What follows belongs to an exercise in optimizing a design on an open flow for small area and a short achievable clock period; a production flow would make more cautious choices.
Where RTL was checked, it was by simulation tests only, not by an equivalence proof against the original.
Some runs may be left out. An edit can pass the tests and still lose a function that they never use.
The RTL of runs 1 to 9 was laid out without a check of its function.

Fig. 1: run 1, where the registers sit
Scale: 4 px per micron.
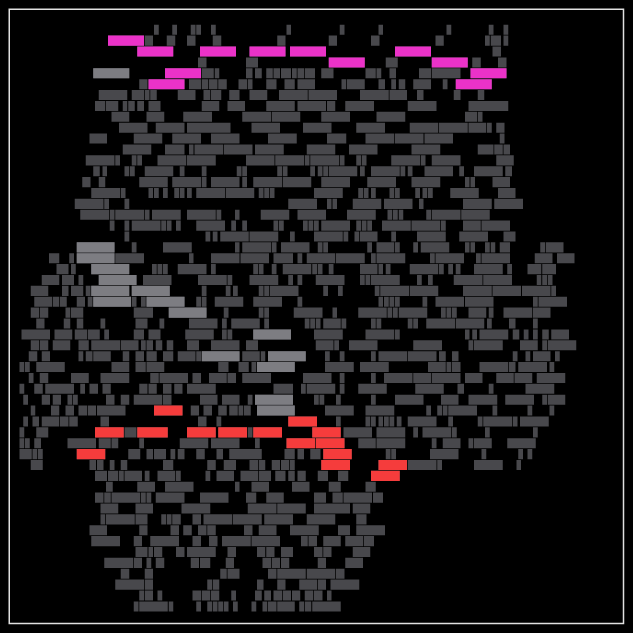
Fig. 2: run 1, local utilization
Scale: 2 px per micron. 15 x 15 tiles, from dark blue (low) to red (high), 0 to 100% covered.
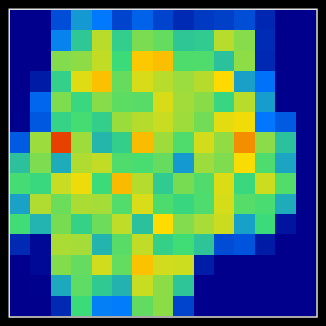
Fig. 3: run 1, metal 2
Scale: 2 px per micron.
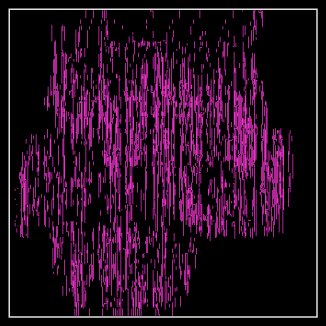
==> flow/design.v, too long to show whole: its modules and the start of the top module <==
// module incline_sat: 7 lines
// module cpa_ts: 103 lines
// module cpa_ic: 103 lines
// module cpa_prod: 200 lines
// module desiredDrive: 204 lines
// module desiredDrive_reg: 630 lines
module desiredDrive_reg(
    input clk, rst_n,
    input [11:0] avg_torque,
    input [4:0] cadence,
    input not_pedaling,
    input [12:0] incline,
    input [2:0] scale,
    output logic [11:0] target_curr
);
  // ...
==> flow/flow/run.sh <==
#!/bin/bash
# Layout flow: the standard flow (standard.sh), with these changes:
#  - synthesis: Yosys's generic "synth -run fine:" step skips its early ABC
#    pass (-noabc), so that extract_fa sees the RTL's full adders as written
#    (without the input/output inversions that pass puts around them), and
#    extract_fa looks for full adders only (EXTRACT_FA_ARGS); the rest of
#    synthesis (dfflibmap, the final ABC mapping, flatten, renaming) is as in
#    the standard flow's synthesis;
#  - the port buffers are PORT_BUF cells;
#  - ORFS's timing repair aims for SETUP_SLACK_MARGIN ns of setup slack.
# The SDC, the clock period and every other step are the standard flow's.
set -euo pipefail
HERE=$(pwd)
EXTRACT_FA_ARGS=""
SETUP_MARGIN=7.0
PORT_BUF=sky130_fd_sc_hd__buf_1
# ORFS's synth.tcl with the changes
sed -e 's/synth -top \$::env(DESIGN_NAME) -run fine: {\*}\$synth_full_args/synth -top $::env(DESIGN_NAME) -run fine: -noabc {*}$synth_full_args/' \
    -e "s/extract_fa {\*}\[dont_use_extract_fa_args\]/extract_fa $EXTRACT_FA_ARGS/" \
    "$FLOW_HOME/scripts/synth.tcl" > "$HERE/synth_changed.tcl"
grep -q -- '-run fine: -noabc' "$HERE/synth_changed.tcl"
grep -q -- "^ *extract_fa $EXTRACT_FA_ARGS\$" "$HERE/synth_changed.tcl"
# The standard flow's synthesis wrapper, sourcing the changed synth.tcl
sed "s#source \$::env(SCRIPTS_DIR)/synth.tcl#source $HERE/synth_changed.tcl#" synth_recipe.tcl > "$HERE/flow_synth.tcl"
grep -q "source $HERE/synth_changed.tcl" "$HERE/flow_synth.tcl"
# standard.sh, pointed at that wrapper
sed "s#SYNTH_SCRIPT=[^ ]*#SYNTH_SCRIPT=$HERE/flow_synth.tcl#" standard.sh > "$HERE/flow_standard.sh"
grep -q "SYNTH_SCRIPT=$HERE/flow_synth.tcl" "$HERE/flow_standard.sh"
bash "$HERE/flow_standard.sh" SETUP_SLACK_MARGIN=$SETUP_MARGIN \
    "BUFFER_PORTS_ARGS=-buffer_cell $PORT_BUF" finish > "$HERE/flow_make.log" 2>&1
==> flow/standard.sh <==
#!/bin/bash
# synth_recipe.tcl (not shown) runs the flow's synth.tcl, then flattens the netlist and writes it again
# the make line also repeats each setting of config.mk as NAME=value (left out here)
make -C /OpenROAD-flow-scripts/flow DESIGN_CONFIG=/design/flow/config.mk WORK_HOME=/design/flow/orfs CLKGATE_MAP_FILE= SYNTH_SCRIPT=/design/flow/synth_recipe.tcl "${@:-finish}"
==> flow/config.mk <==
export PLATFORM = sky130hd
export DESIGN_NAME = desiredDrive_reg
export DESIGN_NICKNAME = desiredDrive_reg
export VERILOG_FILES = /design/flow/design.v
export SDC_FILE = /design/flow/constraint.sdc
export NUM_CORES = 4
export LEC_CHECK = 0
export CAP_MARGIN = 20
export CORE_MARGIN = 2
export CORE_UTILIZATION = 40
export CTS_BUF_LIST = sky130_fd_sc_hd__clkbuf_4 sky130_fd_sc_hd__clkbuf_8
export SLEW_MARGIN = 20
==> flow/constraint.sdc <==
create_clock -name core_clock -period 13.0 [get_ports {clk}]
set_input_delay 2.6000 -clock core_clock [delete_from_list [all_inputs] [get_ports {clk}]]
set_output_delay 2.6000 -clock core_clock [all_outputs]
set_load 0.01 [all_outputs]
==> out/qor.txt, run 1 <==
outcome: complete, no violations
minimum clock period: 5.93 ns
initial antenna violation count: 0
first-pass GRT wire length: 36,000 microns
number of flops mapped to enable cells by yosys: 0
Period Utilization, post-route: 45.6%
pre-CTS setup slack: 6.59 ns
Rel. slew slack: 37.8%
TritonCTS clock tree: done
cell depth of the worst flop-to-flop path: 15
largest area contributor in the netlist: fa_1
WL/cell: 17.7 microns
CP Launch Type: input port
die height: 153 microns
GR Util met1: 25.4%
setup TNS: 0 ns
synthesized flop and latch total: 43
Antenna Cells: 0
final setup violation count: 0
level count of the clock H-tree: 2
sequential area share after synthesis: 11.5%
worst setup margin: 7.07 ns
largest net degree at the start of global routing: 29
IO Pins: 48
drt pass-1 iters: 4
vias in the first global route: 7,094
grt ovf: 0
DRC errors left: 0
RePlAce Congestion: 0.845
top post-synthesis cells by area: fa_1, ha_1, nor2_1
Port-buffer cells: 47
Yosys Warn Count: 1
1st-iter DRT viols: 288
die width: 153 microns
mapped cell area: 8900 sq um
share of cells above drive strength 1: 5.60%
top-area cell type share of the netlist area: 47.2%
global route hottest layer: met2
Yosys cell types: 44
Reg2Reg Setup Slack: 7.43 ns
Vias/cell: 5.35
most numerous cell in the Yosys netlist: nor2_1
Post-Syn Nets: 1,198
die area: 23,500 sq um
cells after synthesis: 878
max-cap viol count: 0
crit-path max FO: 6
clock-pin slew on the worst setup and hold paths: 0.10 ns
Mean Syn Cell Area: 10.1 sq um
DP HPWL: 16,200 microns
HP Class: reg2reg
Hold Violations, Final: 0
RSZ-0062 raised after global routing: yes
total track usage: 19.2%
Area growth syn-to-layout: 5.89%
ys async rst share: 65.1%
post-route ant nets: 0
Worst Path Arrival: 6.17 ns
Rows: 54
Clock Sinks: 43
Final Slew Violations: 0
CTS Buf Count: 5
commonest register cell after synthesis: dfxtp_1
clk root buf: clkbuf_8
met3 usage: 2.41%
CP Capture Type: register
clock tree buffer depth: 2
hold depth: 2
Max Clock Freq: 169 MHz
Req. time, crit path: 13.25 ns
Worst-Margin Slew: 0.930 ns
clock skew: 0.0201 ns
worst-skew pair later-pin latency: 0.33 ns
top cells by count, synth: nor2_1, fa_1, ha_1
Nets: 1,212
kind of critical path: in2reg
## Picture notes: Fig. 1
- red: ic_rn (placed flops 15)
- magenta: curr_r (placed flops 12)
- not colored: 16
proportion of cell area occupied by registers: 10.8%
post-layout util: 43.2%
FF/Latch Area: 1020 sq um

## Picture notes: Fig. 2
- fullest tile: 93%
- densest ninth of the die: center
- tiles over 75% full: 4.4%
- mean over tiles: 39%
Initial Util: 40.8%
core area: 21,800 sq um

## Picture notes: Fig. 3
- wire length on this layer: 10,600 microns
- main direction: vertical
- longest straight run: 49.6 microns
- nets with wire on the layer: 1,073
met2 Usage GRT: 33.8%
WL final: 20,800 microns
DR vias: 6,280

run 1: worst max-delay path, cell delays in order:
cell and delay [ns]:
clkbuf_2 0.14, and2_4 0.18, fa_1 0.52, fa_1 0.43, fa_1 0.53, ha_4 0.21, a21o_1 0.15, a31o_2 0.24
and2_1 0.18, o21ai_1 0.18, nand2b_1 0.10, fa_2 0.34, xnor2_1 0.16, nor2_1 0.06, a21oi_1 0.14
run 1: stage by stage:
stage / cell area, sq um / hold slack [ns] / util (%) / cells
6_report: 9430 / 0.796 / 43.2 / 1173
5_1_grt: 9430 / 0.837 / 43.2 / 1173
4_1_cts: 9410 / 0.833 / 43.1 / 1171
3_5_place_dp: 9290 / 0.811 / 42.6 / 1163
3_3_place_gp: 9290 / 0.825 / 42.6 / 1163
2_1_floorplan: 8930 / 0.585 / - / 878
run 1: cells by family (layout without fill, tap and decap cells):
| family | count (synthesis) | in the layout | synth area share [%] |
|---|---|---|---|
| AND/OR/NAND/NOR | 385 | 385 | 19.6 |
| buffers and inverters | 52 | 67 | 2.19 |
| AO/OA/AOI/OAI | 83 | 83 | 6.13 |
| flip-flops | 43 | 43 | 11.5 |
| adder cells (fa/ha/maj) | 284 | 284 | 57.6 |
| XOR/XNOR | 31 | 31 | 3.05 |
run 1: cell usage in the layout, fill, tap and decap left out, drive strengths merged, types with 7 or more instances in the layout:
| cell type | count |
|---|---|
| fa | 210 |
| o21ai | 17 |
| dfstp | 15 |
| a21o | 12 |
| dfxtp | 15 |
| inv | 10 |
| a21oi | 27 |
| ha | 74 |
| xor2 | 15 |
| dfrtp | 13 |
| nand3 | 7 |
| xnor2 | 16 |
| and2 | 69 |
| buf | 48 |
| nor2 | 237 |
| or2 | 13 |
| clkbuf | 8 |
| nand2 | 28 |
| nor2b | 11 |
run 1: final cells by class:
class | instances | area [sq um]
flip-flops and latches | 43 | 1020
fillers | 2149 | 12400
well taps | 280 | 350
clock inverters | 2 | 36.3
clock buffers | 6 | 76.3
repair buffers | 50 | 204
multi-input cells | 783 | 7700
inverters | 9 | 33.8
run 1: what timing repair did:
action                                  in CTS  in global routing
hold buffers                                 0                  0
setup buffers                                0                  2
pin swaps                                    0                  1
endpoints found under the setup margin       4                  7
gates resized for setup                      2                  3
run 1: per-layer routing:
layer	wire, microns	share of wire (%)
met1	8950	43
met2	10600	51
met3	923	4.4
met4	317	1.5
met5	0	0
Fig. 4: run 1, clock tree branches
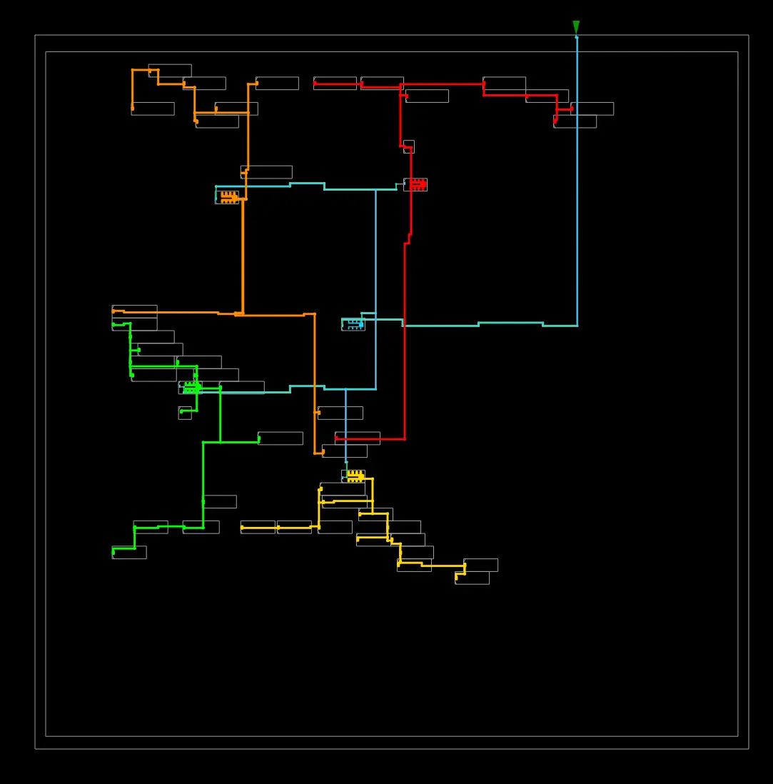

==> run 2, diff against run 1 <==
--- a/flow/flow/run.sh
+++ b/flow/flow/run.sh
@@ -12,7 +12,7 @@
 set -euo pipefail
 HERE=$(pwd)
 EXTRACT_FA_ARGS=""
-SETUP_MARGIN=7.0
+SETUP_MARGIN=7.3
 PORT_BUF=sky130_fd_sc_hd__buf_1
 # ORFS's synth.tcl with the changes
 sed -e 's/synth -top \$::env(DESIGN_NAME) -run fine: {\*}\$synth_full_args/synth -top $::env(DESIGN_NAME) -run fine: -noabc {*}$synth_full_args/' \
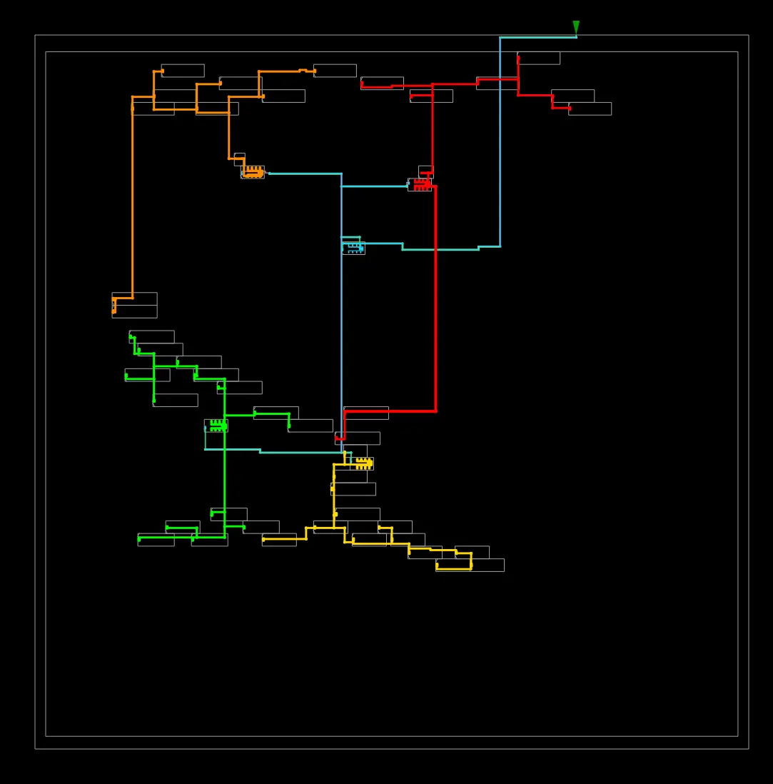
Fig. 5. Clock tree branches (run 2).
Clock Sinks: 43
clk root buf: clkbuf_8
seq_cells: 43
CTS Buf Count: 5
level count of the clock H-tree: 2

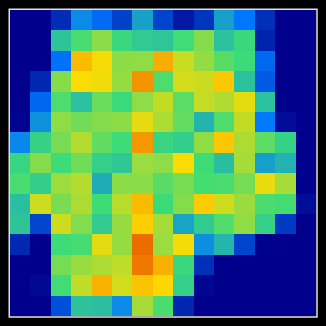
Fig. 6. Local utilization (run 2).
Scale: 2 px per micron. 15 x 15 tiles, from dark blue (low) to red (high), 0 to 100% covered.
- nearly empty tiles: 23%
- tiles over 75% full: 6.7%
- emptiest ninth of the die: lower right
- fullest tile: 88%
- mean over tiles: 40%

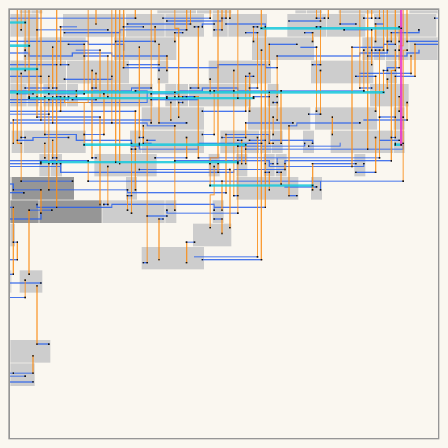
Fig. 7. A small window of the routed layout (run 2).
Window x 90 to 140, y 13 to 63 microns. Cells in gray, sequential cells in the stronger gray; small squares are vias.
- magenta: met4
- orange: met2
- cyan: met3
- blue: met1
- sequential cells in the window: 2
- cells with their middle in the window: 66
- most frequent: nor2_1 (31), fa_1 (22), ha_1 (9)

==> run 2 against run 1 <==
- first-iteration DRC count up 35%
- area after synthesis unchanged
- critical endpoint unchanged
- register-to-register slack better by 0.13 ns
- utilization up 1.1 points
==> out/qor.txt, run 2 <==
top post-synthesis cells by area: fa_1, ha_1, nor2_1
Reg2Reg Setup Slack: 7.56 ns
cell depth of the worst flop-to-flop path: 15
Post-Syn Nets: 1,198
outcome: complete, no violations
most common cell after layout, fill and taps aside: nor2_1
Mean Syn Cell Area: 10.1 sq um
top-area cell type share of the netlist area: 47.2%
IO Pins: 48
share of cells above drive strength 1: 9.94%
CP most frequent cell: fa_1
RSZ-0062 raised after global routing: yes
number of flops mapped to enable cells by yosys: 0
FF/Latch Area: 1020 sq um
Hold Violations, Final: 0
clock-pin slew on the worst setup and hold paths: 0.09 ns
worst-skew pair later-pin latency: 0.32 ns
CP max-delay cell: fa_1
Yosys Warn Count: 1
post-route cell area: 9670 sq um
die height: 153 microns
CP bufs+invs: 1
slowest stage delay, CP: 0.53 ns
post-place instance area: 9300 sq um
worst-path cell chain: buf_12, and2_4, fa_1, fa_1, fa_1, ha_4, a21o_1, a31o_4, and2_4, o21ai_2, nand2b_1, fa_2, xnor2_2, nor2_1, a21oi_1
die width: 153 microns
post-route ant nets: 0
clock skew: 0.0144 ns
Rows: 54
minimum clock period: 5.73 ns
Yosys cell types: 44
WP depth: 15
number of fill cells in the layout: 2,105
kind of critical path: in2reg
Rel. slew slack: 41.4%
cts hold-fix bufs: 0
max-cap viol count: 0
Final Slew Violations: 0
CP Capture Type: register
Worst Path Arrival: 5.90 ns
sequential area share after synthesis: 11.5%
largest net degree at the start of global routing: 29
crit-path max FO: 8
most numerous cell in the Yosys netlist: nor2_1
Worst-Margin Slew: 0.876 ns
1st-iter DRT viols: 390
largest area contributor in the netlist: fa_1
TritonCTS clock tree: done
setup TNS: 0 ns
synthesized flop and latch total: 43
most frequent cells in the layout: nor2_1, fa_1, ha_1
multi-input logic area: 7800 sq um
CP Launch Type: input port
clock tree buffer depth: 2
WL final: 21,100 microns
die area: 23,500 sq um
Port-buffer cells: 47
ys async rst share: 65.1%
Max Clock Freq: 175 MHz
vias in the first global route: 7,269
Area growth syn-to-layout: 8.57%
drt pass-1 iters: 4
Antenna Cells: 0
Nets: 1,224
Initial Util: 40.8%
DRC errors left: 0
DP HPWL: 16,200 microns
initial antenna violation count: 0
cells after synthesis: 878
total track usage: 19.4%
RePlAce Congestion: 0.814
final setup violation count: 0
mapped cell area: 8900 sq um
core area: 21,800 sq um
Period Utilization, post-route: 44.1%
dominant delay contributor by cell family on the critical path: adder cells
Vias/cell: 5.34
first-pass GRT wire length: 36,400 microns
DR vias: 6,325
top cells by count, synth: nor2_1, fa_1, ha_1
Req. time, crit path: 13.17 ns
WL/cell: 17.8 microns
grt ovf: 0
HP Class: reg2reg
hold depth: 2
commonest register cell after synthesis: dfxtp_1
==> run 2: cell counts after synthesis <==
Identical to the previous run, type by type.
==> run 2: final cells by class <==
| type | count | share of cell area (%) |
|---|---|---|
| well taps | 280 | 3.62 |
| inverters | 9 | 0.350 |
| clock buffers | 6 | 0.854 |
| flip-flops and latches | 43 | 10.6 |
| multi-input cells | 783 | 80.7 |
| clock inverters | 2 | 0.155 |
| repair buffers | 62 | 3.73 |
==> run 2: timing repair <==
| item | 4_1_cts | 5_1_grt |
|---|---|---|
| setup endpoints to repair | 7 | 10 |
| setup buffers | 7 | 7 |
| resized for setup | 23 | 27 |
| pin swaps | 12 | 24 |
==> run 2: metrics by stage <==
step / hold WS (ns) / utilization (%) / instances / setup WS (ns)
finish: 0.805 / 44.3 / 1185 / 7.27
global route: 0.882 / 44.3 / 1185 / 7.16
CTS: 0.850 / 43.6 / 1178 / 7.22
detailed placement: 0.830 / 42.6 / 1163 / 6.57
global placement: 0.834 / 42.6 / 1163 / 6.68
floorplan: 0.585 / - / 878 / 7.04
==> run 2: metal layers <==
metal / routed length (microns) / track usage (%) / share of wire, % / vias up
met5: 0 / 0 / 0 / -
met4: 428 / 5.03 / 2.0 / 0
met3: 987 / 2.44 / 4.7 / 29
met2: 10700 / 33.9 / 51 / 157
met1: 9000 / 25.7 / 43 / 3287
li1: - / - / - / 2852
==> run 2: cell families (layout without fill, tap and decap cells) <==
| group | Yosys count | in the layout | synth area share (%) |
|---|---|---|---|
| adders and majority gates | 284 | 284 | 57.6 |
| DFF | 43 | 43 | 11.5 |
| xor gates and xnor gates | 31 | 31 | 3.05 |
| AOI/OAI and AO/OA | 83 | 83 | 6.13 |
| buffers and inverters | 52 | 79 | 2.19 |
| and+or+nand+nor | 385 | 385 | 19.6 |
==> run 2: worst register-to-register path, delay by kind of cell (launching register included) <==
kind | cells | cell delay, ns
adder cells (fa/ha/maj) | 7 | 3.24
flip-flops | 1 | 0.75
AND/OR/NAND/NOR | 5 | 0.69
AO/OA/AOI/OAI | 2 | 0.52
XOR/XNOR | 1 | 0.17
Fig. 8: run 2, metal 2
Scale: 2 px per micron.
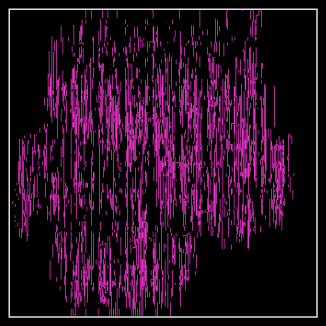

==> run 3, diff against run 2 <==
--- a/flow/config.mk
+++ b/flow/config.mk
@@ -10,3 +10,4 @@
 export CORE_UTILIZATION = 40
 export CTS_BUF_LIST = sky130_fd_sc_hd__clkbuf_4 sky130_fd_sc_hd__clkbuf_8
 export SLEW_MARGIN = 20
+export TNS_END_PERCENT = 5
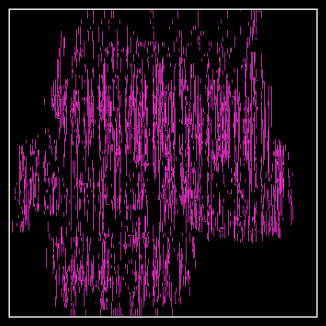
Fig. 9. Metal 2 (run 3).
Scale: 2 px per micron.
- longest straight run: 70.0 microns
- wire length on this layer: 10,200 microns
DR vias: 6,257
met2 Usage GRT: 32.7%
WL final: 20,300 microns

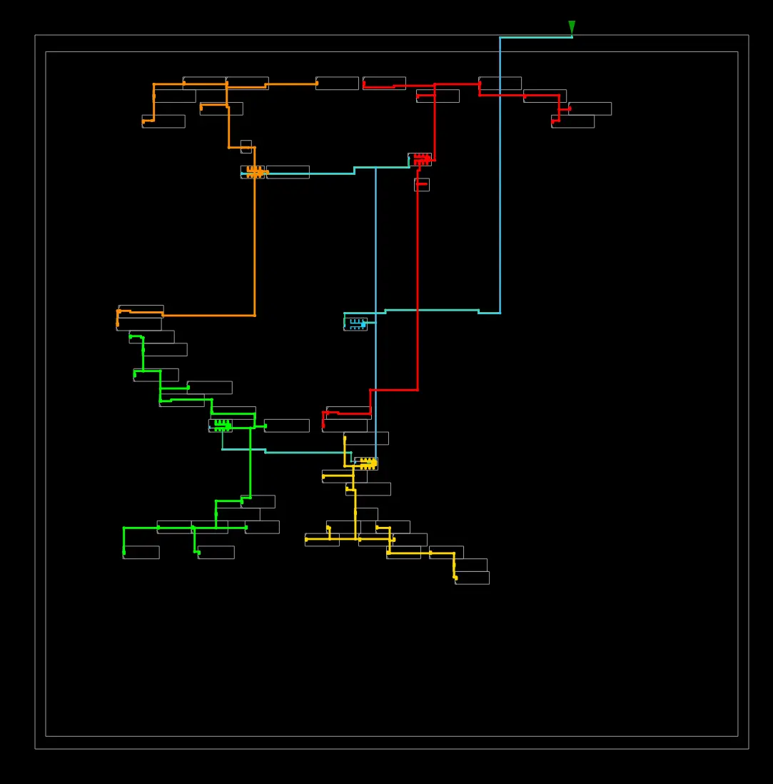
Fig. 10. Clock tree branches (run 3).

==> run 3 against run 2 <==
- critical path depth unchanged
- flip-flop and latch count unchanged
- non-clock buffer count decreased by 5
- setup slack improved by 0.016 ns
- die area unchanged
- count of clock-buffer cells in the layout unchanged
- area after synthesis unchanged
- sequential share of layout area increased by 0.085 points
==> out/qor.txt, run 3 <==
Initial Util: 40.8%
CP Capture Type: register
Post-Syn Nets: 1,198
most frequent cells in the layout: nor2_1, fa_1, ha_1
top cells by count, synth: nor2_1, fa_1, ha_1
hold depth: 2
commonest register cell after synthesis: dfxtp_1
clock tree buffer depth: 2
Req. time, crit path: 13.18 ns
DP HPWL: 15,800 microns
top-area cell type share of the netlist area: 47.2%
Yosys Warn Count: 1
cell depth of the worst flop-to-flop path: 15
ys async rst share: 65.1%
Yosys cell types: 44
IO Pins: 48
CP Launch Type: input port
RePlAce Congestion: 0.816
global route hottest layer: met2
RSZ-0062 raised after global routing: yes
minimum clock period: 5.71 ns
met3 usage: 2.18%
die width: 153 microns
outcome: complete, no violations
largest net degree at the start of global routing: 29
most numerous cell in the Yosys netlist: nor2_1
HP Class: reg2reg
cells after synthesis: 878
DRC errors left: 0
Rel. slew slack: 40.9%
die height: 153 microns
drt pass-1 iters: 4
total track usage: 19.1%
post-route ant nets: 0
TritonCTS clock tree: done
post-place instance area: 9300 sq um
1st-iter DRT viols: 363
number of flops mapped to enable cells by yosys: 0
vias in the first global route: 7,165
clock skew: 0.0127 ns
mapped cell area: 8900 sq um
sequential area share after synthesis: 11.5%
worst setup margin: 7.29 ns
grt ovf: 0
Final Slew Violations: 0
Finished Layout Cells: 1,180
Max Clock Freq: 175 MHz
GR Util met1: 26.0%
crit-path max FO: 6
Reg2Reg Setup Slack: 7.52 ns
Antenna Cells: 0
Period Utilization, post-route: 44.0%
kind of critical path: in2reg
Rows: 54
Port-buffer cells: 47
most common cell after layout, fill and taps aside: nor2_1
Hold Violations, Final: 0
clock-pin slew on the worst setup and hold paths: 0.09 ns
CTS Buf Count: 5
worst-skew pair later-pin latency: 0.32 ns
max-cap viol count: 0
Vias/cell: 5.30
clk root buf: clkbuf_8
core area: 21,800 sq um
Worst Path Arrival: 5.90 ns
first-pass GRT wire length: 35,900 microns
Mean Syn Cell Area: 10.1 sq um
level count of the clock H-tree: 2
post-route cell area: 9580 sq um
pre-CTS setup slack: 6.55 ns
Clock Sinks: 43
WL/cell: 17.2 microns
initial antenna violation count: 0
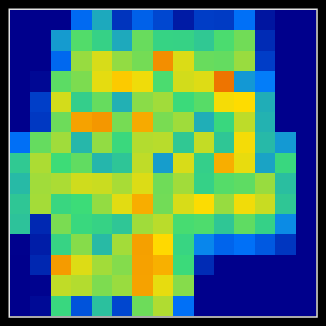
Fig. 11. Local utilization (run 3).
Scale: 2 px per micron. 15 x 15 tiles, from dark blue (low) to red (high), 0 to 100% covered.
- emptiest ninth of the die: lower right
- densest ninth of the die: center
- nearly empty tiles: 23%

## run 3: changes by cell type in the layout (fill, tap and decap cells not counted), sizes merged
cell	delta
buf	-9
clkbuf	+4
## run 3: metrics by stage
stage | util (%) | hold WS [ns]
after floorplan | - | 0.585
after global placement | 42.6 | 0.832
after detailed placement | 42.6 | 0.826
after CTS | 43.5 | 0.847
after global routing | 43.9 | 0.859
final | 43.9 | 0.800
## run 3: cells by family after synthesis
| logic type | after synthesis | share of synthesized area [%] |
|---|---|---|
| DFF | 43 | 11.5 |
| AOI/OAI and AO/OA | 83 | 6.13 |
| xor gates and xnor gates | 31 | 3.05 |
| buffers and inverters | 52 | 2.19 |
| and+or+nand+nor | 385 | 19.6 |
| adders and majority gates | 284 | 57.6 |
## run 3: critical path: stages
cell and delay, ns:
buf_12 0.11, and2_4 0.15, fa_1 0.52, fa_1 0.42, fa_1 0.54, ha_4 0.21, a21o_1 0.16, a31o_4 0.21
and2_4 0.15, o21ai_4 0.15, nand2b_1 0.09, fa_2 0.34, xnor2_1 0.13, nor2_1 0.09, a21oi_1 0.05
## run 3: area by class of cell
| cell class | instances | area, sq um |
|---|---|---|
| Clock buffer | 6 | 82.6 |
| Clock inverter | 2 | 15.0 |
| Fill cell | 2127 | 12200 |
| Inverter | 9 | 33.8 |
| Multi-Input combinational cell | 783 | 7750 |
| Sequential cell | 43 | 1020 |
| Tap cell | 280 | 350 |
| Timing Repair Buffer | 57 | 320 |
## run 3: timing repair
action / 4_1_cts / 5_1_grt
pin swaps: 11 / 11
setup endpoints to repair: 7 / 10
gates resized for setup: 16 / 17
setup buffers: 6 / 3
## run 3: layer usage
layer	vias up	wire, microns
met5	-	0
met2	137	10200
met4	0	438
met1	3247	8740
li1	2848	-
met3	25	966
Fig. 12: run 3, where the registers sit
Scale: 4 px per micron.
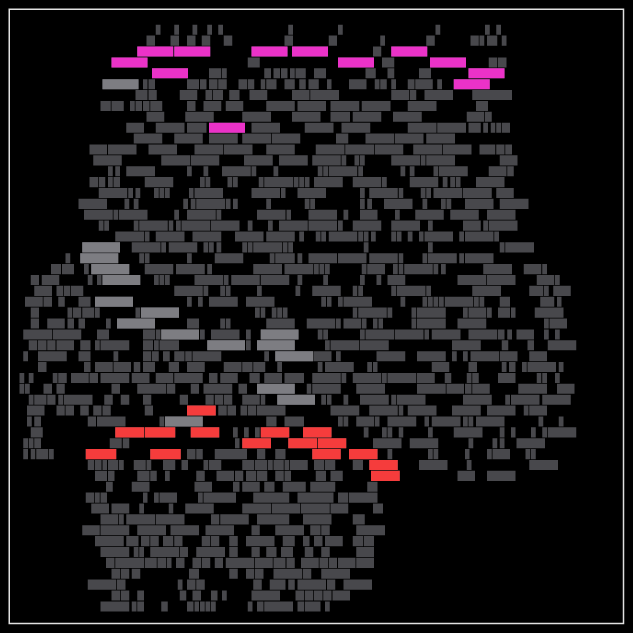

==> run 4, diff against run 3 <==
--- a/flow/config.mk
+++ b/flow/config.mk
@@ -5,6 +5,7 @@
 export SDC_FILE = /design/flow/constraint.sdc
 export NUM_CORES = 4
 export LEC_CHECK = 0
+export ABC_AREA = 1
 export CAP_MARGIN = 20
 export CORE_MARGIN = 2
 export CORE_UTILIZATION = 40
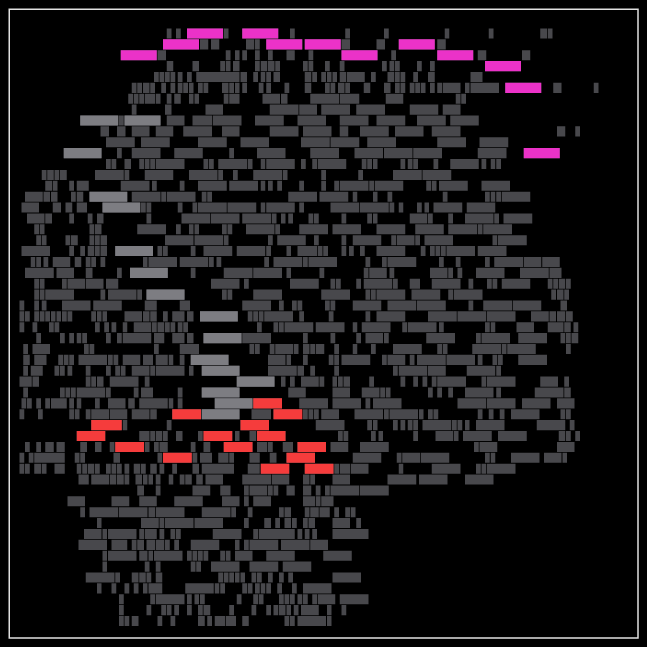
Fig. 13. Where the registers sit (run 4).
Scale: 4 px per micron.
post-layout util: 43.5%
proportion of cell area occupied by registers: 10.3%

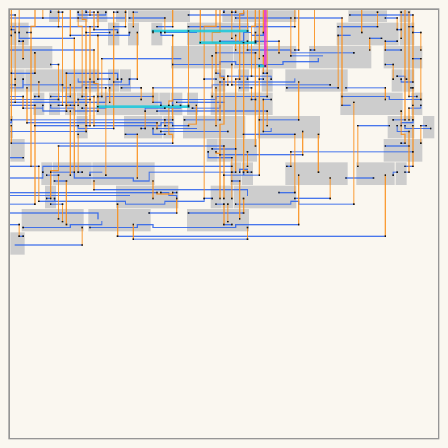
Fig. 14. A small window of the routed layout (run 4).
Window x 93 to 143, y 14 to 64 microns. Cells in gray, sequential cells in the stronger gray; small squares are vias.
- orange: met2
- cyan: met3
- magenta: met4
- blue: met1
- cells with their middle in the window: 72
- most frequent: nor2_1 (34), fa_1 (22), ha_1 (7)
- sequential cells in the window: 0

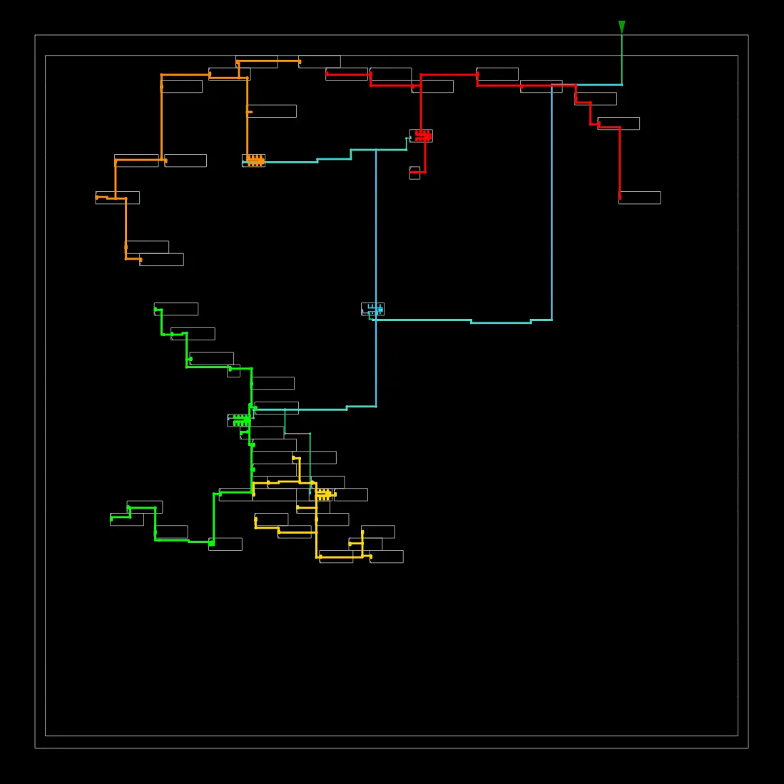
Fig. 15. Clock tree branches (run 4).

==> run 4 against run 3 <==
- global-route usage is 0.23 points higher
- synthesized cell count grew 23%
- still clean on timing, DRC and antenna
==> out/qor.txt, run 4 <==
outcome: complete, no violations
CP Launch Type: input port
RePlAce Congestion: 0.845
crit-path max FO: 10
initial antenna violation count: 0
CTS Buf Count: 5
WL/cell: 15.0 microns
die height: 157 microns
synthesized flop and latch total: 43
minimum clock period: 5.47 ns
drt pass-1 iters: 5
grt ovf: 0
RSZ-0062 raised after global routing: yes
setup TNS: 0 ns
Nets: 1,414
WL final: 21,200 microns
die width: 157 microns
Port-buffer cells: 47
mapped cell area: 9340 sq um
cts hold-fix bufs: 0
largest net degree at the start of global routing: 29
Period Utilization, post-route: 42.1%
Vias/cell: 4.99
TritonCTS clock tree: done
most common cell after layout, fill and taps aside: nor2_1
number of fill cells in the layout: 2,253
Worst-Margin Slew: 0.809 ns
Req. time, crit path: 13.20 ns
Yosys Warn Count: 1
sequential area share after synthesis: 10.9%
Max Clock Freq: 183 MHz
post-route ant nets: 0
Mean Syn Cell Area: 8.67 sq um
final setup violation count: 0
core area: 22,800 sq um
die area: 24,600 sq um
Final Slew Violations: 0
DRC errors left: 0
worst hold slack: 0.751 ns
Rel. slew slack: 46.0%
Clock Sinks: 43
top-area cell type share of the netlist area: 45.0%
cells after synthesis: 1,078
number of flops mapped to enable cells by yosys: 0
Reg2Reg Setup Slack: 7.54 ns
ys async rst share: 65.1%
share of cells above drive strength 1: 6.21%
first-pass GRT wire length: 37,700 microns
placed instance count: 1,399
total track usage: 19.4%
Hold Violations, Final: 0
Rows: 55
clock tree buffer depth: 2
hold depth: 3
Yosys cell types: 38
HP Class: reg2reg
top cells by count, synth: nor2_1, fa_1, nand2_1
cell depth of the worst flop-to-flop path: 14
commonest register cell after synthesis: dfxtp_1
level count of the clock H-tree: 2
Worst Path Arrival: 5.67 ns
Post-Syn Nets: 1,398
top post-synthesis cells by area: fa_1, nor2_1, ha_1
clk root buf: clkbuf_8
CP Capture Type: register
Area growth syn-to-layout: 6.15%
largest area contributor in the netlist: fa_1
vias in the first global route: 7,630
kind of critical path: in2reg
worst-skew pair later-pin latency: 0.32 ns
IO Pins: 48
clock-pin slew on the worst setup and hold paths: 0.09 ns
clock skew: 0.00718 ns
max-cap viol count: 0
most frequent cells in the layout: nor2_1, fa_1, nand2_1
DP HPWL: 16,600 microns
Initial Util: 41.0%
Finished Layout Cells: 1,408
1st-iter DRT viols: 390
DR vias: 7,030
most numerous cell in the Yosys netlist: nor2_1
Antenna Cells: 0
## run 4: cell types whose count changed in the layout (fill, tap and decap cells not counted), sizes merged, moves of 9 or more
cell   previous run  this run
nand2            28       176
a21o             12         3
nor2            237       277
xnor2            16         4
and2             69         0
nor2b            11         0
nand3             7        42
inv              10       117
a21oi            27        37
## run 4: logic make-up after synthesis
group / Yosys count / synth area share (%)
flops: 43 / 10.9
compound gates: 60 / 3.80
xor+xnor: 12 / 1.12
buf+inv: 158 / 6.72
simple gates: 521 / 22.5
fa+ha+maj: 284 / 54.9
## run 4: what timing repair did
item	CTS	global route
pin swaps	0	1
gates resized for setup	2	11
setup buffers	0	1
endpoints found under the setup margin	1	6
endpoints found under the hold margin	0	0
## run 4: critical path, stage by stage
cell     delay [ns]
buf_1          0.21
inv_1          0.22
nor2_1         0.09
fa_1           0.45
fa_1           0.49
fa_1           0.48
ha_1           0.36
a21oi_1        0.24
o21ai_0        0.14
a21oi_1        0.17
nand3_1        0.09
nand3_1        0.09
nand2_1        0.05
## run 4: per-stage QoR
step                      setup slack (ns)  area [sq um]
after floorplan                       7.31          9370
after global placement                6.91          9780
after detailed placement              6.87          9780
after CTS                             7.35          9890
after global routing                  7.28          9920
final                                 7.53          9920
## run 4: final cells by class
| cell class | count | area (sq um) | share of cell area (%) |
|---|---|---|---|
| Multi-Input combinational cell | 877 | 7730 | 77.9 |
| Sequential cell | 43 | 1020 | 10.3 |
| Inverter | 117 | 449 | 4.53 |
| Tap cell | 313 | 392 | 3.95 |
| Timing Repair Buffer | 50 | 214 | 2.16 |
| Clock buffer | 6 | 76.3 | 0.770 |
| Clock inverter | 2 | 36.3 | 0.366 |
## run 4: per-layer routing
metal,global-route usage [%],vias up,share of wire (%)
met4,4.06,0,1.5
met3,1.99,24,4.0
li1,-,3311,-
met5,0,-,0
met1,27.2,3553,47
met2,32.6,142,48
Fig. 16: run 4, local utilization
Scale: 2 px per micron. 16 x 16 tiles, from dark blue (low) to red (high), 0 to 100% covered.
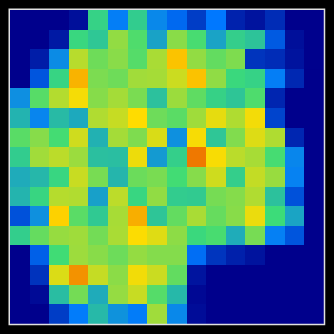

==> run 5, diff against run 4 <==
--- a/flow/flow/run.sh
+++ b/flow/flow/run.sh
@@ -12,7 +12,7 @@
 set -euo pipefail
 HERE=$(pwd)
 EXTRACT_FA_ARGS=""
-SETUP_MARGIN=7.3
+SETUP_MARGIN=7.6
 PORT_BUF=sky130_fd_sc_hd__buf_1
 # ORFS's synth.tcl with the changes
 sed -e 's/synth -top \$::env(DESIGN_NAME) -run fine: {\*}\$synth_full_args/synth -top $::env(DESIGN_NAME) -run fine: -noabc {*}$synth_full_args/' \
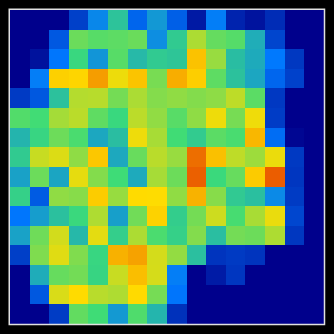
Fig. 17. Local utilization (run 5).
Scale: 2 px per micron. 16 x 16 tiles, from dark blue (low) to red (high), 0 to 100% covered.
core area: 22,800 sq um
post-layout util: 44.7%
Initial Util: 41.0%

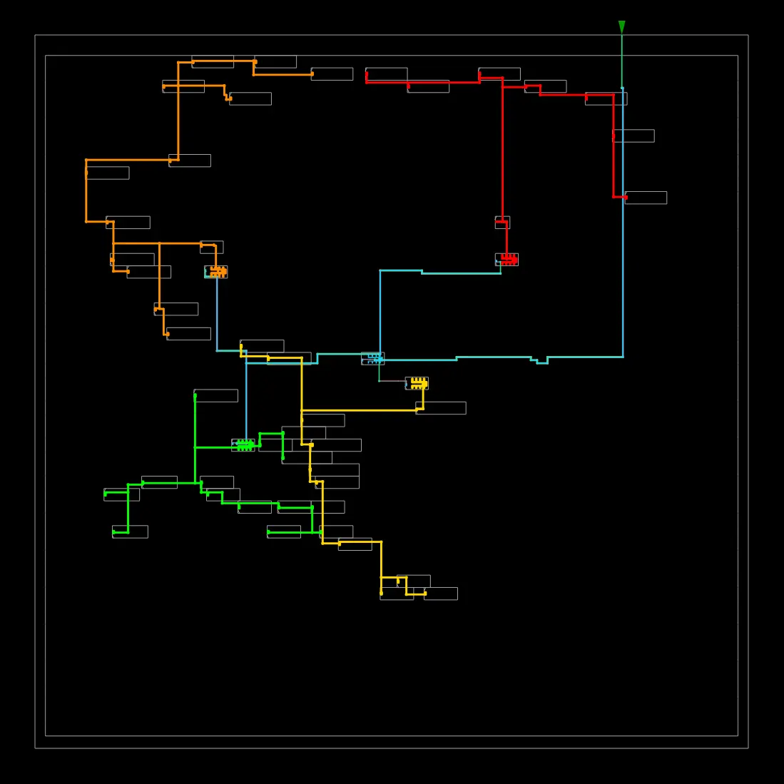
Fig. 18. Clock tree branches (run 5).

==> run 5 against run 4 <==
- still clean on timing, DRC and antenna
- area after synthesis is the same
- synthesized cell count is the same
- sequential share of layout area decreased by 0.12 points
- utilization grew 1.1 points
- clock skew increased by 0.0045 ns
- flip-flop and latch count is the same
- maximum frequency grew 2.7%
- via count increased by 0.87%
- non-clock buffer count rose by 10
- setup slack gained 0.14 ns
==> out/qor.txt, run 5 <==
outcome: complete, no violations
level count of the clock H-tree: 2
RePlAce Congestion: 0.834
Mean Syn Cell Area: 8.67 sq um
RSZ-0062 raised after global routing: yes
final setup violation count: 0
Post-Synth Adder-Cell Area: 54.9%
Final Slew Violations: 0
die area: 24,600 sq um
Post-Syn Nets: 1,398
initial antenna violation count: 0
mux share of post-synthesis cell area: 0%
grt ovf: 0
clock-pin slew on the worst setup and hold paths: 0.10 ns
worst-path cell chain: buf_12, nand2_2, inv_2, fa_2, fa_1, fa_1, ha_4, nand2_2, nand2_2, a21oi_2, nand2_2, fa_2, xnor2_1, o21ai_1, inv_1
CP max-delay cell: fa_1
pre-CTS setup slack: 6.97 ns
cells after synthesis: 1,078
clock tree buffer depth: 2
most numerous cell in the Yosys netlist: nor2_1
Clock Sinks: 43
slowest stage delay, CP: 0.57 ns
Worst Path Arrival: 5.55 ns
crit-path max FO: 6
Vias/cell: 5.00
top-area cell type share of the netlist area: 45.0%
share of cells above drive strength 1: 9.86%
Nets: 1,424
worst setup margin: 7.67 ns
Antenna Cells: 0
WL final: 21,700 microns
vias in the first global route: 7,769
Reg2Reg Setup Slack: 7.77 ns
most frequent cells in the layout: nor2_1, fa_1, nand2_1
dominant delay contributor by cell family on the critical path: adder cells
clk root buf: clkbuf_8
most common cell after layout, fill and taps aside: nor2_1
post-route ant nets: 0
Period Utilization, post-route: 41.0%
sequential area share after synthesis: 10.9%
1st-iter DRT viols: 409
die height: 157 microns
kind of critical path: in2reg
post-route cell area: 10,200 sq um
minimum clock period: 5.33 ns
DRC errors left: 0
drt pass-1 iters: 4
WL/cell: 15.3 microns
CP Capture Type: register
Port-buffer cells: 47
largest area contributor in the netlist: fa_1
DR vias: 7,091
first-pass GRT wire length: 38,000 microns
commonest register cell after synthesis: dfxtp_1
Yosys cell types: 38
Rel. slew slack: 47.5%
Req. time, crit path: 13.22 ns
Hold Violations, Final: 0
largest family of logic cells by synthesized area: adder cells
mapped cell area: 9340 sq um
ys async rst share: 65.1%
clock skew: 0.0116 ns
worst-skew pair later-pin latency: 0.33 ns
number of flops mapped to enable cells by yosys: 0
Rows: 55
top cells by count, synth: nor2_1, fa_1, nand2_1
cell depth of the worst flop-to-flop path: 14
cts hold-fix bufs: 0
CP bufs+invs: 3
XOR/XNOR share of the synthesized area: 1.12%
CTS Buf Count: 5
post-place instance area: 9770 sq um
post-synthesis compound-gate area fraction: 3.80%
number of fill cells in the layout: 2,222
Area growth syn-to-layout: 8.89%
Synth Area in Simple Gates: 22.5%
CP Launch Type: input port
setup TNS: 0 ns
TritonCTS clock tree: done
DP HPWL: 16,800 microns
Worst-Margin Slew: 0.787 ns
Max Clock Freq: 188 MHz
IO Pins: 48
die width: 157 microns
top post-synthesis cells by area: fa_1, nor2_1, ha_1
largest net degree at the start of global routing: 29
HP Class: reg2reg
synthesized flop and latch total: 43
hold depth: 3
WP depth: 15
CP most frequent cell: nand2_2
total track usage: 19.4%
Yosys Warn Count: 1
max-cap viol count: 0
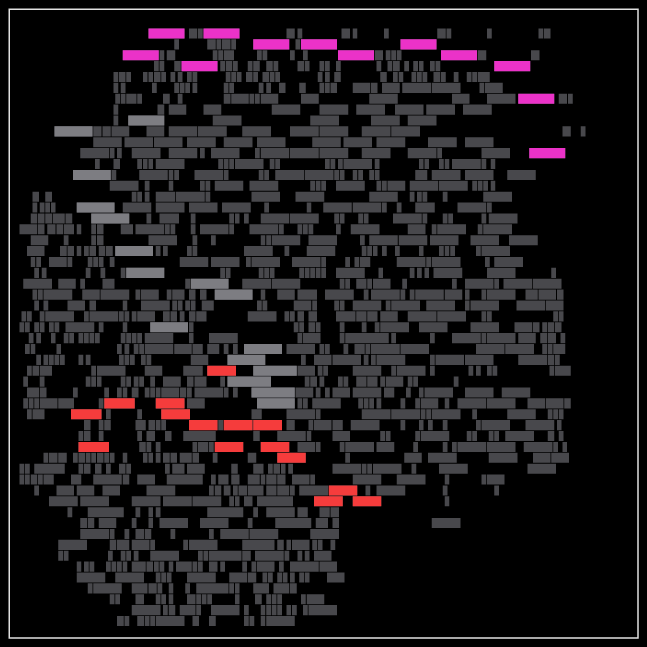
Fig. 19. Where the registers sit (run 5).
Scale: 4 px per micron.
- red: ic_rn (placed flops 15)
- magenta: curr_r (placed flops 12)
FF/Latch Area: 1030 sq um
proportion of cell area occupied by registers: 10.2%

[run 5: cell counts after synthesis]
Identical to the previous run, type by type.
[run 5: cell type report]
class / instances / area [sq um] / share of cell area (%)
Clock buffer: 6 / 82.6 / 0.812
Timing Repair Buffer: 60 / 373 / 3.66
Clock inverter: 2 / 38.8 / 0.381
Inverter: 117 / 449 / 4.42
Tap cell: 313 / 392 / 3.85
Multi-Input combinational cell: 877 / 7800 / 76.7
Sequential cell: 43 / 1030 / 10.2
[run 5: timing repair]
item,in CTS,in global routing
buffers inserted,1,10
setup endpoints to repair,8,10
pin swaps,1,17
gates resized for setup,11,59
gates cloned,0,1
[run 5: metal layers]
| metal | part of all wire, % | vias up | track usage (%) | wire length, microns |
|---|---|---|---|---|
| li1 | - | 3346 | - | - |
| met1 | 45 | 3553 | 26.3 | 9750 |
| met2 | 49 | 162 | 33.5 | 10600 |
| met3 | 4.6 | 30 | 2.27 | 998 |
| met4 | 1.5 | 0 | 4.41 | 317 |
| met5 | 0 | - | 0 | 0 |
[run 5: cell families (layout without fill, tap and decap cells)]
kind of cell,count (synthesis),count (layout)
AND/OR/NAND/NOR,521,521
adder cells (fa/ha/maj),284,284
buffers and inverters,158,185
AO/OA/AOI/OAI,60,60
flip-flops,43,43
XOR/XNOR,12,12
[run 5: tightest hold or removal path, cell delays in order, from the launching register on]
cell and delay [ns]:
dfxtp_2 0.44, nor2_1 0.13, nor4_1 0.06, nand2_1 0.05
[run 5: per-stage QoR]
stage,hold slack (ns),util (%),cells
after global routing,0.756,44.7,1418
final,0.708,44.7,1418
after detailed placement,0.748,42.9,1398
after floorplan,0.538,-,1078
after global placement,0.759,42.9,1398
after CTS,0.714,43.5,1407
Fig. 20: run 5, a small window of the routed layout
Window x 93 to 143, y 14 to 64 microns. Cells in gray, sequential cells in the stronger gray; small squares are vias.
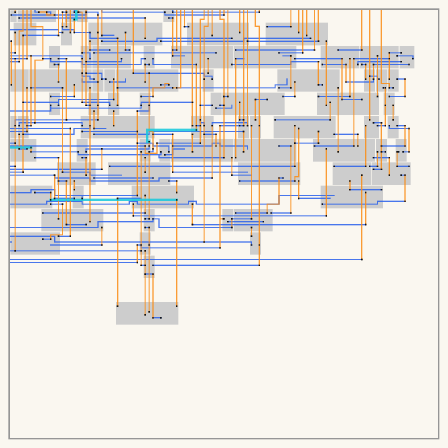

==> run 6, diff against run 5 <==
--- a/flow/flow/run.sh
+++ b/flow/flow/run.sh
@@ -12,7 +12,7 @@
 set -euo pipefail
 HERE=$(pwd)
 EXTRACT_FA_ARGS=""
-SETUP_MARGIN=7.6
+SETUP_MARGIN=7.9
 PORT_BUF=sky130_fd_sc_hd__buf_1
 # ORFS's synth.tcl with the changes
 sed -e 's/synth -top \$::env(DESIGN_NAME) -run fine: {\*}\$synth_full_args/synth -top $::env(DESIGN_NAME) -run fine: -noabc {*}$synth_full_args/' \
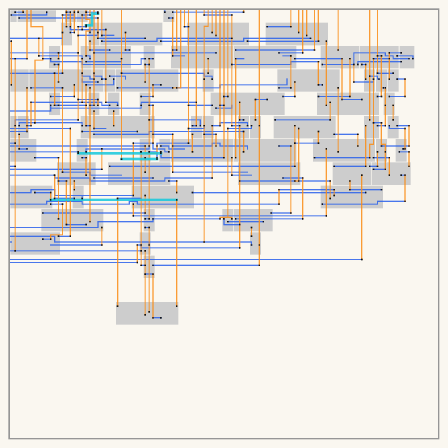
Fig. 21. A small window of the routed layout (run 6).
Window x 93 to 143, y 14 to 64 microns. Cells in gray, sequential cells in the stronger gray; small squares are vias.
- blue: met1
- cyan: met3
- orange: met2
- sequential cells in the window: 0
- cells with their middle in the window: 74
- most frequent: nor2_1 (33), fa_1 (23), ha_1 (9)

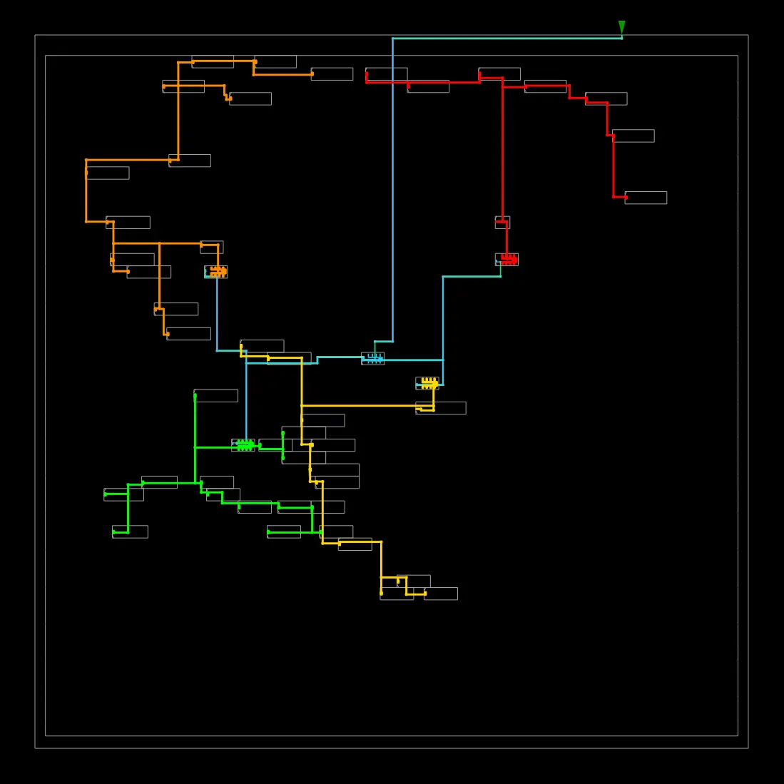
Fig. 22. Clock tree branches (run 6).

==> run 6 against run 5 <==
- routed wire length grew 0.46%
- non-clock buffer count shrank 5
- final area decreased by 0.41%
- utilization is 0.18 points lower
- clock skew is 0.00064 ns higher
- final cell count shrank 0.35%
- count of clock-buffer cells in the layout stayed put
- via count rose by 0.39%
- flip-flop and latch count unchanged
- area after synthesis did not move
- critical endpoint unchanged
- largest cell class unchanged
==> out/qor.txt, run 6 <==
max-cap viol count: 0
WL final: 21,800 microns
sequential area share after synthesis: 10.9%
minimum clock period: 5.35 ns
Worst Path Arrival: 5.57 ns
Nets: 1,419
hold depth: 3
CP Launch Type: input port
Worst-Margin Slew: 0.771 ns
Post-Syn Nets: 1,398
CP Capture Type: register
Initial Util: 41.0%
most common cell after layout, fill and taps aside: nor2_1
Vias/cell: 5.04
level count of the clock H-tree: 2
RSZ-0062 raised after global routing: yes
vias in the first global route: 7,799
CP max-delay cell: fa_1
outcome: complete, no violations
RePlAce Congestion: 0.834
number of fill cells in the layout: 2,222
ys async rst share: 65.1%
Hold Violations, Final: 0
post-route ant nets: 0
Final Slew Violations: 0
Rel. slew slack: 48.5%
DRC errors left: 0
top-area cell type share of the netlist area: 45.0%
IO Pins: 48
post-route cell area: 10,100 sq um
first-pass GRT wire length: 38,300 microns
WL/cell: 15.4 microns
final setup violation count: 0
clock skew: 0.0123 ns
cts hold-fix bufs: 0
dominant delay contributor by cell family on the critical path: adder cells
clock tree buffer depth: 2
Period Utilization, post-route: 41.1%
CP most frequent cell: nand2_2
die area: 24,600 sq um
1st-iter DRT viols: 402
setup TNS: 0 ns
clock-pin slew on the worst setup and hold paths: 0.10 ns
die width: 157 microns
cells after synthesis: 1,078
Clock Sinks: 43
core area: 22,800 sq um
largest net degree at the start of global routing: 29
number of flops mapped to enable cells by yosys: 0
drt pass-1 iters: 7
slowest stage delay, CP: 0.57 ns
worst-skew pair later-pin latency: 0.33 ns
Antenna Cells: 0
share of cells above drive strength 1: 9.36%
Req. time, crit path: 13.22 ns
cell depth of the worst flop-to-flop path: 14
synthesized flop and latch total: 43
commonest register cell after synthesis: dfxtp_1
Area growth syn-to-layout: 8.45%
DR vias: 7,119
grt ovf: 0
most frequent cells in the layout: nor2_1, fa_1, nand2_1
most numerous cell in the Yosys netlist: nor2_1
crit-path max FO: 6
die height: 157 microns
TritonCTS clock tree: done
initial antenna violation count: 0
Mean Syn Cell Area: 8.67 sq um
largest area contributor in the netlist: fa_1
post-place instance area: 9770 sq um
Yosys Warn Count: 1
CP bufs+invs: 3
Rows: 55
top cells by count, synth: nor2_1, fa_1, nand2_1
HP Class: reg2reg
Yosys cell types: 38
top post-synthesis cells by area: fa_1, nor2_1, ha_1
clk root buf: clkbuf_8
total track usage: 19.6%
kind of critical path: in2reg
Port-buffer cells: 47
DP HPWL: 16,800 microns
worst-path cell chain: buf_12, nand2_4, inv_2, fa_2, fa_1, fa_1, ha_4, nand2_2, nand2_2, a21oi_2, nand2_2, fa_2, xnor2_1, o21ai_1, inv_1
mapped cell area: 9340 sq um
WP depth: 15
CTS Buf Count: 5
Max Clock Freq: 187 MHz
Reg2Reg Setup Slack: 7.78 ns
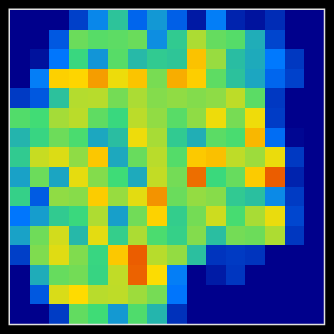
Fig. 23. Local utilization (run 6).
Scale: 2 px per micron. 16 x 16 tiles, from dark blue (low) to red (high), 0 to 100% covered.
- mean over tiles: 40%
- tiles over 75% full: 8.2%
- emptiest ninth of the die: lower right
- nearly empty tiles: 20%

run 6: cell counts after synthesis:
No cell type changed its count.
run 6: cell type report:
cell class / count / area [sq um] / area share, %
clock inverters: 2 / 38.8 / 0.383
multi-input cells: 877 / 7800 / 77.0
repair buffers: 55 / 335 / 3.31
flip-flops and latches: 43 / 1030 / 10.2
clock buffers: 6 / 82.6 / 0.815
inverters: 117 / 449 / 4.43
well taps: 313 / 392 / 3.87
run 6: per-stage QoR:
step / setup slack [ns] / util (%) / hold WS [ns] / cells
after detailed placement: 6.97 / 42.9 / 0.748 / 1398
after CTS: 7.66 / 43.8 / 0.714 / 1410
after global routing: 7.57 / 44.5 / 0.755 / 1413
final: 7.65 / 44.5 / 0.706 / 1413
after global placement: 7.00 / 42.9 / 0.759 / 1398
after floorplan: 7.43 / - / 0.538 / 1078
run 6: cell families after synthesis:
kind of cell | share of synthesized area [%]
DFF | 10.9
AOI/OAI and AO/OA | 3.80
buffers and inverters | 6.72
xor gates and xnor gates | 1.12
adders and majority gates | 54.9
and+or+nand+nor | 22.5
run 6: routing by layer:
layer	wire length, microns	vias up	global-route usage, %	part of all wire, %
li1	-	3337	-	-
met1	9740	3585	26.3	45
met2	10800	173	34.1	49
met3	1000	24	2.30	4.6
met4	288	0	4.41	1.3
met5	0	-	0	0
run 6: worst register-to-register path: cells and delay by family, from the launching register on:
kind,cells,cell delay [ns]
xor gates and xnor gates,1,0.15
DFF,1,0.57
and+or+nand+nor,2,0.30
adders and majority gates,8,3.63
AOI/OAI and AO/OA,3,0.47
run 6: what timing repair did:
action                                  in CTS  in global routing
pin swaps                                    1                 18
setup buffers                                4                  2
endpoints found under the setup margin      23                 26
cloned                                       0                  1
resized for setup                           20                 46
Fig. 24: run 6, where the registers sit
Scale: 4 px per micron.
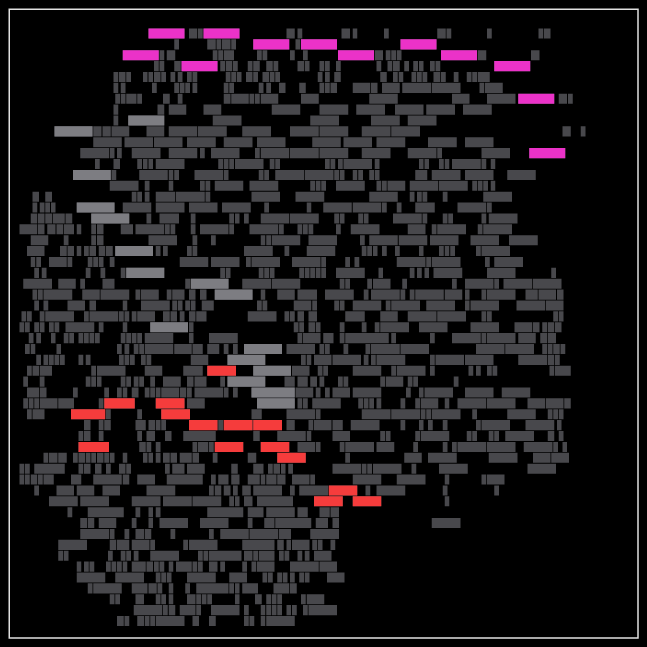

==> run 7, diff against run 6 <==
--- a/flow/flow/run.sh
+++ b/flow/flow/run.sh
@@ -12,7 +12,7 @@
 set -euo pipefail
 HERE=$(pwd)
 EXTRACT_FA_ARGS=""
-SETUP_MARGIN=7.9
+SETUP_MARGIN=7.3
 PORT_BUF=sky130_fd_sc_hd__buf_1
 # ORFS's synth.tcl with the changes
 sed -e 's/synth -top \$::env(DESIGN_NAME) -run fine: {\*}\$synth_full_args/synth -top $::env(DESIGN_NAME) -run fine: -noabc {*}$synth_full_args/' \
--- a/flow/config.mk
+++ b/flow/config.mk
@@ -5,10 +5,9 @@
 export SDC_FILE = /design/flow/constraint.sdc
 export NUM_CORES = 4
 export LEC_CHECK = 0
-export ABC_AREA = 1
 export CAP_MARGIN = 20
 export CORE_MARGIN = 2
-export CORE_UTILIZATION = 40
+export CORE_UTILIZATION = 60
 export CTS_BUF_LIST = sky130_fd_sc_hd__clkbuf_4 sky130_fd_sc_hd__clkbuf_8
+export PLACE_DENSITY = 0.75
 export SLEW_MARGIN = 20
-export TNS_END_PERCENT = 5
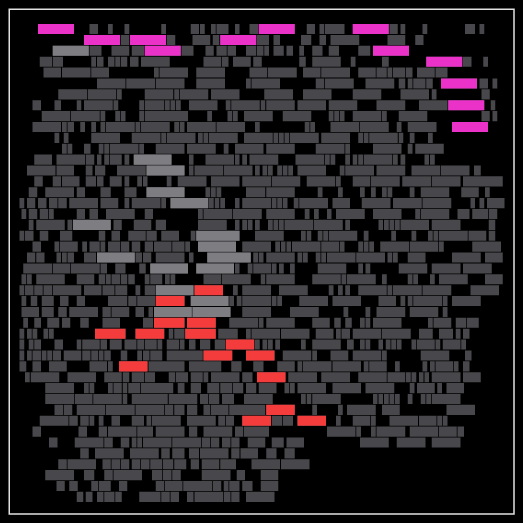
Fig. 25. Where the registers sit (run 7).
Scale: 4 px per micron.
- red: ic_rn (placed flops 15)
- magenta: curr_r (placed flops 12)

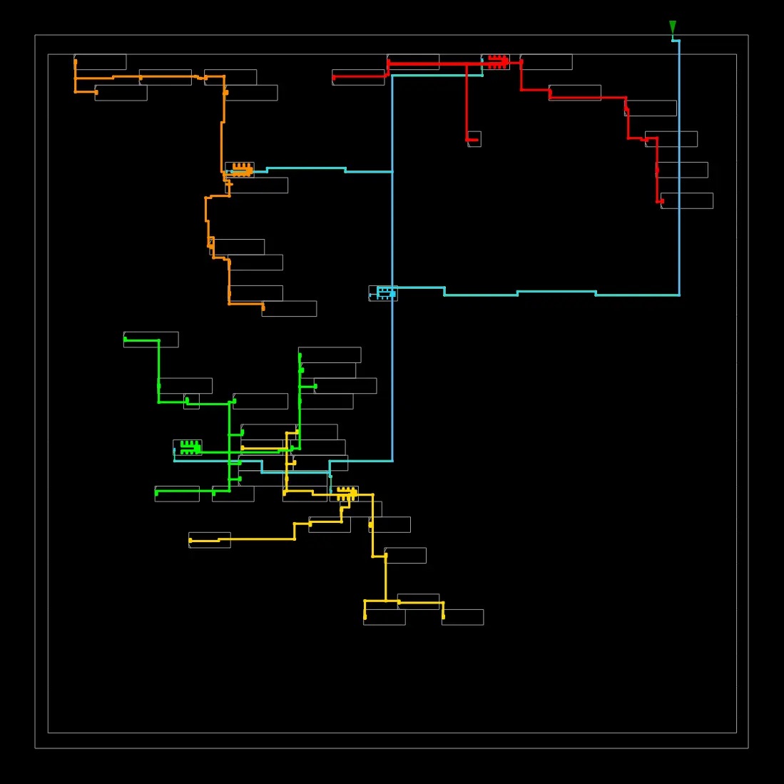
Fig. 26. Clock tree branches (run 7).

==> run 7 against run 6 <==
- die area is 36% lower
- non-clock buffer count is 8 higher
- maximum frequency is 7.3% lower
- first-iteration DRC count is 14% lower
- register-to-register slack worse by 0.24 ns
==> out/qor.txt, run 7 <==
initial antenna violation count: 0
synthesized flop and latch total: 43
level count of the clock H-tree: 2
die width: 126 microns
largest net degree at the start of global routing: 29
worst setup margin: 7.23 ns
DR vias: 6,458
top-area cell type share of the netlist area: 47.2%
Antenna Cells: 0
number of fill cells in the layout: 1,167
TritonCTS clock tree: done
most numerous cell in the Yosys netlist: nor2_1
post-route ant nets: 0
clock tree buffer depth: 2
top cells by count, synth: nor2_1, fa_1, ha_1
CP Capture Type: register
outcome: complete, no violations
HP Class: reg2reg
final setup violation count: 0
clock skew: 0.00716 ns
cell depth of the worst flop-to-flop path: 15
RSZ-0062 raised after global routing: yes
CP Launch Type: input port
drt pass-1 iters: 6
CTS Buf Count: 5
DP HPWL: 15,400 microns
FF/Latch Area: 1030 sq um
most common cell after layout, fill and taps aside: nor2_1
Area growth syn-to-layout: 7.48%
commonest register cell after synthesis: dfxtp_1
top post-synthesis cells by area: fa_1, ha_1, nor2_1
WL final: 20,300 microns
cells after synthesis: 878
clock-pin slew on the worst setup and hold paths: 0.09 ns
most frequent cells in the layout: nor2_1, fa_1, ha_1
Clock Sinks: 43
largest area contributor in the netlist: fa_1
ys async rst share: 65.1%
max-cap viol count: 0
crit-path max FO: 4
number of flops mapped to enable cells by yosys: 0
Rel. slew slack: 44.9%
IO Pins: 48
Post-Syn Nets: 1,198
Yosys cell types: 44
core area: 14,500 sq um
setup TNS: 0 ns
Worst Path Arrival: 5.95 ns
Hold Violations, Final: 0
clk root buf: clkbuf_8
die area: 15,800 sq um
WL/cell: 18.6 microns
vias in the first global route: 7,018
Req. time, crit path: 13.19 ns
Worst-Margin Slew: 0.824 ns
kind of critical path: in2reg
multi-input logic area: 7790 sq um
Initial Util: 61.3%
first-pass GRT wire length: 34,500 microns
pre-CTS setup slack: 6.62 ns
post-layout util: 65.8%
DRC errors left: 0
Nets: 1,225
Max Clock Freq: 173 MHz
mapped cell area: 8900 sq um
Yosys Warn Count: 1
die height: 126 microns
share of cells above drive strength 1: 9.38%
minimum clock period: 5.77 ns
Vias/cell: 5.92
1st-iter DRT viols: 346
Rows: 44
Mean Syn Cell Area: 10.1 sq um
hold depth: 2
sequential area share after synthesis: 11.5%
RePlAce Congestion: 0.872
Period Utilization, post-route: 44.4%
grt ovf: 0
Final Slew Violations: 0
worst-skew pair later-pin latency: 0.32 ns
Reg2Reg Setup Slack: 7.54 ns
Port-buffer cells: 47
total track usage: 27.5%
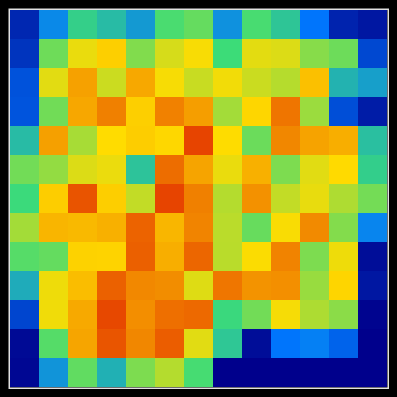
Fig. 27. Local utilization (run 7).
Scale: 3 px per micron. 13 x 13 tiles, from dark blue (low) to red (high), 0 to 100% covered.
- tiles over 75% full: 34%
- emptiest ninth of the die: lower right
- mean over tiles: 59%
- fullest tile: 92%
- densest ninth of the die: center

-- run 7: what timing repair did --
action	in CTS	in global routing
resized for setup	21	23
endpoints found under the setup margin	7	9
buffers inserted	9	6
hold buffers	0	0
pin swaps	12	16
-- run 7: metal layers --
layer	track usage (%)	vias up	routed length, microns
met3	5.27	47	1600
met1	37.5	3296	8300
met2	46.1	257	9920
met5	0	-	0
li1	-	2858	-
met4	6.98	0	500
-- run 7: final cells by class --
| class | count | share of cell area, % |
|---|---|---|
| repair buffers | 63 | 3.87 |
| clock inverters | 2 | 0.379 |
| flip-flops and latches | 43 | 10.8 |
| well taps | 184 | 2.41 |
| multi-input cells | 783 | 81.4 |
| inverters | 9 | 0.353 |
| clock buffers | 6 | 0.798 |
-- run 7: per-stage QoR --
stage                     hold WS, ns  instance area, sq um  std cells
after floorplan                 0.585                  8940        878
after global placement          0.803                  9180       1067
after detailed placement        0.803                  9180       1067
after CTS                       0.836                  9450       1084
after global routing            0.836                  9570       1090
final                           0.778                  9570       1090
-- run 7: worst max-delay path, cell delays in order --
cell      delay, ns
buf_8          0.10
and2_4         0.15
fa_1           0.51
fa_1           0.44
fa_1           0.55
ha_4           0.22
a21o_1         0.17
a31o_4         0.21
and2_4         0.14
o21ai_2        0.16
nand2b_1       0.11
fa_2           0.34
xnor2_1        0.13
nor2_1         0.08
a21oi_1        0.05
-- run 7: cells by family after synthesis --
| kind of cell | Yosys count | share of synthesized area (%) |
|---|---|---|
| flops | 43 | 11.5 |
| buf+inv | 52 | 2.19 |
| compound gates | 83 | 6.13 |
| xor+xnor | 31 | 3.05 |
| simple gates | 385 | 19.6 |
| fa+ha+maj | 284 | 57.6 |
Fig. 28: run 7, a small window of the routed layout
Window x 69 to 119, y 6 to 56 microns. Cells in gray, sequential cells in the stronger gray; small squares are vias.
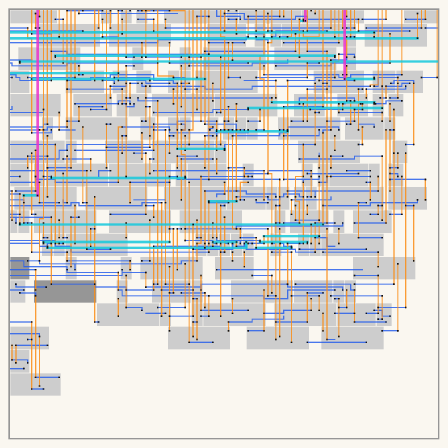

==> run 8, diff against run 7 <==
--- a/flow/flow/run.sh
+++ b/flow/flow/run.sh
@@ -6,20 +6,24 @@
 #    extract_fa looks for full adders only (EXTRACT_FA_ARGS); the rest of
 #    synthesis (dfflibmap, the final ABC mapping, flatten, renaming) is as in
 #    the standard flow's synthesis;
+#    the final ABC mapping runs flow/map.abc (a delay-oriented mapping without
+#    ABC's own buffering and sizing, which OpenROAD's repair does later);
 #  - the port buffers are PORT_BUF cells;
 #  - ORFS's timing repair aims for SETUP_SLACK_MARGIN ns of setup slack.
 # The SDC, the clock period and every other step are the standard flow's.
 set -euo pipefail
 HERE=$(pwd)
 EXTRACT_FA_ARGS=""
-SETUP_MARGIN=7.3
+SETUP_MARGIN=7.6
 PORT_BUF=sky130_fd_sc_hd__buf_1
 # ORFS's synth.tcl with the changes
 sed -e 's/synth -top \$::env(DESIGN_NAME) -run fine: {\*}\$synth_full_args/synth -top $::env(DESIGN_NAME) -run fine: -noabc {*}$synth_full_args/' \
     -e "s/extract_fa {\*}\[dont_use_extract_fa_args\]/extract_fa $EXTRACT_FA_ARGS/" \
+    -e "s#^  log_cmd abc {\*}\$abc_args#  log_cmd abc {*}[lreplace \$abc_args 1 1 $HERE/flow/map.abc]#" \
     "$FLOW_HOME/scripts/synth.tcl" > "$HERE/synth_changed.tcl"
 grep -q -- '-run fine: -noabc' "$HERE/synth_changed.tcl"
 grep -q -- "^ *extract_fa $EXTRACT_FA_ARGS\$" "$HERE/synth_changed.tcl"
+grep -q -- "lreplace \$abc_args 1 1 $HERE/flow/map.abc" "$HERE/synth_changed.tcl"
 # The standard flow's synthesis wrapper, sourcing the changed synth.tcl
 sed "s#source \$::env(SCRIPTS_DIR)/synth.tcl#source $HERE/synth_changed.tcl#" synth_recipe.tcl > "$HERE/flow_synth.tcl"
 grep -q "source $HERE/synth_changed.tcl" "$HERE/flow_synth.tcl"
==> flow/flow/map.abc (new file) <==
strash
&get -n
&st
&dch
&nf
&put
topo
stime -c
--- a/flow/config.mk
+++ b/flow/config.mk
@@ -7,7 +7,7 @@
 export LEC_CHECK = 0
 export CAP_MARGIN = 20
 export CORE_MARGIN = 2
-export CORE_UTILIZATION = 60
+export CORE_UTILIZATION = 40
 export CTS_BUF_LIST = sky130_fd_sc_hd__clkbuf_4 sky130_fd_sc_hd__clkbuf_8
-export PLACE_DENSITY = 0.75
 export SLEW_MARGIN = 20
+export TNS_END_PERCENT = 5
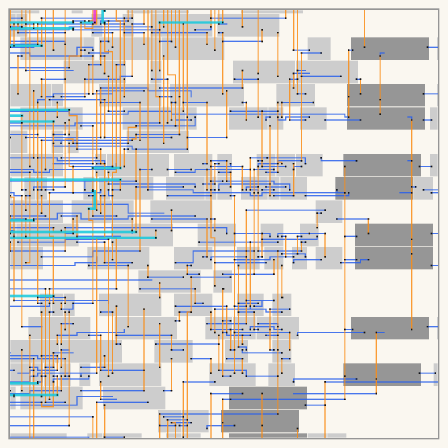
Fig. 29. A small window of the routed layout (run 8).
Window x 89 to 139, y 13 to 63 microns. Cells in gray, sequential cells in the stronger gray; small squares are vias.
- cyan: met3
- orange: met2
- magenta: met4
- blue: met1
- most frequent: fa_1 (32), nor2_1 (25), dfrtp_1 (11)
- cells with their middle in the window: 110
- sequential cells in the window: 11

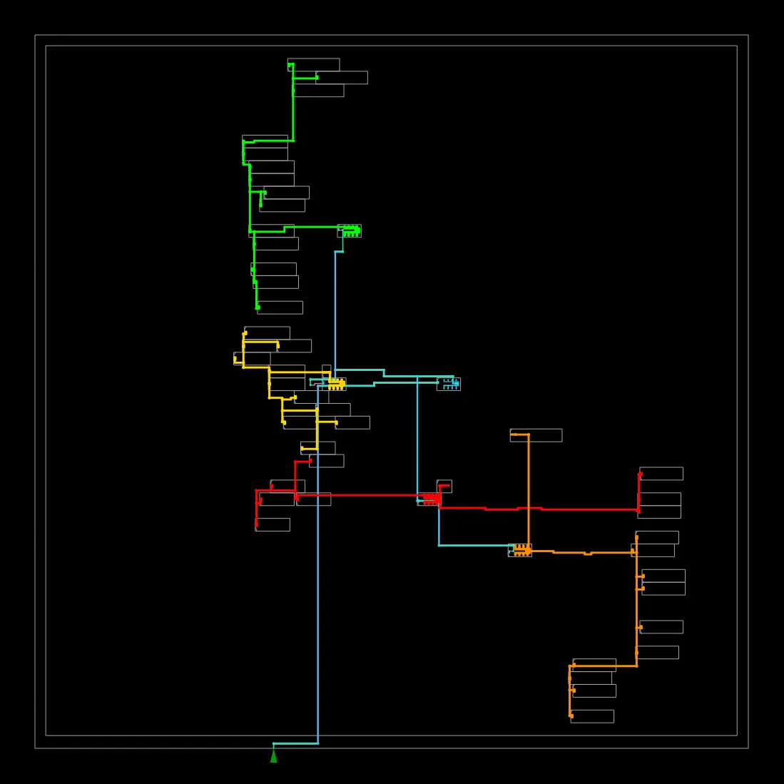
Fig. 30. Clock tree branches (run 8).

==> run 8 against run 7 <==
- global-route usage shrank 9.0 points
- count of clock-buffer cells in the layout shrank 1
- register-to-register slack better by 0.14 ns
- critical path depth shrank 2
- largest cell class unchanged
==> out/qor.txt, run 8 <==
placed instance count: 1,170
clk root buf: clkbuf_8
TritonCTS clock tree: done
ys async rst share: 65.1%
max-cap viol count: 0
Yosys Warn Count: 1
pre-CTS setup slack: 6.76 ns
largest net degree at the start of global routing: 29
crit-path max FO: 6
synthesized flop and latch total: 43
IO Pins: 48
top cells by count, synth: nor2_1, fa_1, ha_1
dominant delay contributor by cell family on the critical path: adder cells
Initial Util: 40.5%
HP Class: reg2reg
post-layout util: 44.4%
Worst-Margin Slew: 0.783 ns
setup TNS: 0 ns
Vias/cell: 5.30
most common cell after layout, fill and taps aside: nor2_1
RePlAce Congestion: 0.816
Req. time, crit path: 13.19 ns
Yosys cell types: 40
CTS Buf Count: 5
number of flops mapped to enable cells by yosys: 0
kind of critical path: in2reg
Mean Syn Cell Area: 10.4 sq um
clock skew: 0.00665 ns
DP HPWL: 16,100 microns
die width: 152 microns
Rows: 54
WL/cell: 17.3 microns
hold depth: 3
Period Utilization, post-route: 43.4%
commonest register cell after synthesis: dfxtp_1
Clock Sinks: 43
most frequent cells in the layout: nor2_1, fa_1, ha_1
drt pass-1 iters: 5
die area: 23,100 sq um
CP max-delay cell: fa_1
slowest stage delay, CP: 0.59 ns
die height: 152 microns
Rel. slew slack: 47.7%
CP Capture Type: register
initial antenna violation count: 0
outcome: complete, no violations
WP depth: 13
most numerous cell in the Yosys netlist: nor2_1
worst-path cell chain: buf_12, and2_4, fa_1, fa_1, fa_1, ha_4, a21oi_2, o21ai_1, a31oi_2, clkinv_2, fa_2, xor2_1, a21oi_1
top post-synthesis cells by area: fa_1, ha_1, nor2_1
level count of the clock H-tree: 2
Post-Syn Nets: 1,162
Final Slew Violations: 0
cells after synthesis: 842
Area growth syn-to-layout: 9.68%
worst-skew pair later-pin latency: 0.32 ns
minimum clock period: 5.64 ns
CP Launch Type: input port
RSZ-0062 raised after global routing: yes
final setup violation count: 0
clock tree buffer depth: 2
CP bufs+invs: 2
post-route ant nets: 0
top-area cell type share of the netlist area: 48.1%
Hold Violations, Final: 0
grt ovf: 0
CP most frequent cell: fa_1
mapped cell area: 8750 sq um
clock-pin slew on the worst setup and hold paths: 0.09 ns
Max Clock Freq: 177 MHz
vias in the first global route: 6,604
cts hold-fix bufs: 0
largest area contributor in the netlist: fa_1
worst setup margin: 7.36 ns
cell depth of the worst flop-to-flop path: 14
first-pass GRT wire length: 34,700 microns
Reg2Reg Setup Slack: 7.68 ns
Worst Path Arrival: 5.83 ns
sequential area share after synthesis: 11.7%
number of fill cells in the layout: 2,089
DRC errors left: 0
core area: 21,600 sq um
Nets: 1,224
Port-buffer cells: 47
Finished Layout Cells: 1,185
Antenna Cells: 0
1st-iter DRT viols: 299
share of cells above drive strength 1: 7.07%
total track usage: 18.5%
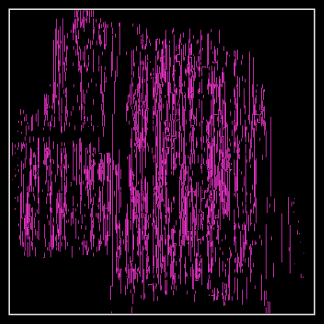
Fig. 31. Metal 2 (run 8).
Scale: 2 px per micron.
- wire length on this layer: 9,780 microns
- share of all routed wire: 48%
- nets with wire on the layer: 1,021
- main direction: vertical
met2 Usage GRT: 30.6%
DR vias: 6,284
WL final: 20,500 microns

-- run 8: cell count changes in the layout (fill, tap and decap cells not counted), sizes merged, moves of 3 or more --
cell | previous run | this run
a21o | 12 | 9
a21oi | 27 | 33
a221oi | 0 | 3
and3 | 1 | 9
buf | 57 | 50
clkinv | 0 | 14
inv | 10 | 0
nand2b | 4 | 1
nor2b | 11 | 7
-- run 8: timing repair --
action | CTS | global route
setup endpoints to repair | 11 | 18
pin swaps | 0 | 9
gates resized for setup | 11 | 34
setup buffers | 0 | 6
-- run 8: final cells by class --
cell class / count / area [sq um] / share of cell area, %
Clock inverter: 3 / 43.8 / 0.456
Multi-Input combinational cell: 787 / 7770 / 81.0
Inverter: 12 / 46.3 / 0.482
Timing Repair Buffer: 55 / 280 / 2.92
Clock buffer: 5 / 68.8 / 0.717
Tap cell: 280 / 350 / 3.65
Sequential cell: 43 / 1030 / 10.8
-- run 8: stage by stage --
stage                     area [sq um]  hold slack, ns
final                             9600           0.790
after global placement            9340           0.807
after floorplan                   8800           0.669
after global routing              9600           0.860
after detailed placement          9340           0.855
after CTS                         9470           0.798
-- run 8: metal layers --
layer  wire length (microns)  track usage (%)  up-vias
met1                    9470             26.9     3202
met2                    9780             30.6      178
met3                     986             1.45       20
met4                     279             4.18        0
met5                       0                0        -
li1                        -                -     2884
-- run 8: tightest hold or removal path: cells and delay by family, from the launching register on --
kind	cells	cell delay, ns
AO/OA/AOI/OAI	2	0.26
flip-flops	1	0.42
AND/OR/NAND/NOR	1	0.07
-- run 8: cells by family after synthesis --
logic type | count (synthesis) | share of synthesized area [%]
AO/OA/AOI/OAI | 89 | 6.31
XOR/XNOR | 31 | 3.10
adder cells (fa/ha/maj) | 284 | 58.6
buffers and inverters | 12 | 0.515
flip-flops | 43 | 11.7
AND/OR/NAND/NOR | 383 | 19.8
Fig. 32: run 8, local utilization
Scale: 2 px per micron. 15 x 15 tiles, from dark blue (low) to red (high), 0 to 100% covered.
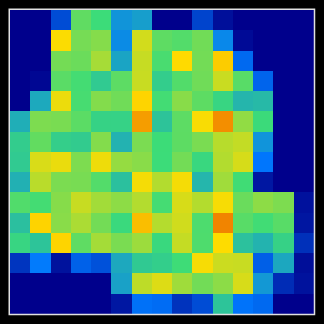

==> run 9, diff against run 8 <==
==> flow/flow/map.abc (replaced) <==
strash
dc2
dch
map -B 0.9
topo
stime -c
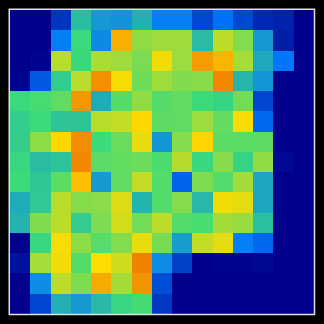
Fig. 33. Local utilization (run 9).
Scale: 2 px per micron. 15 x 15 tiles, from dark blue (low) to red (high), 0 to 100% covered.
- mean over tiles: 40%
- tiles over 75% full: 7.1%
- nearly empty tiles: 23%
- fullest tile: 85%
- emptiest ninth of the die: lower right
Initial Util: 40.5%
post-layout util: 44.4%
core area: 21,600 sq um

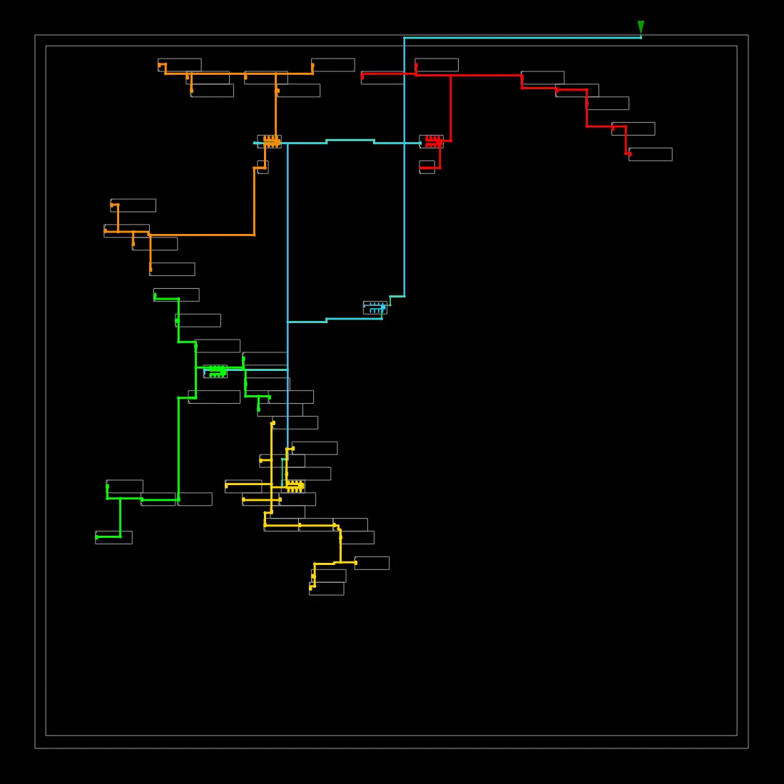
Fig. 34. Clock tree branches (run 9).

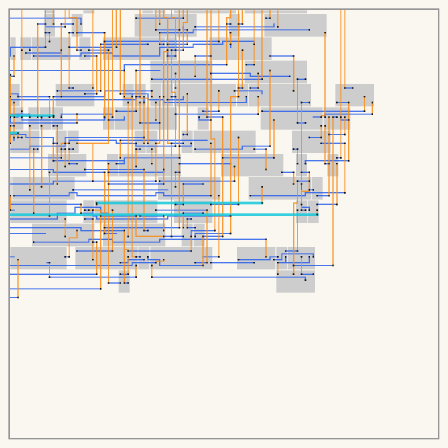
Fig. 35. A small window of the routed layout (run 9).
Window x 89 to 139, y 13 to 63 microns. Cells in gray, sequential cells in the stronger gray; small squares are vias.
- cyan: met3
- orange: met2
- blue: met1
- cells with their middle in the window: 68
- most frequent: nor2_1 (30), fa_1 (23), ha_1 (8)
- sequential cells in the window: 0

==> run 9 against run 8 <==
- still clean on timing, DRC and antenna
- clock skew increased by 0.0057 ns
- hold slack lost 0.026 ns
- register-to-register slack got worse by 0.04 ns
- via count is 1.8% higher
- count of clock-buffer cells in the layout unchanged
- largest cell class unchanged
==> out/qor.txt, run 9 <==
outcome: complete, no violations
minimum clock period: 5.67 ns
post-synthesis compound-gate area fraction: 3.02%
TritonCTS clock tree: done
global route hottest layer: met2
Area growth syn-to-layout: 9.58%
grt ovf: 0
sequential area share after synthesis: 11.7%
level count of the clock H-tree: 2
CP Launch Type: input port
1st-iter DRT viols: 370
most frequent cells in the layout: nor2_1, fa_1, nand2_1
most numerous cell in the Yosys netlist: nor2_1
kind of critical path: in2reg
Synth Area in Simple Gates: 19.5%
Port-buffer cells: 47
top post-synthesis cells by area: fa_1, nor2_1, ha_1
CP Capture Type: register
top cells by count, synth: nor2_1, fa_1, nand2_1
DP HPWL: 15,200 microns
Hold Violations, Final: 0
first-pass GRT wire length: 33,900 microns
Rows: 54
Yosys cell types: 28
met3 usage: 1.91%
Final Slew Violations: 0
clk root buf: clkbuf_8
Clock Sinks: 43
post-route ant nets: 0
cts hold-fix bufs: 0
DRC errors left: 0
Req. time, crit path: 13.21 ns
largest area contributor in the netlist: fa_1
max-cap viol count: 0
WL final: 19,300 microns
GR Util met1: 24.3%
Nets: 1,324
Period Utilization, post-route: 43.6%
setup TNS: 0 ns
clock skew: 0.0123 ns
WL/cell: 15.1 microns
die area: 23,100 sq um
drt pass-1 iters: 5
CTS Buf Count: 5
Worst Path Arrival: 5.88 ns
Reg2Reg Setup Slack: 7.64 ns
Vias/cell: 4.98
HP Class: reg2reg
cell depth of the worst flop-to-flop path: 27
Worst-Margin Slew: 0.749 ns
cells after synthesis: 944
RSZ-0062 raised after global routing: yes
synthesized flop and latch total: 43
largest family of logic cells by synthesized area: adder cells
pre-CTS setup slack: 6.73 ns
Finished Layout Cells: 1,285
Post-Syn Nets: 1,264
Yosys Warn Count: 1
Mean Syn Cell Area: 9.27 sq um
share of cells above drive strength 1: 9.35%
die width: 152 microns
met2 Usage GRT: 31.9%
top-area cell type share of the netlist area: 48.0%
Post-Synth Adder-Cell Area: 58.6%
total track usage: 18.0%
Max Clock Freq: 176 MHz
worst-skew pair later-pin latency: 0.32 ns
commonest register cell after synthesis: dfxtp_1
vias in the first global route: 6,929
XOR/XNOR share of the synthesized area: 1.90%
IO Pins: 48
mux share of post-synthesis cell area: 0.114%
Antenna Cells: 0
ys async rst share: 65.1%
DR vias: 6,400
mapped cell area: 8750 sq um
-- run 9: cell count changes in the layout (fill, tap and decap cells not counted), sizes merged, moves of 6 or more --
| cell | before | now |
|---|---|---|
| nand2 | 29 | 139 |
| clkinv | 14 | 119 |
| and2 | 69 | 0 |
| nor2 | 235 | 254 |
| a21oi | 33 | 18 |
| o21ai | 19 | 9 |
| and3 | 9 | 0 |
| nor2b | 7 | 0 |
| xor2 | 16 | 9 |
| buf | 50 | 44 |
| nand3 | 8 | 14 |
-- run 9: layer usage --
metal	routed length (microns)	share of wire, %	vias up
met5	0	0	-
met4	229	1.2	0
met3	856	4.4	15
met2	9810	51	149
met1	8450	44	3250
li1	-	-	2986
-- run 9: kinds of logic (layout without fill, tap and decap cells) --
family	Yosys count	count (layout)
AO/OA/AOI/OAI	43	43
XOR/XNOR	19	19
adder cells (fa/ha/maj)	284	284
buffers and inverters	122	183
flip-flops	43	43
multiplexers	1	1
AND/OR/NAND/NOR	432	432
-- run 9: timing repair --
action	in CTS	in global routing
buffers inserted	0	4
setup endpoints to repair	16	21
pin swaps	0	15
resized for setup	4	50
-- run 9: worst max-delay path, cell delays in order --
cell and delay, ns:
buf_6 0.12, nand2_2 0.06, inv_2 0.03, fa_1 0.46, fa_1 0.51, fa_1 0.61, ha_4 0.23, inv_4 0.06
o21bai_4 0.07, nand2_2 0.08, nand2_2 0.06, nand2_2 0.07, nand2_2 0.07, buf_4 0.14, fa_2 0.38, xor2_1 0.13
nand2_1 0.06, o21ai_1 0.08, clkinv_1 0.07
-- run 9: final cells by class --
| type | count | area [sq um] |
|---|---|---|
| sequential | 43 | 1030 |
| multi-input combinational | 779 | 7360 |
| inverter | 122 | 460 |
| fill | 2147 | 12000 |
| tap | 280 | 350 |
| timing repair buffer | 53 | 275 |
| clock inverter | 3 | 45.0 |
| clock buffer | 5 | 68.8 |
-- run 9: through the flow --
step                      cell area [sq um]
after floorplan                        8770
after detailed placement               9320
final                                  9590
after global placement                 9320
after CTS                              9440
after global routing                   9590
Fig. 36: run 9, where the registers sit
Scale: 4 px per micron.
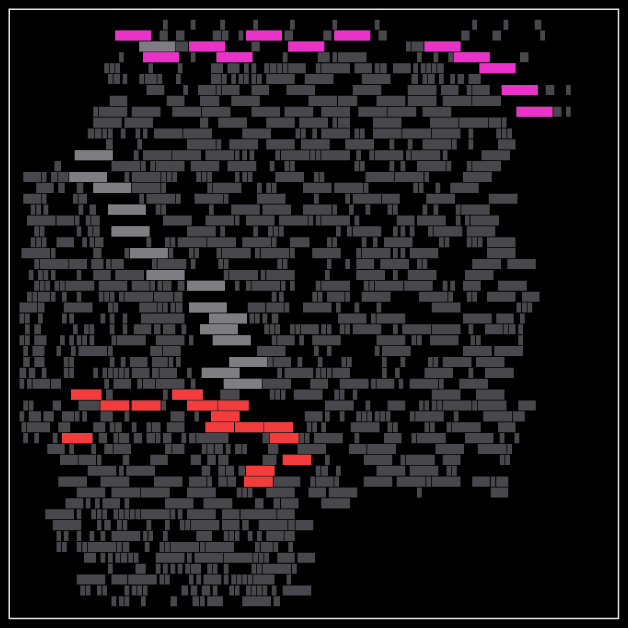

==> run 10, diff against run 9 <==
--- a/flow/design.v
+++ b/flow/design.v
@@ -628,14 +628,17 @@
 logic [14:0] ts_rn, ic_rn;
 desiredDrive iDD(.avg_torque(avg_torque), .cadence(cadence), .not_pedaling(not_pedaling),
                  .incline(incline), .scale(scale), .ts_prod(ts_nxt), .ic_prod(ic_nxt));
+always_ff @(posedge clk) begin
+    ts_rn <= ~ts_nxt;
+    ic_rn <= ~ic_nxt;
+end
+logic valid;
 always_ff @(posedge clk, negedge rst_n) begin
     if (!rst_n)
-        ts_rn <= 15'h7FFF;
+        valid <= 1'b0;
     else
-        ts_rn <= ~ts_nxt;
+        valid <= 1'b1;
 end
-always_ff @(posedge clk)
-    ic_rn <= ~ic_nxt;
 logic [14:0] ts_r, ic_r;
 assign ts_r = ~ts_rn;
 assign ic_r = ~ic_rn;
@@ -1239,8 +1242,8 @@
         sat_r <= 1'b0;
     end
     else begin
-        curr_r <= prod_hi[11:0];
-        sat_r <= |prod_hi[14:12];
+        curr_r <= prod_hi[11:0] & {12{valid}};
+        sat_r <= (|prod_hi[14:12]) & valid;
     end
 end
 assign target_curr = curr_r | {12{sat_r}};
==> flow/flow/map.abc (replaced) <==
strash
&get -n
&st
&dch
&nf
&put
topo
stime -c
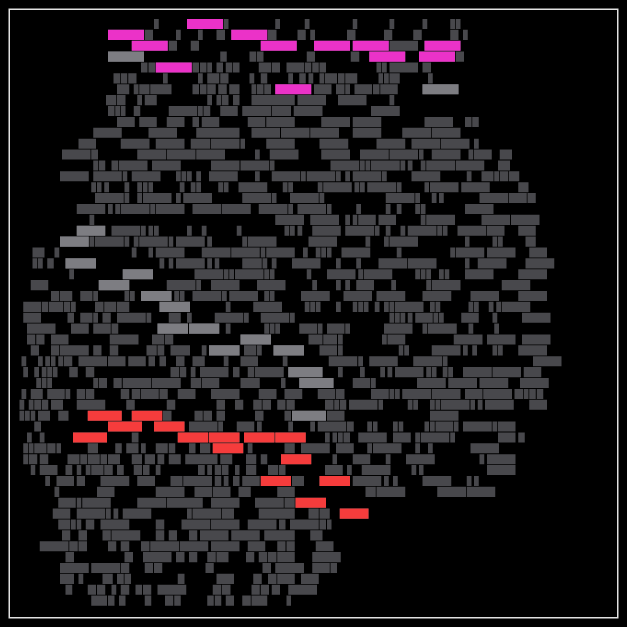
Fig. 37. Where the registers sit (run 10).
Scale: 4 px per micron.
- red: ic_rn (placed flops 15)
- magenta: curr_r (placed flops 12)
- not colored: 17
FF/Latch Area: 1000 sq um
post-layout util: 44.3%
proportion of cell area occupied by registers: 10.4%

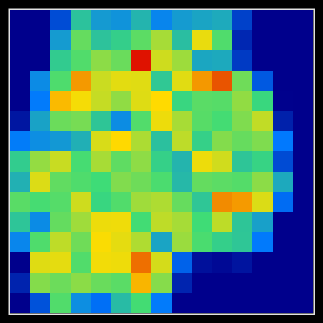
Fig. 38. Local utilization (run 10).
Scale: 2 px per micron. 15 x 15 tiles, from dark blue (low) to red (high), 0 to 100% covered.
- nearly empty tiles: 22%
- fullest tile: 98%
- tiles over 75% full: 4.9%
- mean over tiles: 40%
- emptiest ninth of the die: lower right
Initial Util: 40.4%

==> run 10 against run 9 <==
- still clean on timing, DRC and antenna
- routed wire length increased by 6.0%
- area after synthesis decreased by 0.23%
- register-to-register slack improved by 0.15 ns
- final area decreased by 0.13%
- synthesized cell count decreased by 8.5%
- via count increased by 1.1%
- critical endpoint is now ic_rn[8]
==> out/qor.txt, run 10 <==
outcome: complete, no violations
setup TNS: 0 ns
1st-iter DRT viols: 339
initial antenna violation count: 0
RePlAce Congestion: 0.810
IO Pins: 48
most frequent cells in the layout: nor2_1, fa_1, ha_1
die width: 152 microns
Worst Path Arrival: 5.74 ns
routed length on met1: 8910 microns
mapped cell area: 8730 sq um
DR WL met3: 873 microns
most common cell after layout, fill and taps aside: nor2_1
clock-pin slew on the worst setup and hold paths: 0.09 ns
WL/cell: 17.0 microns
most numerous cell in the Yosys netlist: nor2_1
first-pass GRT wire length: 35,600 microns
die area: 23,000 sq um
cell depth of the worst flop-to-flop path: 15
CP bufs+invs: 2
WL final: 20,500 microns
top cells by count, synth: nor2_1, fa_1, ha_1
Max Clock Freq: 180 MHz
synthesized flop and latch total: 44
final setup violation count: 0
CP most frequent cell: fa_1
top-area cell type share of the netlist area: 48.2%
worst-path cell chain: buf_6, and2_4, fa_1, fa_1, fa_1, ha_4, a21o_1, a31oi_4, o21a_2, clkinv_2, fa_2, nor2_1
Met2 Routed Length: 10,400 microns
minimum clock period: 5.57 ns
clk root buf: clkbuf_8
Mean Syn Cell Area: 10.1 sq um
Area growth syn-to-layout: 9.69%
CP Capture Type: register
Worst-Margin Slew: 0.788 ns
CTS Buf Count: 5
Post-Syn Nets: 1,184
dominant delay contributor by cell family on the critical path: adder cells
largest area contributor in the netlist: fa_1
Reg2Reg Setup Slack: 7.79 ns
worst-skew pair later-pin latency: 0.31 ns
Hold Violations, Final: 0
WP depth: 12
HP Class: reg2reg
kind of critical path: in2reg
sequential area share after synthesis: 10.9%
DP HPWL: 16,200 microns
TritonCTS clock tree: done
Highest Signal Layer: met4
total track usage: 19.8%
Port-buffer cells: 47
ys async rst share: 31.8%
Period Utilization, post-route: 42.8%
slowest stage delay, CP: 0.55 ns
Yosys cell types: 40
RSZ-0062 raised after global routing: yes
DRC errors left: 0
post-route ant nets: 0
crit-path max FO: 6
Nets: 1,245
Req. time, crit path: 13.17 ns
Rel. slew slack: 47.5%
clock tree buffer depth: 2
die height: 152 microns
Final Slew Violations: 0
grt ovf: 0
clock skew: 0.00962 ns
largest net degree at the start of global routing: 16
core area: 21,600 sq um
CP max-delay cell: fa_1
number of flops mapped to enable cells by yosys: 0
max-cap viol count: 0
hold depth: 2
vias in the first global route: 7,080
Yosys Warn Count: 1
worst hold slack: 0.693 ns
DR vias: 6,471
CP Launch Type: input port
commonest register cell after synthesis: dfxtp_1
Rows: 54
drt pass-1 iters: 5
Antenna Cells: 0
cells after synthesis: 864
level count of the clock H-tree: 2
Vias/cell: 5.37
top post-synthesis cells by area: fa_1, ha_1, nor2_1
share of cells above drive strength 1: 6.81%
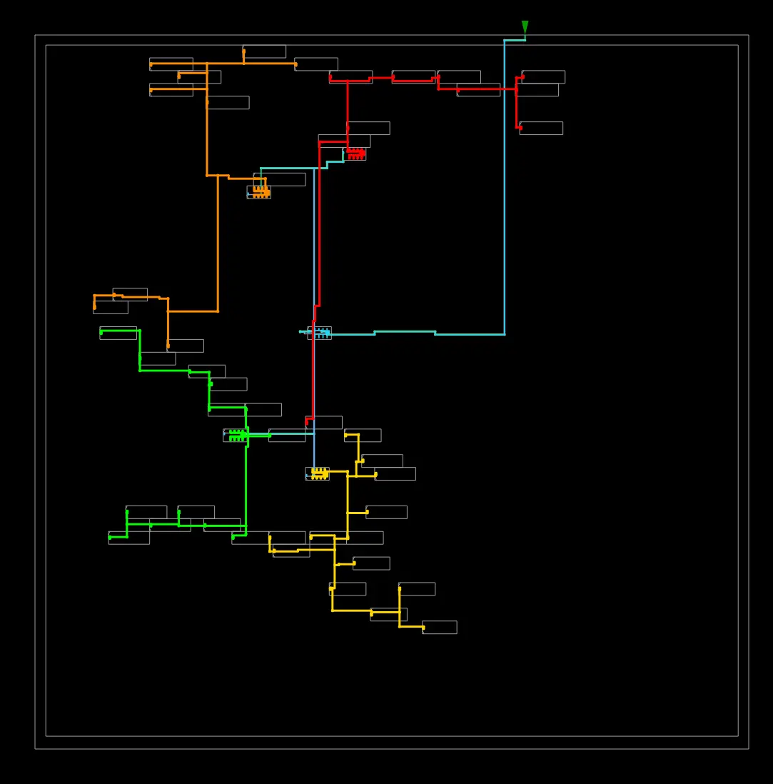
Fig. 39. Clock tree branches (run 10).
seq_cells: 44
Clock Sinks: 44

-- run 10: metal layers --
metal	up-vias	track usage [%]
li1	2952	-
met1	3331	26.4
met2	157	35.0
met3	31	1.86
met4	0	4.54
met5	-	0
-- run 10: kinds of logic after synthesis --
family	count (synthesis)	synth area share [%]
AND/OR/NAND/NOR	389	20.1
adder cells (fa/ha/maj)	284	58.8
AO/OA/AOI/OAI	103	7.08
flip-flops	44	10.9
XOR/XNOR	23	2.31
buffers and inverters	20	0.860
other	1	0.0430
-- run 10: repair_timing --
action	4_1_cts	5_1_grt
gates resized for setup	27	33
setup buffers	3	2
pin swaps	7	4
setup endpoints to repair	19	20
hold buffers	0	0
-- run 10: final cells by class --
class,instances,area (sq um)
Sequential cell,44,1000
Inverter,20,76.3
Clock buffer,5,68.8
Tap cell,280,350
Fill cell,2096,12000
Clock inverter,2,60.1
Multi-Input combinational cell,800,7760
Timing Repair Buffer,54,258
-- run 10: worst register-to-register path, stage by stage, from the launching register on --
cell	delay [ns]
dfxtp_2	0.55
nor2_1	0.11
fa_1	0.46
fa_1	0.40
fa_1	0.52
fa_1	0.43
fa_1	0.53
fa_1	0.41
ha_1	0.34
a21oi_1	0.25
o21ai_0	0.25
a21oi_1	0.30
nor2_1	0.08
a311oi_2	0.27
o21ai_0	0.12
a21oi_1	0.14
-- run 10: through the flow --
step | instances | instance area (sq um) | setup WS [ns]
floorplan | 864 | 8760 | 7.22
global placement | 1193 | 9300 | 6.78
detailed placement | 1193 | 9300 | 6.70
CTS | 1203 | 9500 | 7.38
global route | 1205 | 9580 | 7.34
finish | 1205 | 9580 | 7.43
Fig. 40: run 10, a small window of the routed layout
Window x 89 to 139, y 13 to 63 microns. Cells in gray, sequential cells in the stronger gray; small squares are vias.
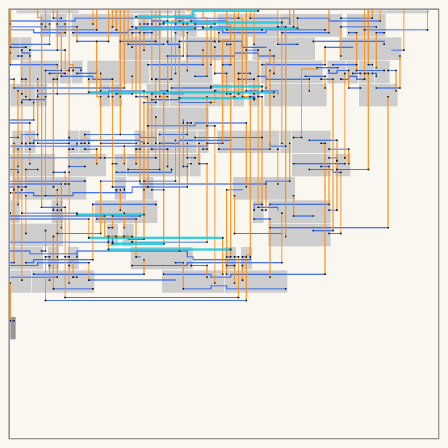

==> run 11, diff against run 10 <==
--- a/flow/flow/run.sh
+++ b/flow/flow/run.sh
@@ -6,8 +6,6 @@
 #    extract_fa looks for full adders only (EXTRACT_FA_ARGS); the rest of
 #    synthesis (dfflibmap, the final ABC mapping, flatten, renaming) is as in
 #    the standard flow's synthesis;
-#    the final ABC mapping runs flow/map.abc (a delay-oriented mapping without
-#    ABC's own buffering and sizing, which OpenROAD's repair does later);
 #  - the port buffers are PORT_BUF cells;
 #  - ORFS's timing repair aims for SETUP_SLACK_MARGIN ns of setup slack.
 # The SDC, the clock period and every other step are the standard flow's.
@@ -19,11 +17,9 @@
 # ORFS's synth.tcl with the changes
 sed -e 's/synth -top \$::env(DESIGN_NAME) -run fine: {\*}\$synth_full_args/synth -top $::env(DESIGN_NAME) -run fine: -noabc {*}$synth_full_args/' \
     -e "s/extract_fa {\*}\[dont_use_extract_fa_args\]/extract_fa $EXTRACT_FA_ARGS/" \
-    -e "s#^  log_cmd abc {\*}\$abc_args#  log_cmd abc {*}[lreplace \$abc_args 1 1 $HERE/flow/map.abc]#" \
     "$FLOW_HOME/scripts/synth.tcl" > "$HERE/synth_changed.tcl"
 grep -q -- '-run fine: -noabc' "$HERE/synth_changed.tcl"
 grep -q -- "^ *extract_fa $EXTRACT_FA_ARGS\$" "$HERE/synth_changed.tcl"
-grep -q -- "lreplace \$abc_args 1 1 $HERE/flow/map.abc" "$HERE/synth_changed.tcl"
 # The standard flow's synthesis wrapper, sourcing the changed synth.tcl
 sed "s#source \$::env(SCRIPTS_DIR)/synth.tcl#source $HERE/synth_changed.tcl#" synth_recipe.tcl > "$HERE/flow_synth.tcl"
 grep -q "source $HERE/synth_changed.tcl" "$HERE/flow_synth.tcl"
--- a/flow/config.mk
+++ b/flow/config.mk
@@ -5,7 +5,10 @@
 export SDC_FILE = /design/flow/constraint.sdc
 export NUM_CORES = 4
 export LEC_CHECK = 0
+export ABC_AREA = 1
 export CAP_MARGIN = 20
+export CELL_PAD_IN_SITES_DETAIL_PLACEMENT = 0
+export CELL_PAD_IN_SITES_GLOBAL_PLACEMENT = 0
 export CORE_MARGIN = 2
 export CORE_UTILIZATION = 40
 export CTS_BUF_LIST = sky130_fd_sc_hd__clkbuf_4 sky130_fd_sc_hd__clkbuf_8
removed: flow/flow/map.abc
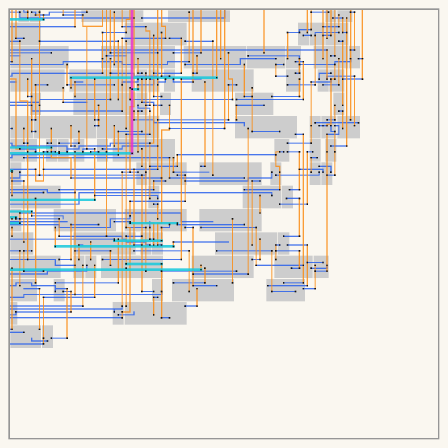
Fig. 41. A small window of the routed layout (run 11).
Window x 92 to 142, y 14 to 64 microns. Cells in gray, sequential cells in the stronger gray; small squares are vias.
- cyan: met3
- magenta: met4
- orange: met2
- blue: met1
- most frequent: nor2_1 (30), fa_1 (28), ha_1 (8)
- cells with their middle in the window: 87
- sequential cells in the window: 0

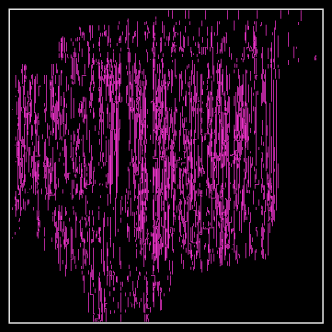
Fig. 42. Metal 2 (run 11).
Scale: 2 px per micron.
met2 Usage GRT: 34.7%
DR vias: 7,130
WL final: 21,900 microns

==> run 11 against run 10 <==
- still clean
- setup slack better by 0.20 ns
- sequential share of layout area fell by 0.69 points
- routed wire length grew 6.9%
- count of clock-buffer cells in the layout is 1 higher
- hold slack improved by 0.074 ns
- register-to-register slack worse by 0.02 ns
- flip-flop and latch count stayed put
- clock skew is 0.0053 ns lower
- critical path type unchanged
==> out/qor.txt, run 11 <==
outcome: complete, no violations
final setup violation count: 0
Worst Path Arrival: 5.59 ns
CP max-delay cell: fa_1
total track usage: 19.9%
post-layout util: 43.5%
post-place instance area: 9680 sq um
drt pass-1 iters: 6
mapped cell area: 9260 sq um
max-cap viol count: 0
Initial Util: 40.8%
Nets: 1,421
cells after synthesis: 1,087
clock-pin slew on the worst setup and hold paths: 0.09 ns
RePlAce Congestion: 0.820
Period Utilization, post-route: 41.3%
top cells by count, synth: nor2_1, fa_1, nand2_1
number of fill cells in the layout: 2,265
DRC errors left: 0
kind of critical path: in2reg
commonest register cell after synthesis: dfxtp_1
synthesized flop and latch total: 44
Worst-Margin Slew: 0.863 ns
ys async rst share: 31.8%
share of cells above drive strength 1: 5.44%
FF/Latch Area: 963 sq um
most numerous cell in the Yosys netlist: nor2_1
Hold Violations, Final: 0
Finished Layout Cells: 1,387
Post-Syn Nets: 1,407
RSZ-0062 raised after global routing: yes
level count of the clock H-tree: 2
Mean Syn Cell Area: 8.52 sq um
slowest stage delay, CP: 0.58 ns
setup TNS: 0 ns
worst setup margin: 7.63 ns
clock skew: 0.00433 ns
die height: 156 microns
die width: 156 microns
post-route cell area: 9880 sq um
largest net degree at the start of global routing: 16
Yosys Warn Count: 1
CP Launch Type: input port
most common cell after layout, fill and taps aside: nor2_1
Clock Sinks: 44
largest area contributor in the netlist: fa_1
core area: 22,700 sq um
initial antenna violation count: 0
first-pass GRT wire length: 38,300 microns
Max Clock Freq: 186 MHz
1st-iter DRT viols: 442
multi-input logic area: 7760 sq um
Area growth syn-to-layout: 6.73%
minimum clock period: 5.37 ns
met3 usage: 2.53%
top-area cell type share of the netlist area: 45.4%
sequential area share after synthesis: 10.3%
hold depth: 2
die area: 24,400 sq um
WL/cell: 15.8 microns
placed instance count: 1,378
CTS Buf Count: 5
Reg2Reg Setup Slack: 7.77 ns
GR Util met1: 26.7%
cts hold-fix bufs: 0
Antenna Cells: 0
global route hottest layer: met2
Req. time, crit path: 13.23 ns
pre-CTS setup slack: 7.01 ns
number of flops mapped to enable cells by yosys: 0
Rows: 55
DP HPWL: 17,400 microns
most frequent cells in the layout: nor2_1, fa_1, nand2_1
CP Capture Type: register
post-route ant nets: 0
Port-buffer cells: 47
Vias/cell: 5.14
grt ovf: 0
worst-skew pair later-pin latency: 0.33 ns
vias in the first global route: 7,699
Final Slew Violations: 0
IO Pins: 48
clock tree buffer depth: 2
top post-synthesis cells by area: fa_1, nor2_1, ha_1
crit-path max FO: 11
Yosys cell types: 36
HP Class: reg2reg
clk root buf: clkbuf_8
Rel. slew slack: 42.4%
TritonCTS clock tree: done
worst-path cell chain: buf_8, nand2_1, inv_1, fa_1, fa_1, fa_1, ha_4, nand2_2, inv_1, nand2_1, nand3_2, fa_2, xor2_1, nand2_1, o21ai_1, inv_1
cell depth of the worst flop-to-flop path: 15
worst hold slack: 0.767 ns
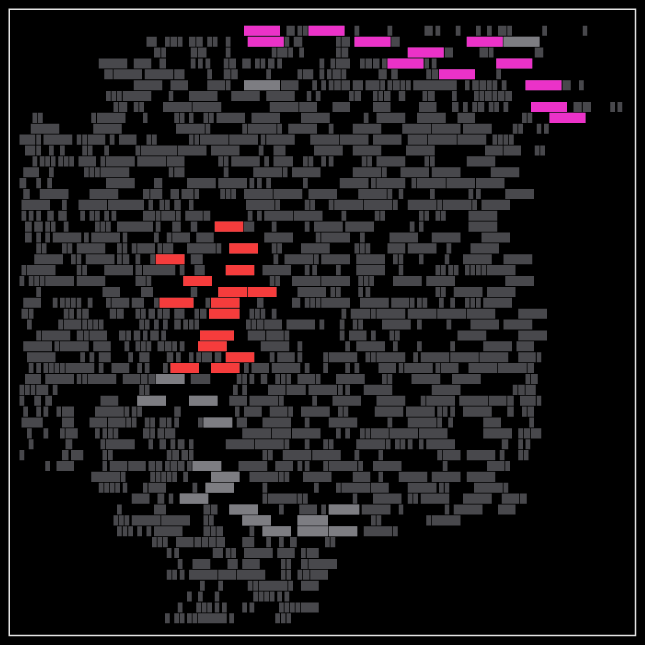
Fig. 43. Where the registers sit (run 11).
Scale: 4 px per micron.
- red: ic_rn (placed flops 15)
- magenta: curr_r (placed flops 12)

[run 11: cells by family (layout without fill, tap and decap cells)]
logic type      count (synthesis)  after routing  share of synthesized area, %
simple gates                  512            512                          22.1
fa+ha+maj                     284            284                          55.4
buf+inv                       162            177                          6.71
compound gates                 73             73                          4.47
flops                          44             44                          10.3
xor+xnor                       11             11                          1.04
other cells                     1              1                        0.0405
[run 11: per-layer routing]
metal | vias up | wire (microns)
met5 | - | 0
met4 | 0 | 316
met3 | 25 | 1000
met2 | 170 | 10800
met1 | 3597 | 9830
li1 | 3338 | -
[run 11: area by class of cell]
| type | instances | share of cell area (%) |
|---|---|---|
| flip-flops and latches | 44 | 9.75 |
| multi-input cells | 881 | 78.5 |
| repair buffers | 49 | 2.39 |
| inverters | 120 | 4.56 |
| clock inverters | 2 | 0.392 |
| clock buffers | 6 | 0.835 |
| well taps | 285 | 3.61 |
[run 11: critical path: cells and delay by family]
family | cells | cell delay [ns]
xor gates and xnor gates | 1 | 0.13
AOI/OAI and AO/OA | 1 | 0.09
adders and majority gates | 5 | 2.16
and+or+nand+nor | 5 | 0.36
buffers and inverters | 4 | 0.26
[run 11: what timing repair did]
item	CTS	global route
setup endpoints to repair	7	13
gates cloned	0	0
pin swaps	0	12
gates resized for setup	12	33
setup buffers	0	1
Fig. 44: run 11, clock tree branches
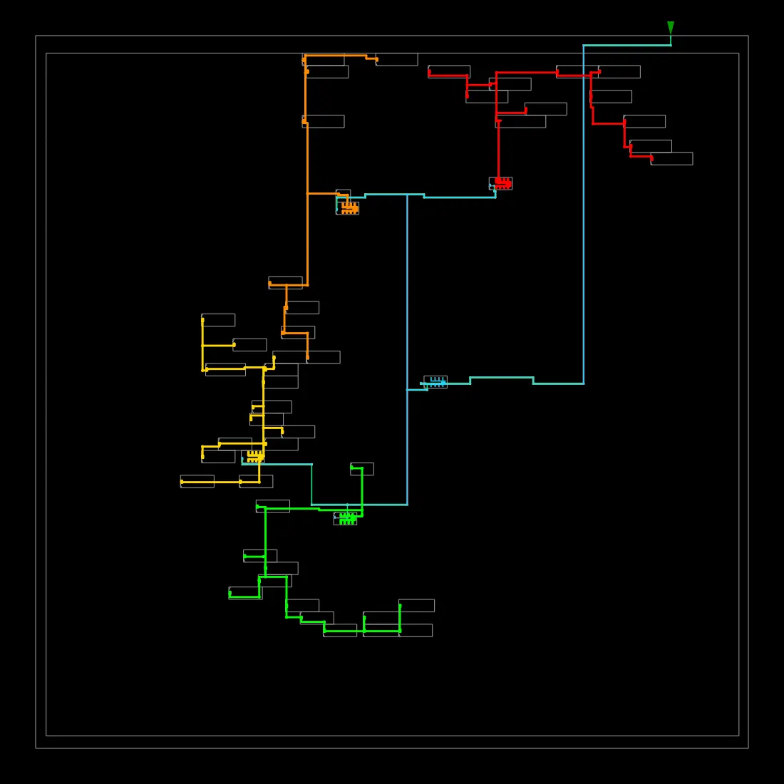

==> run 12, diff against run 11 <==
--- a/flow/config.mk
+++ b/flow/config.mk
@@ -7,10 +7,9 @@
 export LEC_CHECK = 0
 export ABC_AREA = 1
 export CAP_MARGIN = 20
-export CELL_PAD_IN_SITES_DETAIL_PLACEMENT = 0
-export CELL_PAD_IN_SITES_GLOBAL_PLACEMENT = 0
 export CORE_MARGIN = 2
 export CORE_UTILIZATION = 40
 export CTS_BUF_LIST = sky130_fd_sc_hd__clkbuf_4 sky130_fd_sc_hd__clkbuf_8
+export PLACE_DENSITY = 0.8
 export SLEW_MARGIN = 20
 export TNS_END_PERCENT = 5
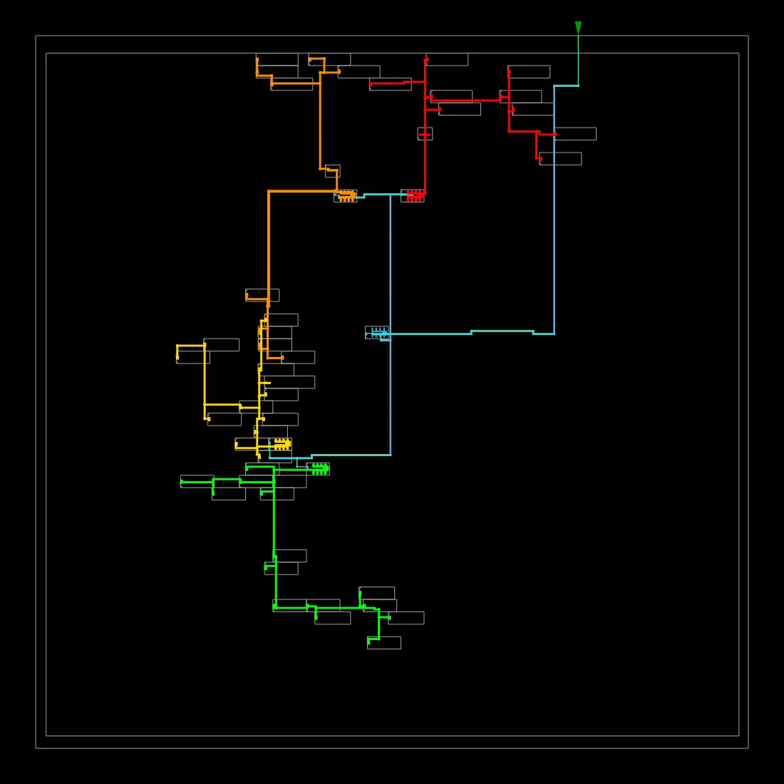
Fig. 45. Clock tree branches (run 12).

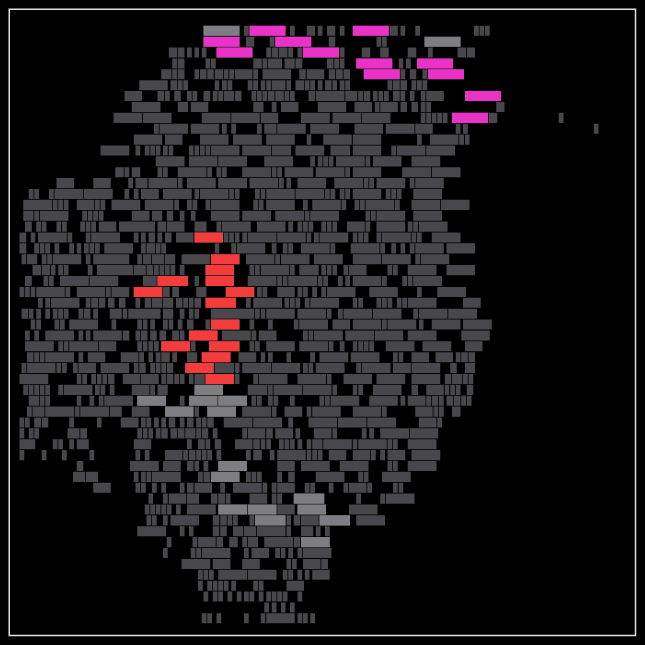
Fig. 46. Where the registers sit (run 12).
Scale: 4 px per micron.
- magenta: curr_r (placed flops 12)
- red: ic_rn (placed flops 15)
FF/Latch Area: 958 sq um

==> run 12 against run 11 <==
- final area down 0.30%
- first-iteration DRC count increased by 16%
- still clean on timing, DRC and antenna
- routed wire length decreased by 2.1%
- register-to-register slack worse by 0.08 ns
- count of clock-buffer cells in the layout is 1 lower
==> out/qor.txt, run 12 <==
RePlAce Congestion: 0.886
clock tree buffer depth: 2
first-pass GRT wire length: 37,300 microns
hold depth: 2
top cells by count, synth: nor2_1, fa_1, nand2_1
Mean Syn Cell Area: 8.52 sq um
Yosys cell types: 36
TritonCTS clock tree: done
worst-skew pair later-pin latency: 0.32 ns
Post-Syn Nets: 1,407
Worst-Margin Slew: 0.821 ns
clk root buf: clkbuf_8
grt ovf: 0
Yosys Warn Count: 1
Port-buffer cells: 47
synthesized flop and latch total: 44
Vias/cell: 5.28
Period Utilization, post-route: 41.9%
WL/cell: 15.5 microns
setup TNS: 0 ns
worst-path cell chain: buf_4, nand2_1, inv_1, fa_1, fa_1, fa_1, ha_4, a21o_1, nand2_2, nand3_2, fa_2, xor2_1, nand2_1, o21ai_1, inv_1
Rows: 55
Area growth syn-to-layout: 6.40%
ys async rst share: 31.8%
Rel. slew slack: 45.2%
outcome: complete, no violations
die height: 156 microns
vias in the first global route: 7,964
drt pass-1 iters: 5
clock-pin slew on the worst setup and hold paths: 0.09 ns
CP Launch Type: input port
Clock Sinks: 44
CP most frequent cell: fa_1
RSZ-0062 raised after global routing: yes
top-area cell type share of the netlist area: 45.4%
sequential area share after synthesis: 10.3%
IO Pins: 48
CP max-delay cell: fa_1
Req. time, crit path: 13.21 ns
kind of critical path: in2reg
cell depth of the worst flop-to-flop path: 15
Nets: 1,422
largest area contributor in the netlist: fa_1
initial antenna violation count: 0
multi-input logic area: 7750 sq um
top post-synthesis cells by area: fa_1, nor2_1, ha_1
Reg2Reg Setup Slack: 7.69 ns
die area: 24,400 sq um
total track usage: 19.0%
die width: 156 microns
cells after synthesis: 1,087
share of cells above drive strength 1: 5.35%
CP Capture Type: register
DR vias: 7,322
slowest stage delay, CP: 0.56 ns
max-cap viol count: 0
Hold Violations, Final: 0
level count of the clock H-tree: 2
HP Class: reg2reg
1st-iter DRT viols: 512
final setup violation count: 0
DRC errors left: 0
Max Clock Freq: 184 MHz
worst setup margin: 7.56 ns
DP HPWL: 17,200 microns
Antenna Cells: 0
CTS Buf Count: 5
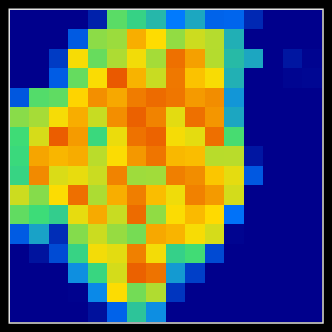
Fig. 47. Local utilization (run 12).
Scale: 2 px per micron. 16 x 16 tiles, from dark blue (low) to red (high), 0 to 100% covered.
core area: 22,700 sq um
Initial Util: 40.8%
post-layout util: 43.4%

[run 12: critical path, delay by kind of cell]
family          cells  cell delay (ns)
xor+xnor            1             0.14
buf+inv             3             0.25
simple gates        4             0.29
compound gates      2             0.26
fa+ha+maj           5             2.11
[run 12: kinds of logic (layout without fill, tap and decap cells)]
group,count (synthesis),count (layout),share of synthesized area [%]
compound gates,73,73,4.47
xor+xnor,11,11,1.04
fa+ha+maj,284,284,55.4
buf+inv,162,178,6.71
flops,44,44,10.3
other cells,1,1,0.0405
simple gates,512,512,22.1
[run 12: final cells by class]
class | count | area share, %
multi-input cells | 881 | 78.6
well taps | 285 | 3.62
repair buffers | 50 | 2.29
flip-flops and latches | 44 | 9.73
clock inverters | 3 | 0.482
clock buffers | 5 | 0.698
inverters | 120 | 4.57
[run 12: repair_timing]
item                       CTS  global route
setup endpoints to repair    8            10
setup buffers                0             3
pin swaps                    0             6
hold endpoints to repair     0             0
gates resized for setup     17            12
hold buffers                 0             0
[run 12: metrics by stage]
stage                     instances  hold WS (ns)  instance area, sq um
after floorplan                1087         0.532                  9310
after global placement         1377         0.724                  9670
after detailed placement       1377         0.729                  9670
after CTS                      1385         0.739                  9810
after global routing           1388         0.809                  9850
final                          1388         0.740                  9850
[run 12: routing by layer]
layer	vias to the layer above	wire (microns)	global-route usage (%)	share of wire (%)
met5	-	0	0	0
met4	0	695	6.82	3.2
met3	69	1560	2.19	7.3
met2	303	10700	33.7	50
met1	3609	8560	24.0	40
li1	3341	-	-	-

## Gallery

Metal 2.
Plate I
Scale: 2 px per micron.
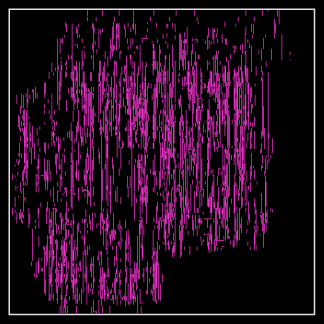
Plate II
Scale: 3 px per micron.
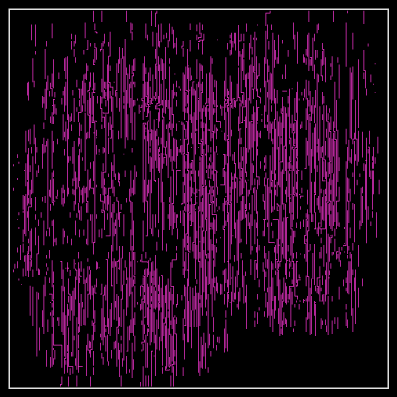
Plate III
Scale: 2 px per micron.
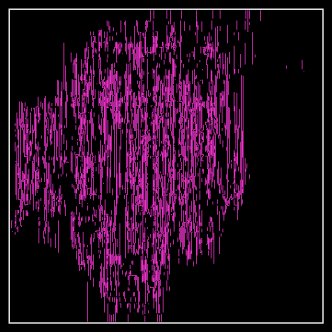
Run 9 is Plate I.
Run 12 is Plate III.
Run 7 is Plate II.
The one with the smallest die is Plate II.

Key to Plate I:
- main direction: vertical
- share of all routed wire: 51%
- wire length on this layer: 9,810 microns
- nets with wire on the layer: 1,107

-- port drivers added, routing unchanged --
No port has a modelled driver above. Below, the same layouts with a new extraction and two added sets of constraints. Step 1, drivers: a clkbuf_16 drives clk and a buf_2 each remaining input, both assumed. Step 2 moves the port delays by t, midway between the first and last clock arrival at a register: inputs arrive t later, outputs are due t later. That takes back most of the time a late clock gives input paths. a / b / c = ideal ports / drivers / drivers and shift; a / b = the first two.
run	shift t [ns]	setup slack, ns	hold slack, ns	worst setup path at the end	cell pins on the clock port's net
run 1	0.361	7.072 / 7.086 / 6.725	0.796 / 0.796 / 0.796	input to register	1
run 2	0.351	7.270 / 7.260 / 6.908	0.805 / 0.805 / 0.805	input to register	1
run 3	0.353	7.286 / 7.277 / 6.924	0.800 / 0.800 / 0.800	input to register	1
run 4	0.352	7.526 / 7.539 / 7.192	0.751 / 0.751 / 0.751	input to register	1
run 5	0.362	7.670 / 7.636 / 7.274	0.708 / 0.708 / 0.708	input to register	1
run 6	0.361	7.653 / 7.617 / 7.256	0.706 / 0.706 / 0.706	input to register	1
run 7	0.357	7.233 / 7.229 / 6.872	0.778 / 0.778 / 0.778	input to register	1
run 8	0.350	7.361 / 7.347 / 6.996	0.790 / 0.790 / 0.790	input to register	1
run 9	0.352	7.330 / 7.313 / 6.961	0.764 / 0.764 / 0.764	input to register	1
run 10	0.347	7.434 / 7.443 / 7.096	0.693 / 0.693 / 0.693	input to register	1
run 11	0.364	7.634 / 7.632 / 7.268	0.767 / 0.767 / 0.767	input to register	1
run 12	0.349	7.559 / 7.575 / 7.226	0.740 / 0.740 / 0.740	input to register	1
After both steps setup and hold are still met in every run listed. The setup slack of run 6, which loses most, moves by -0.036 ns with the drivers and by -0.397 ns with both steps.
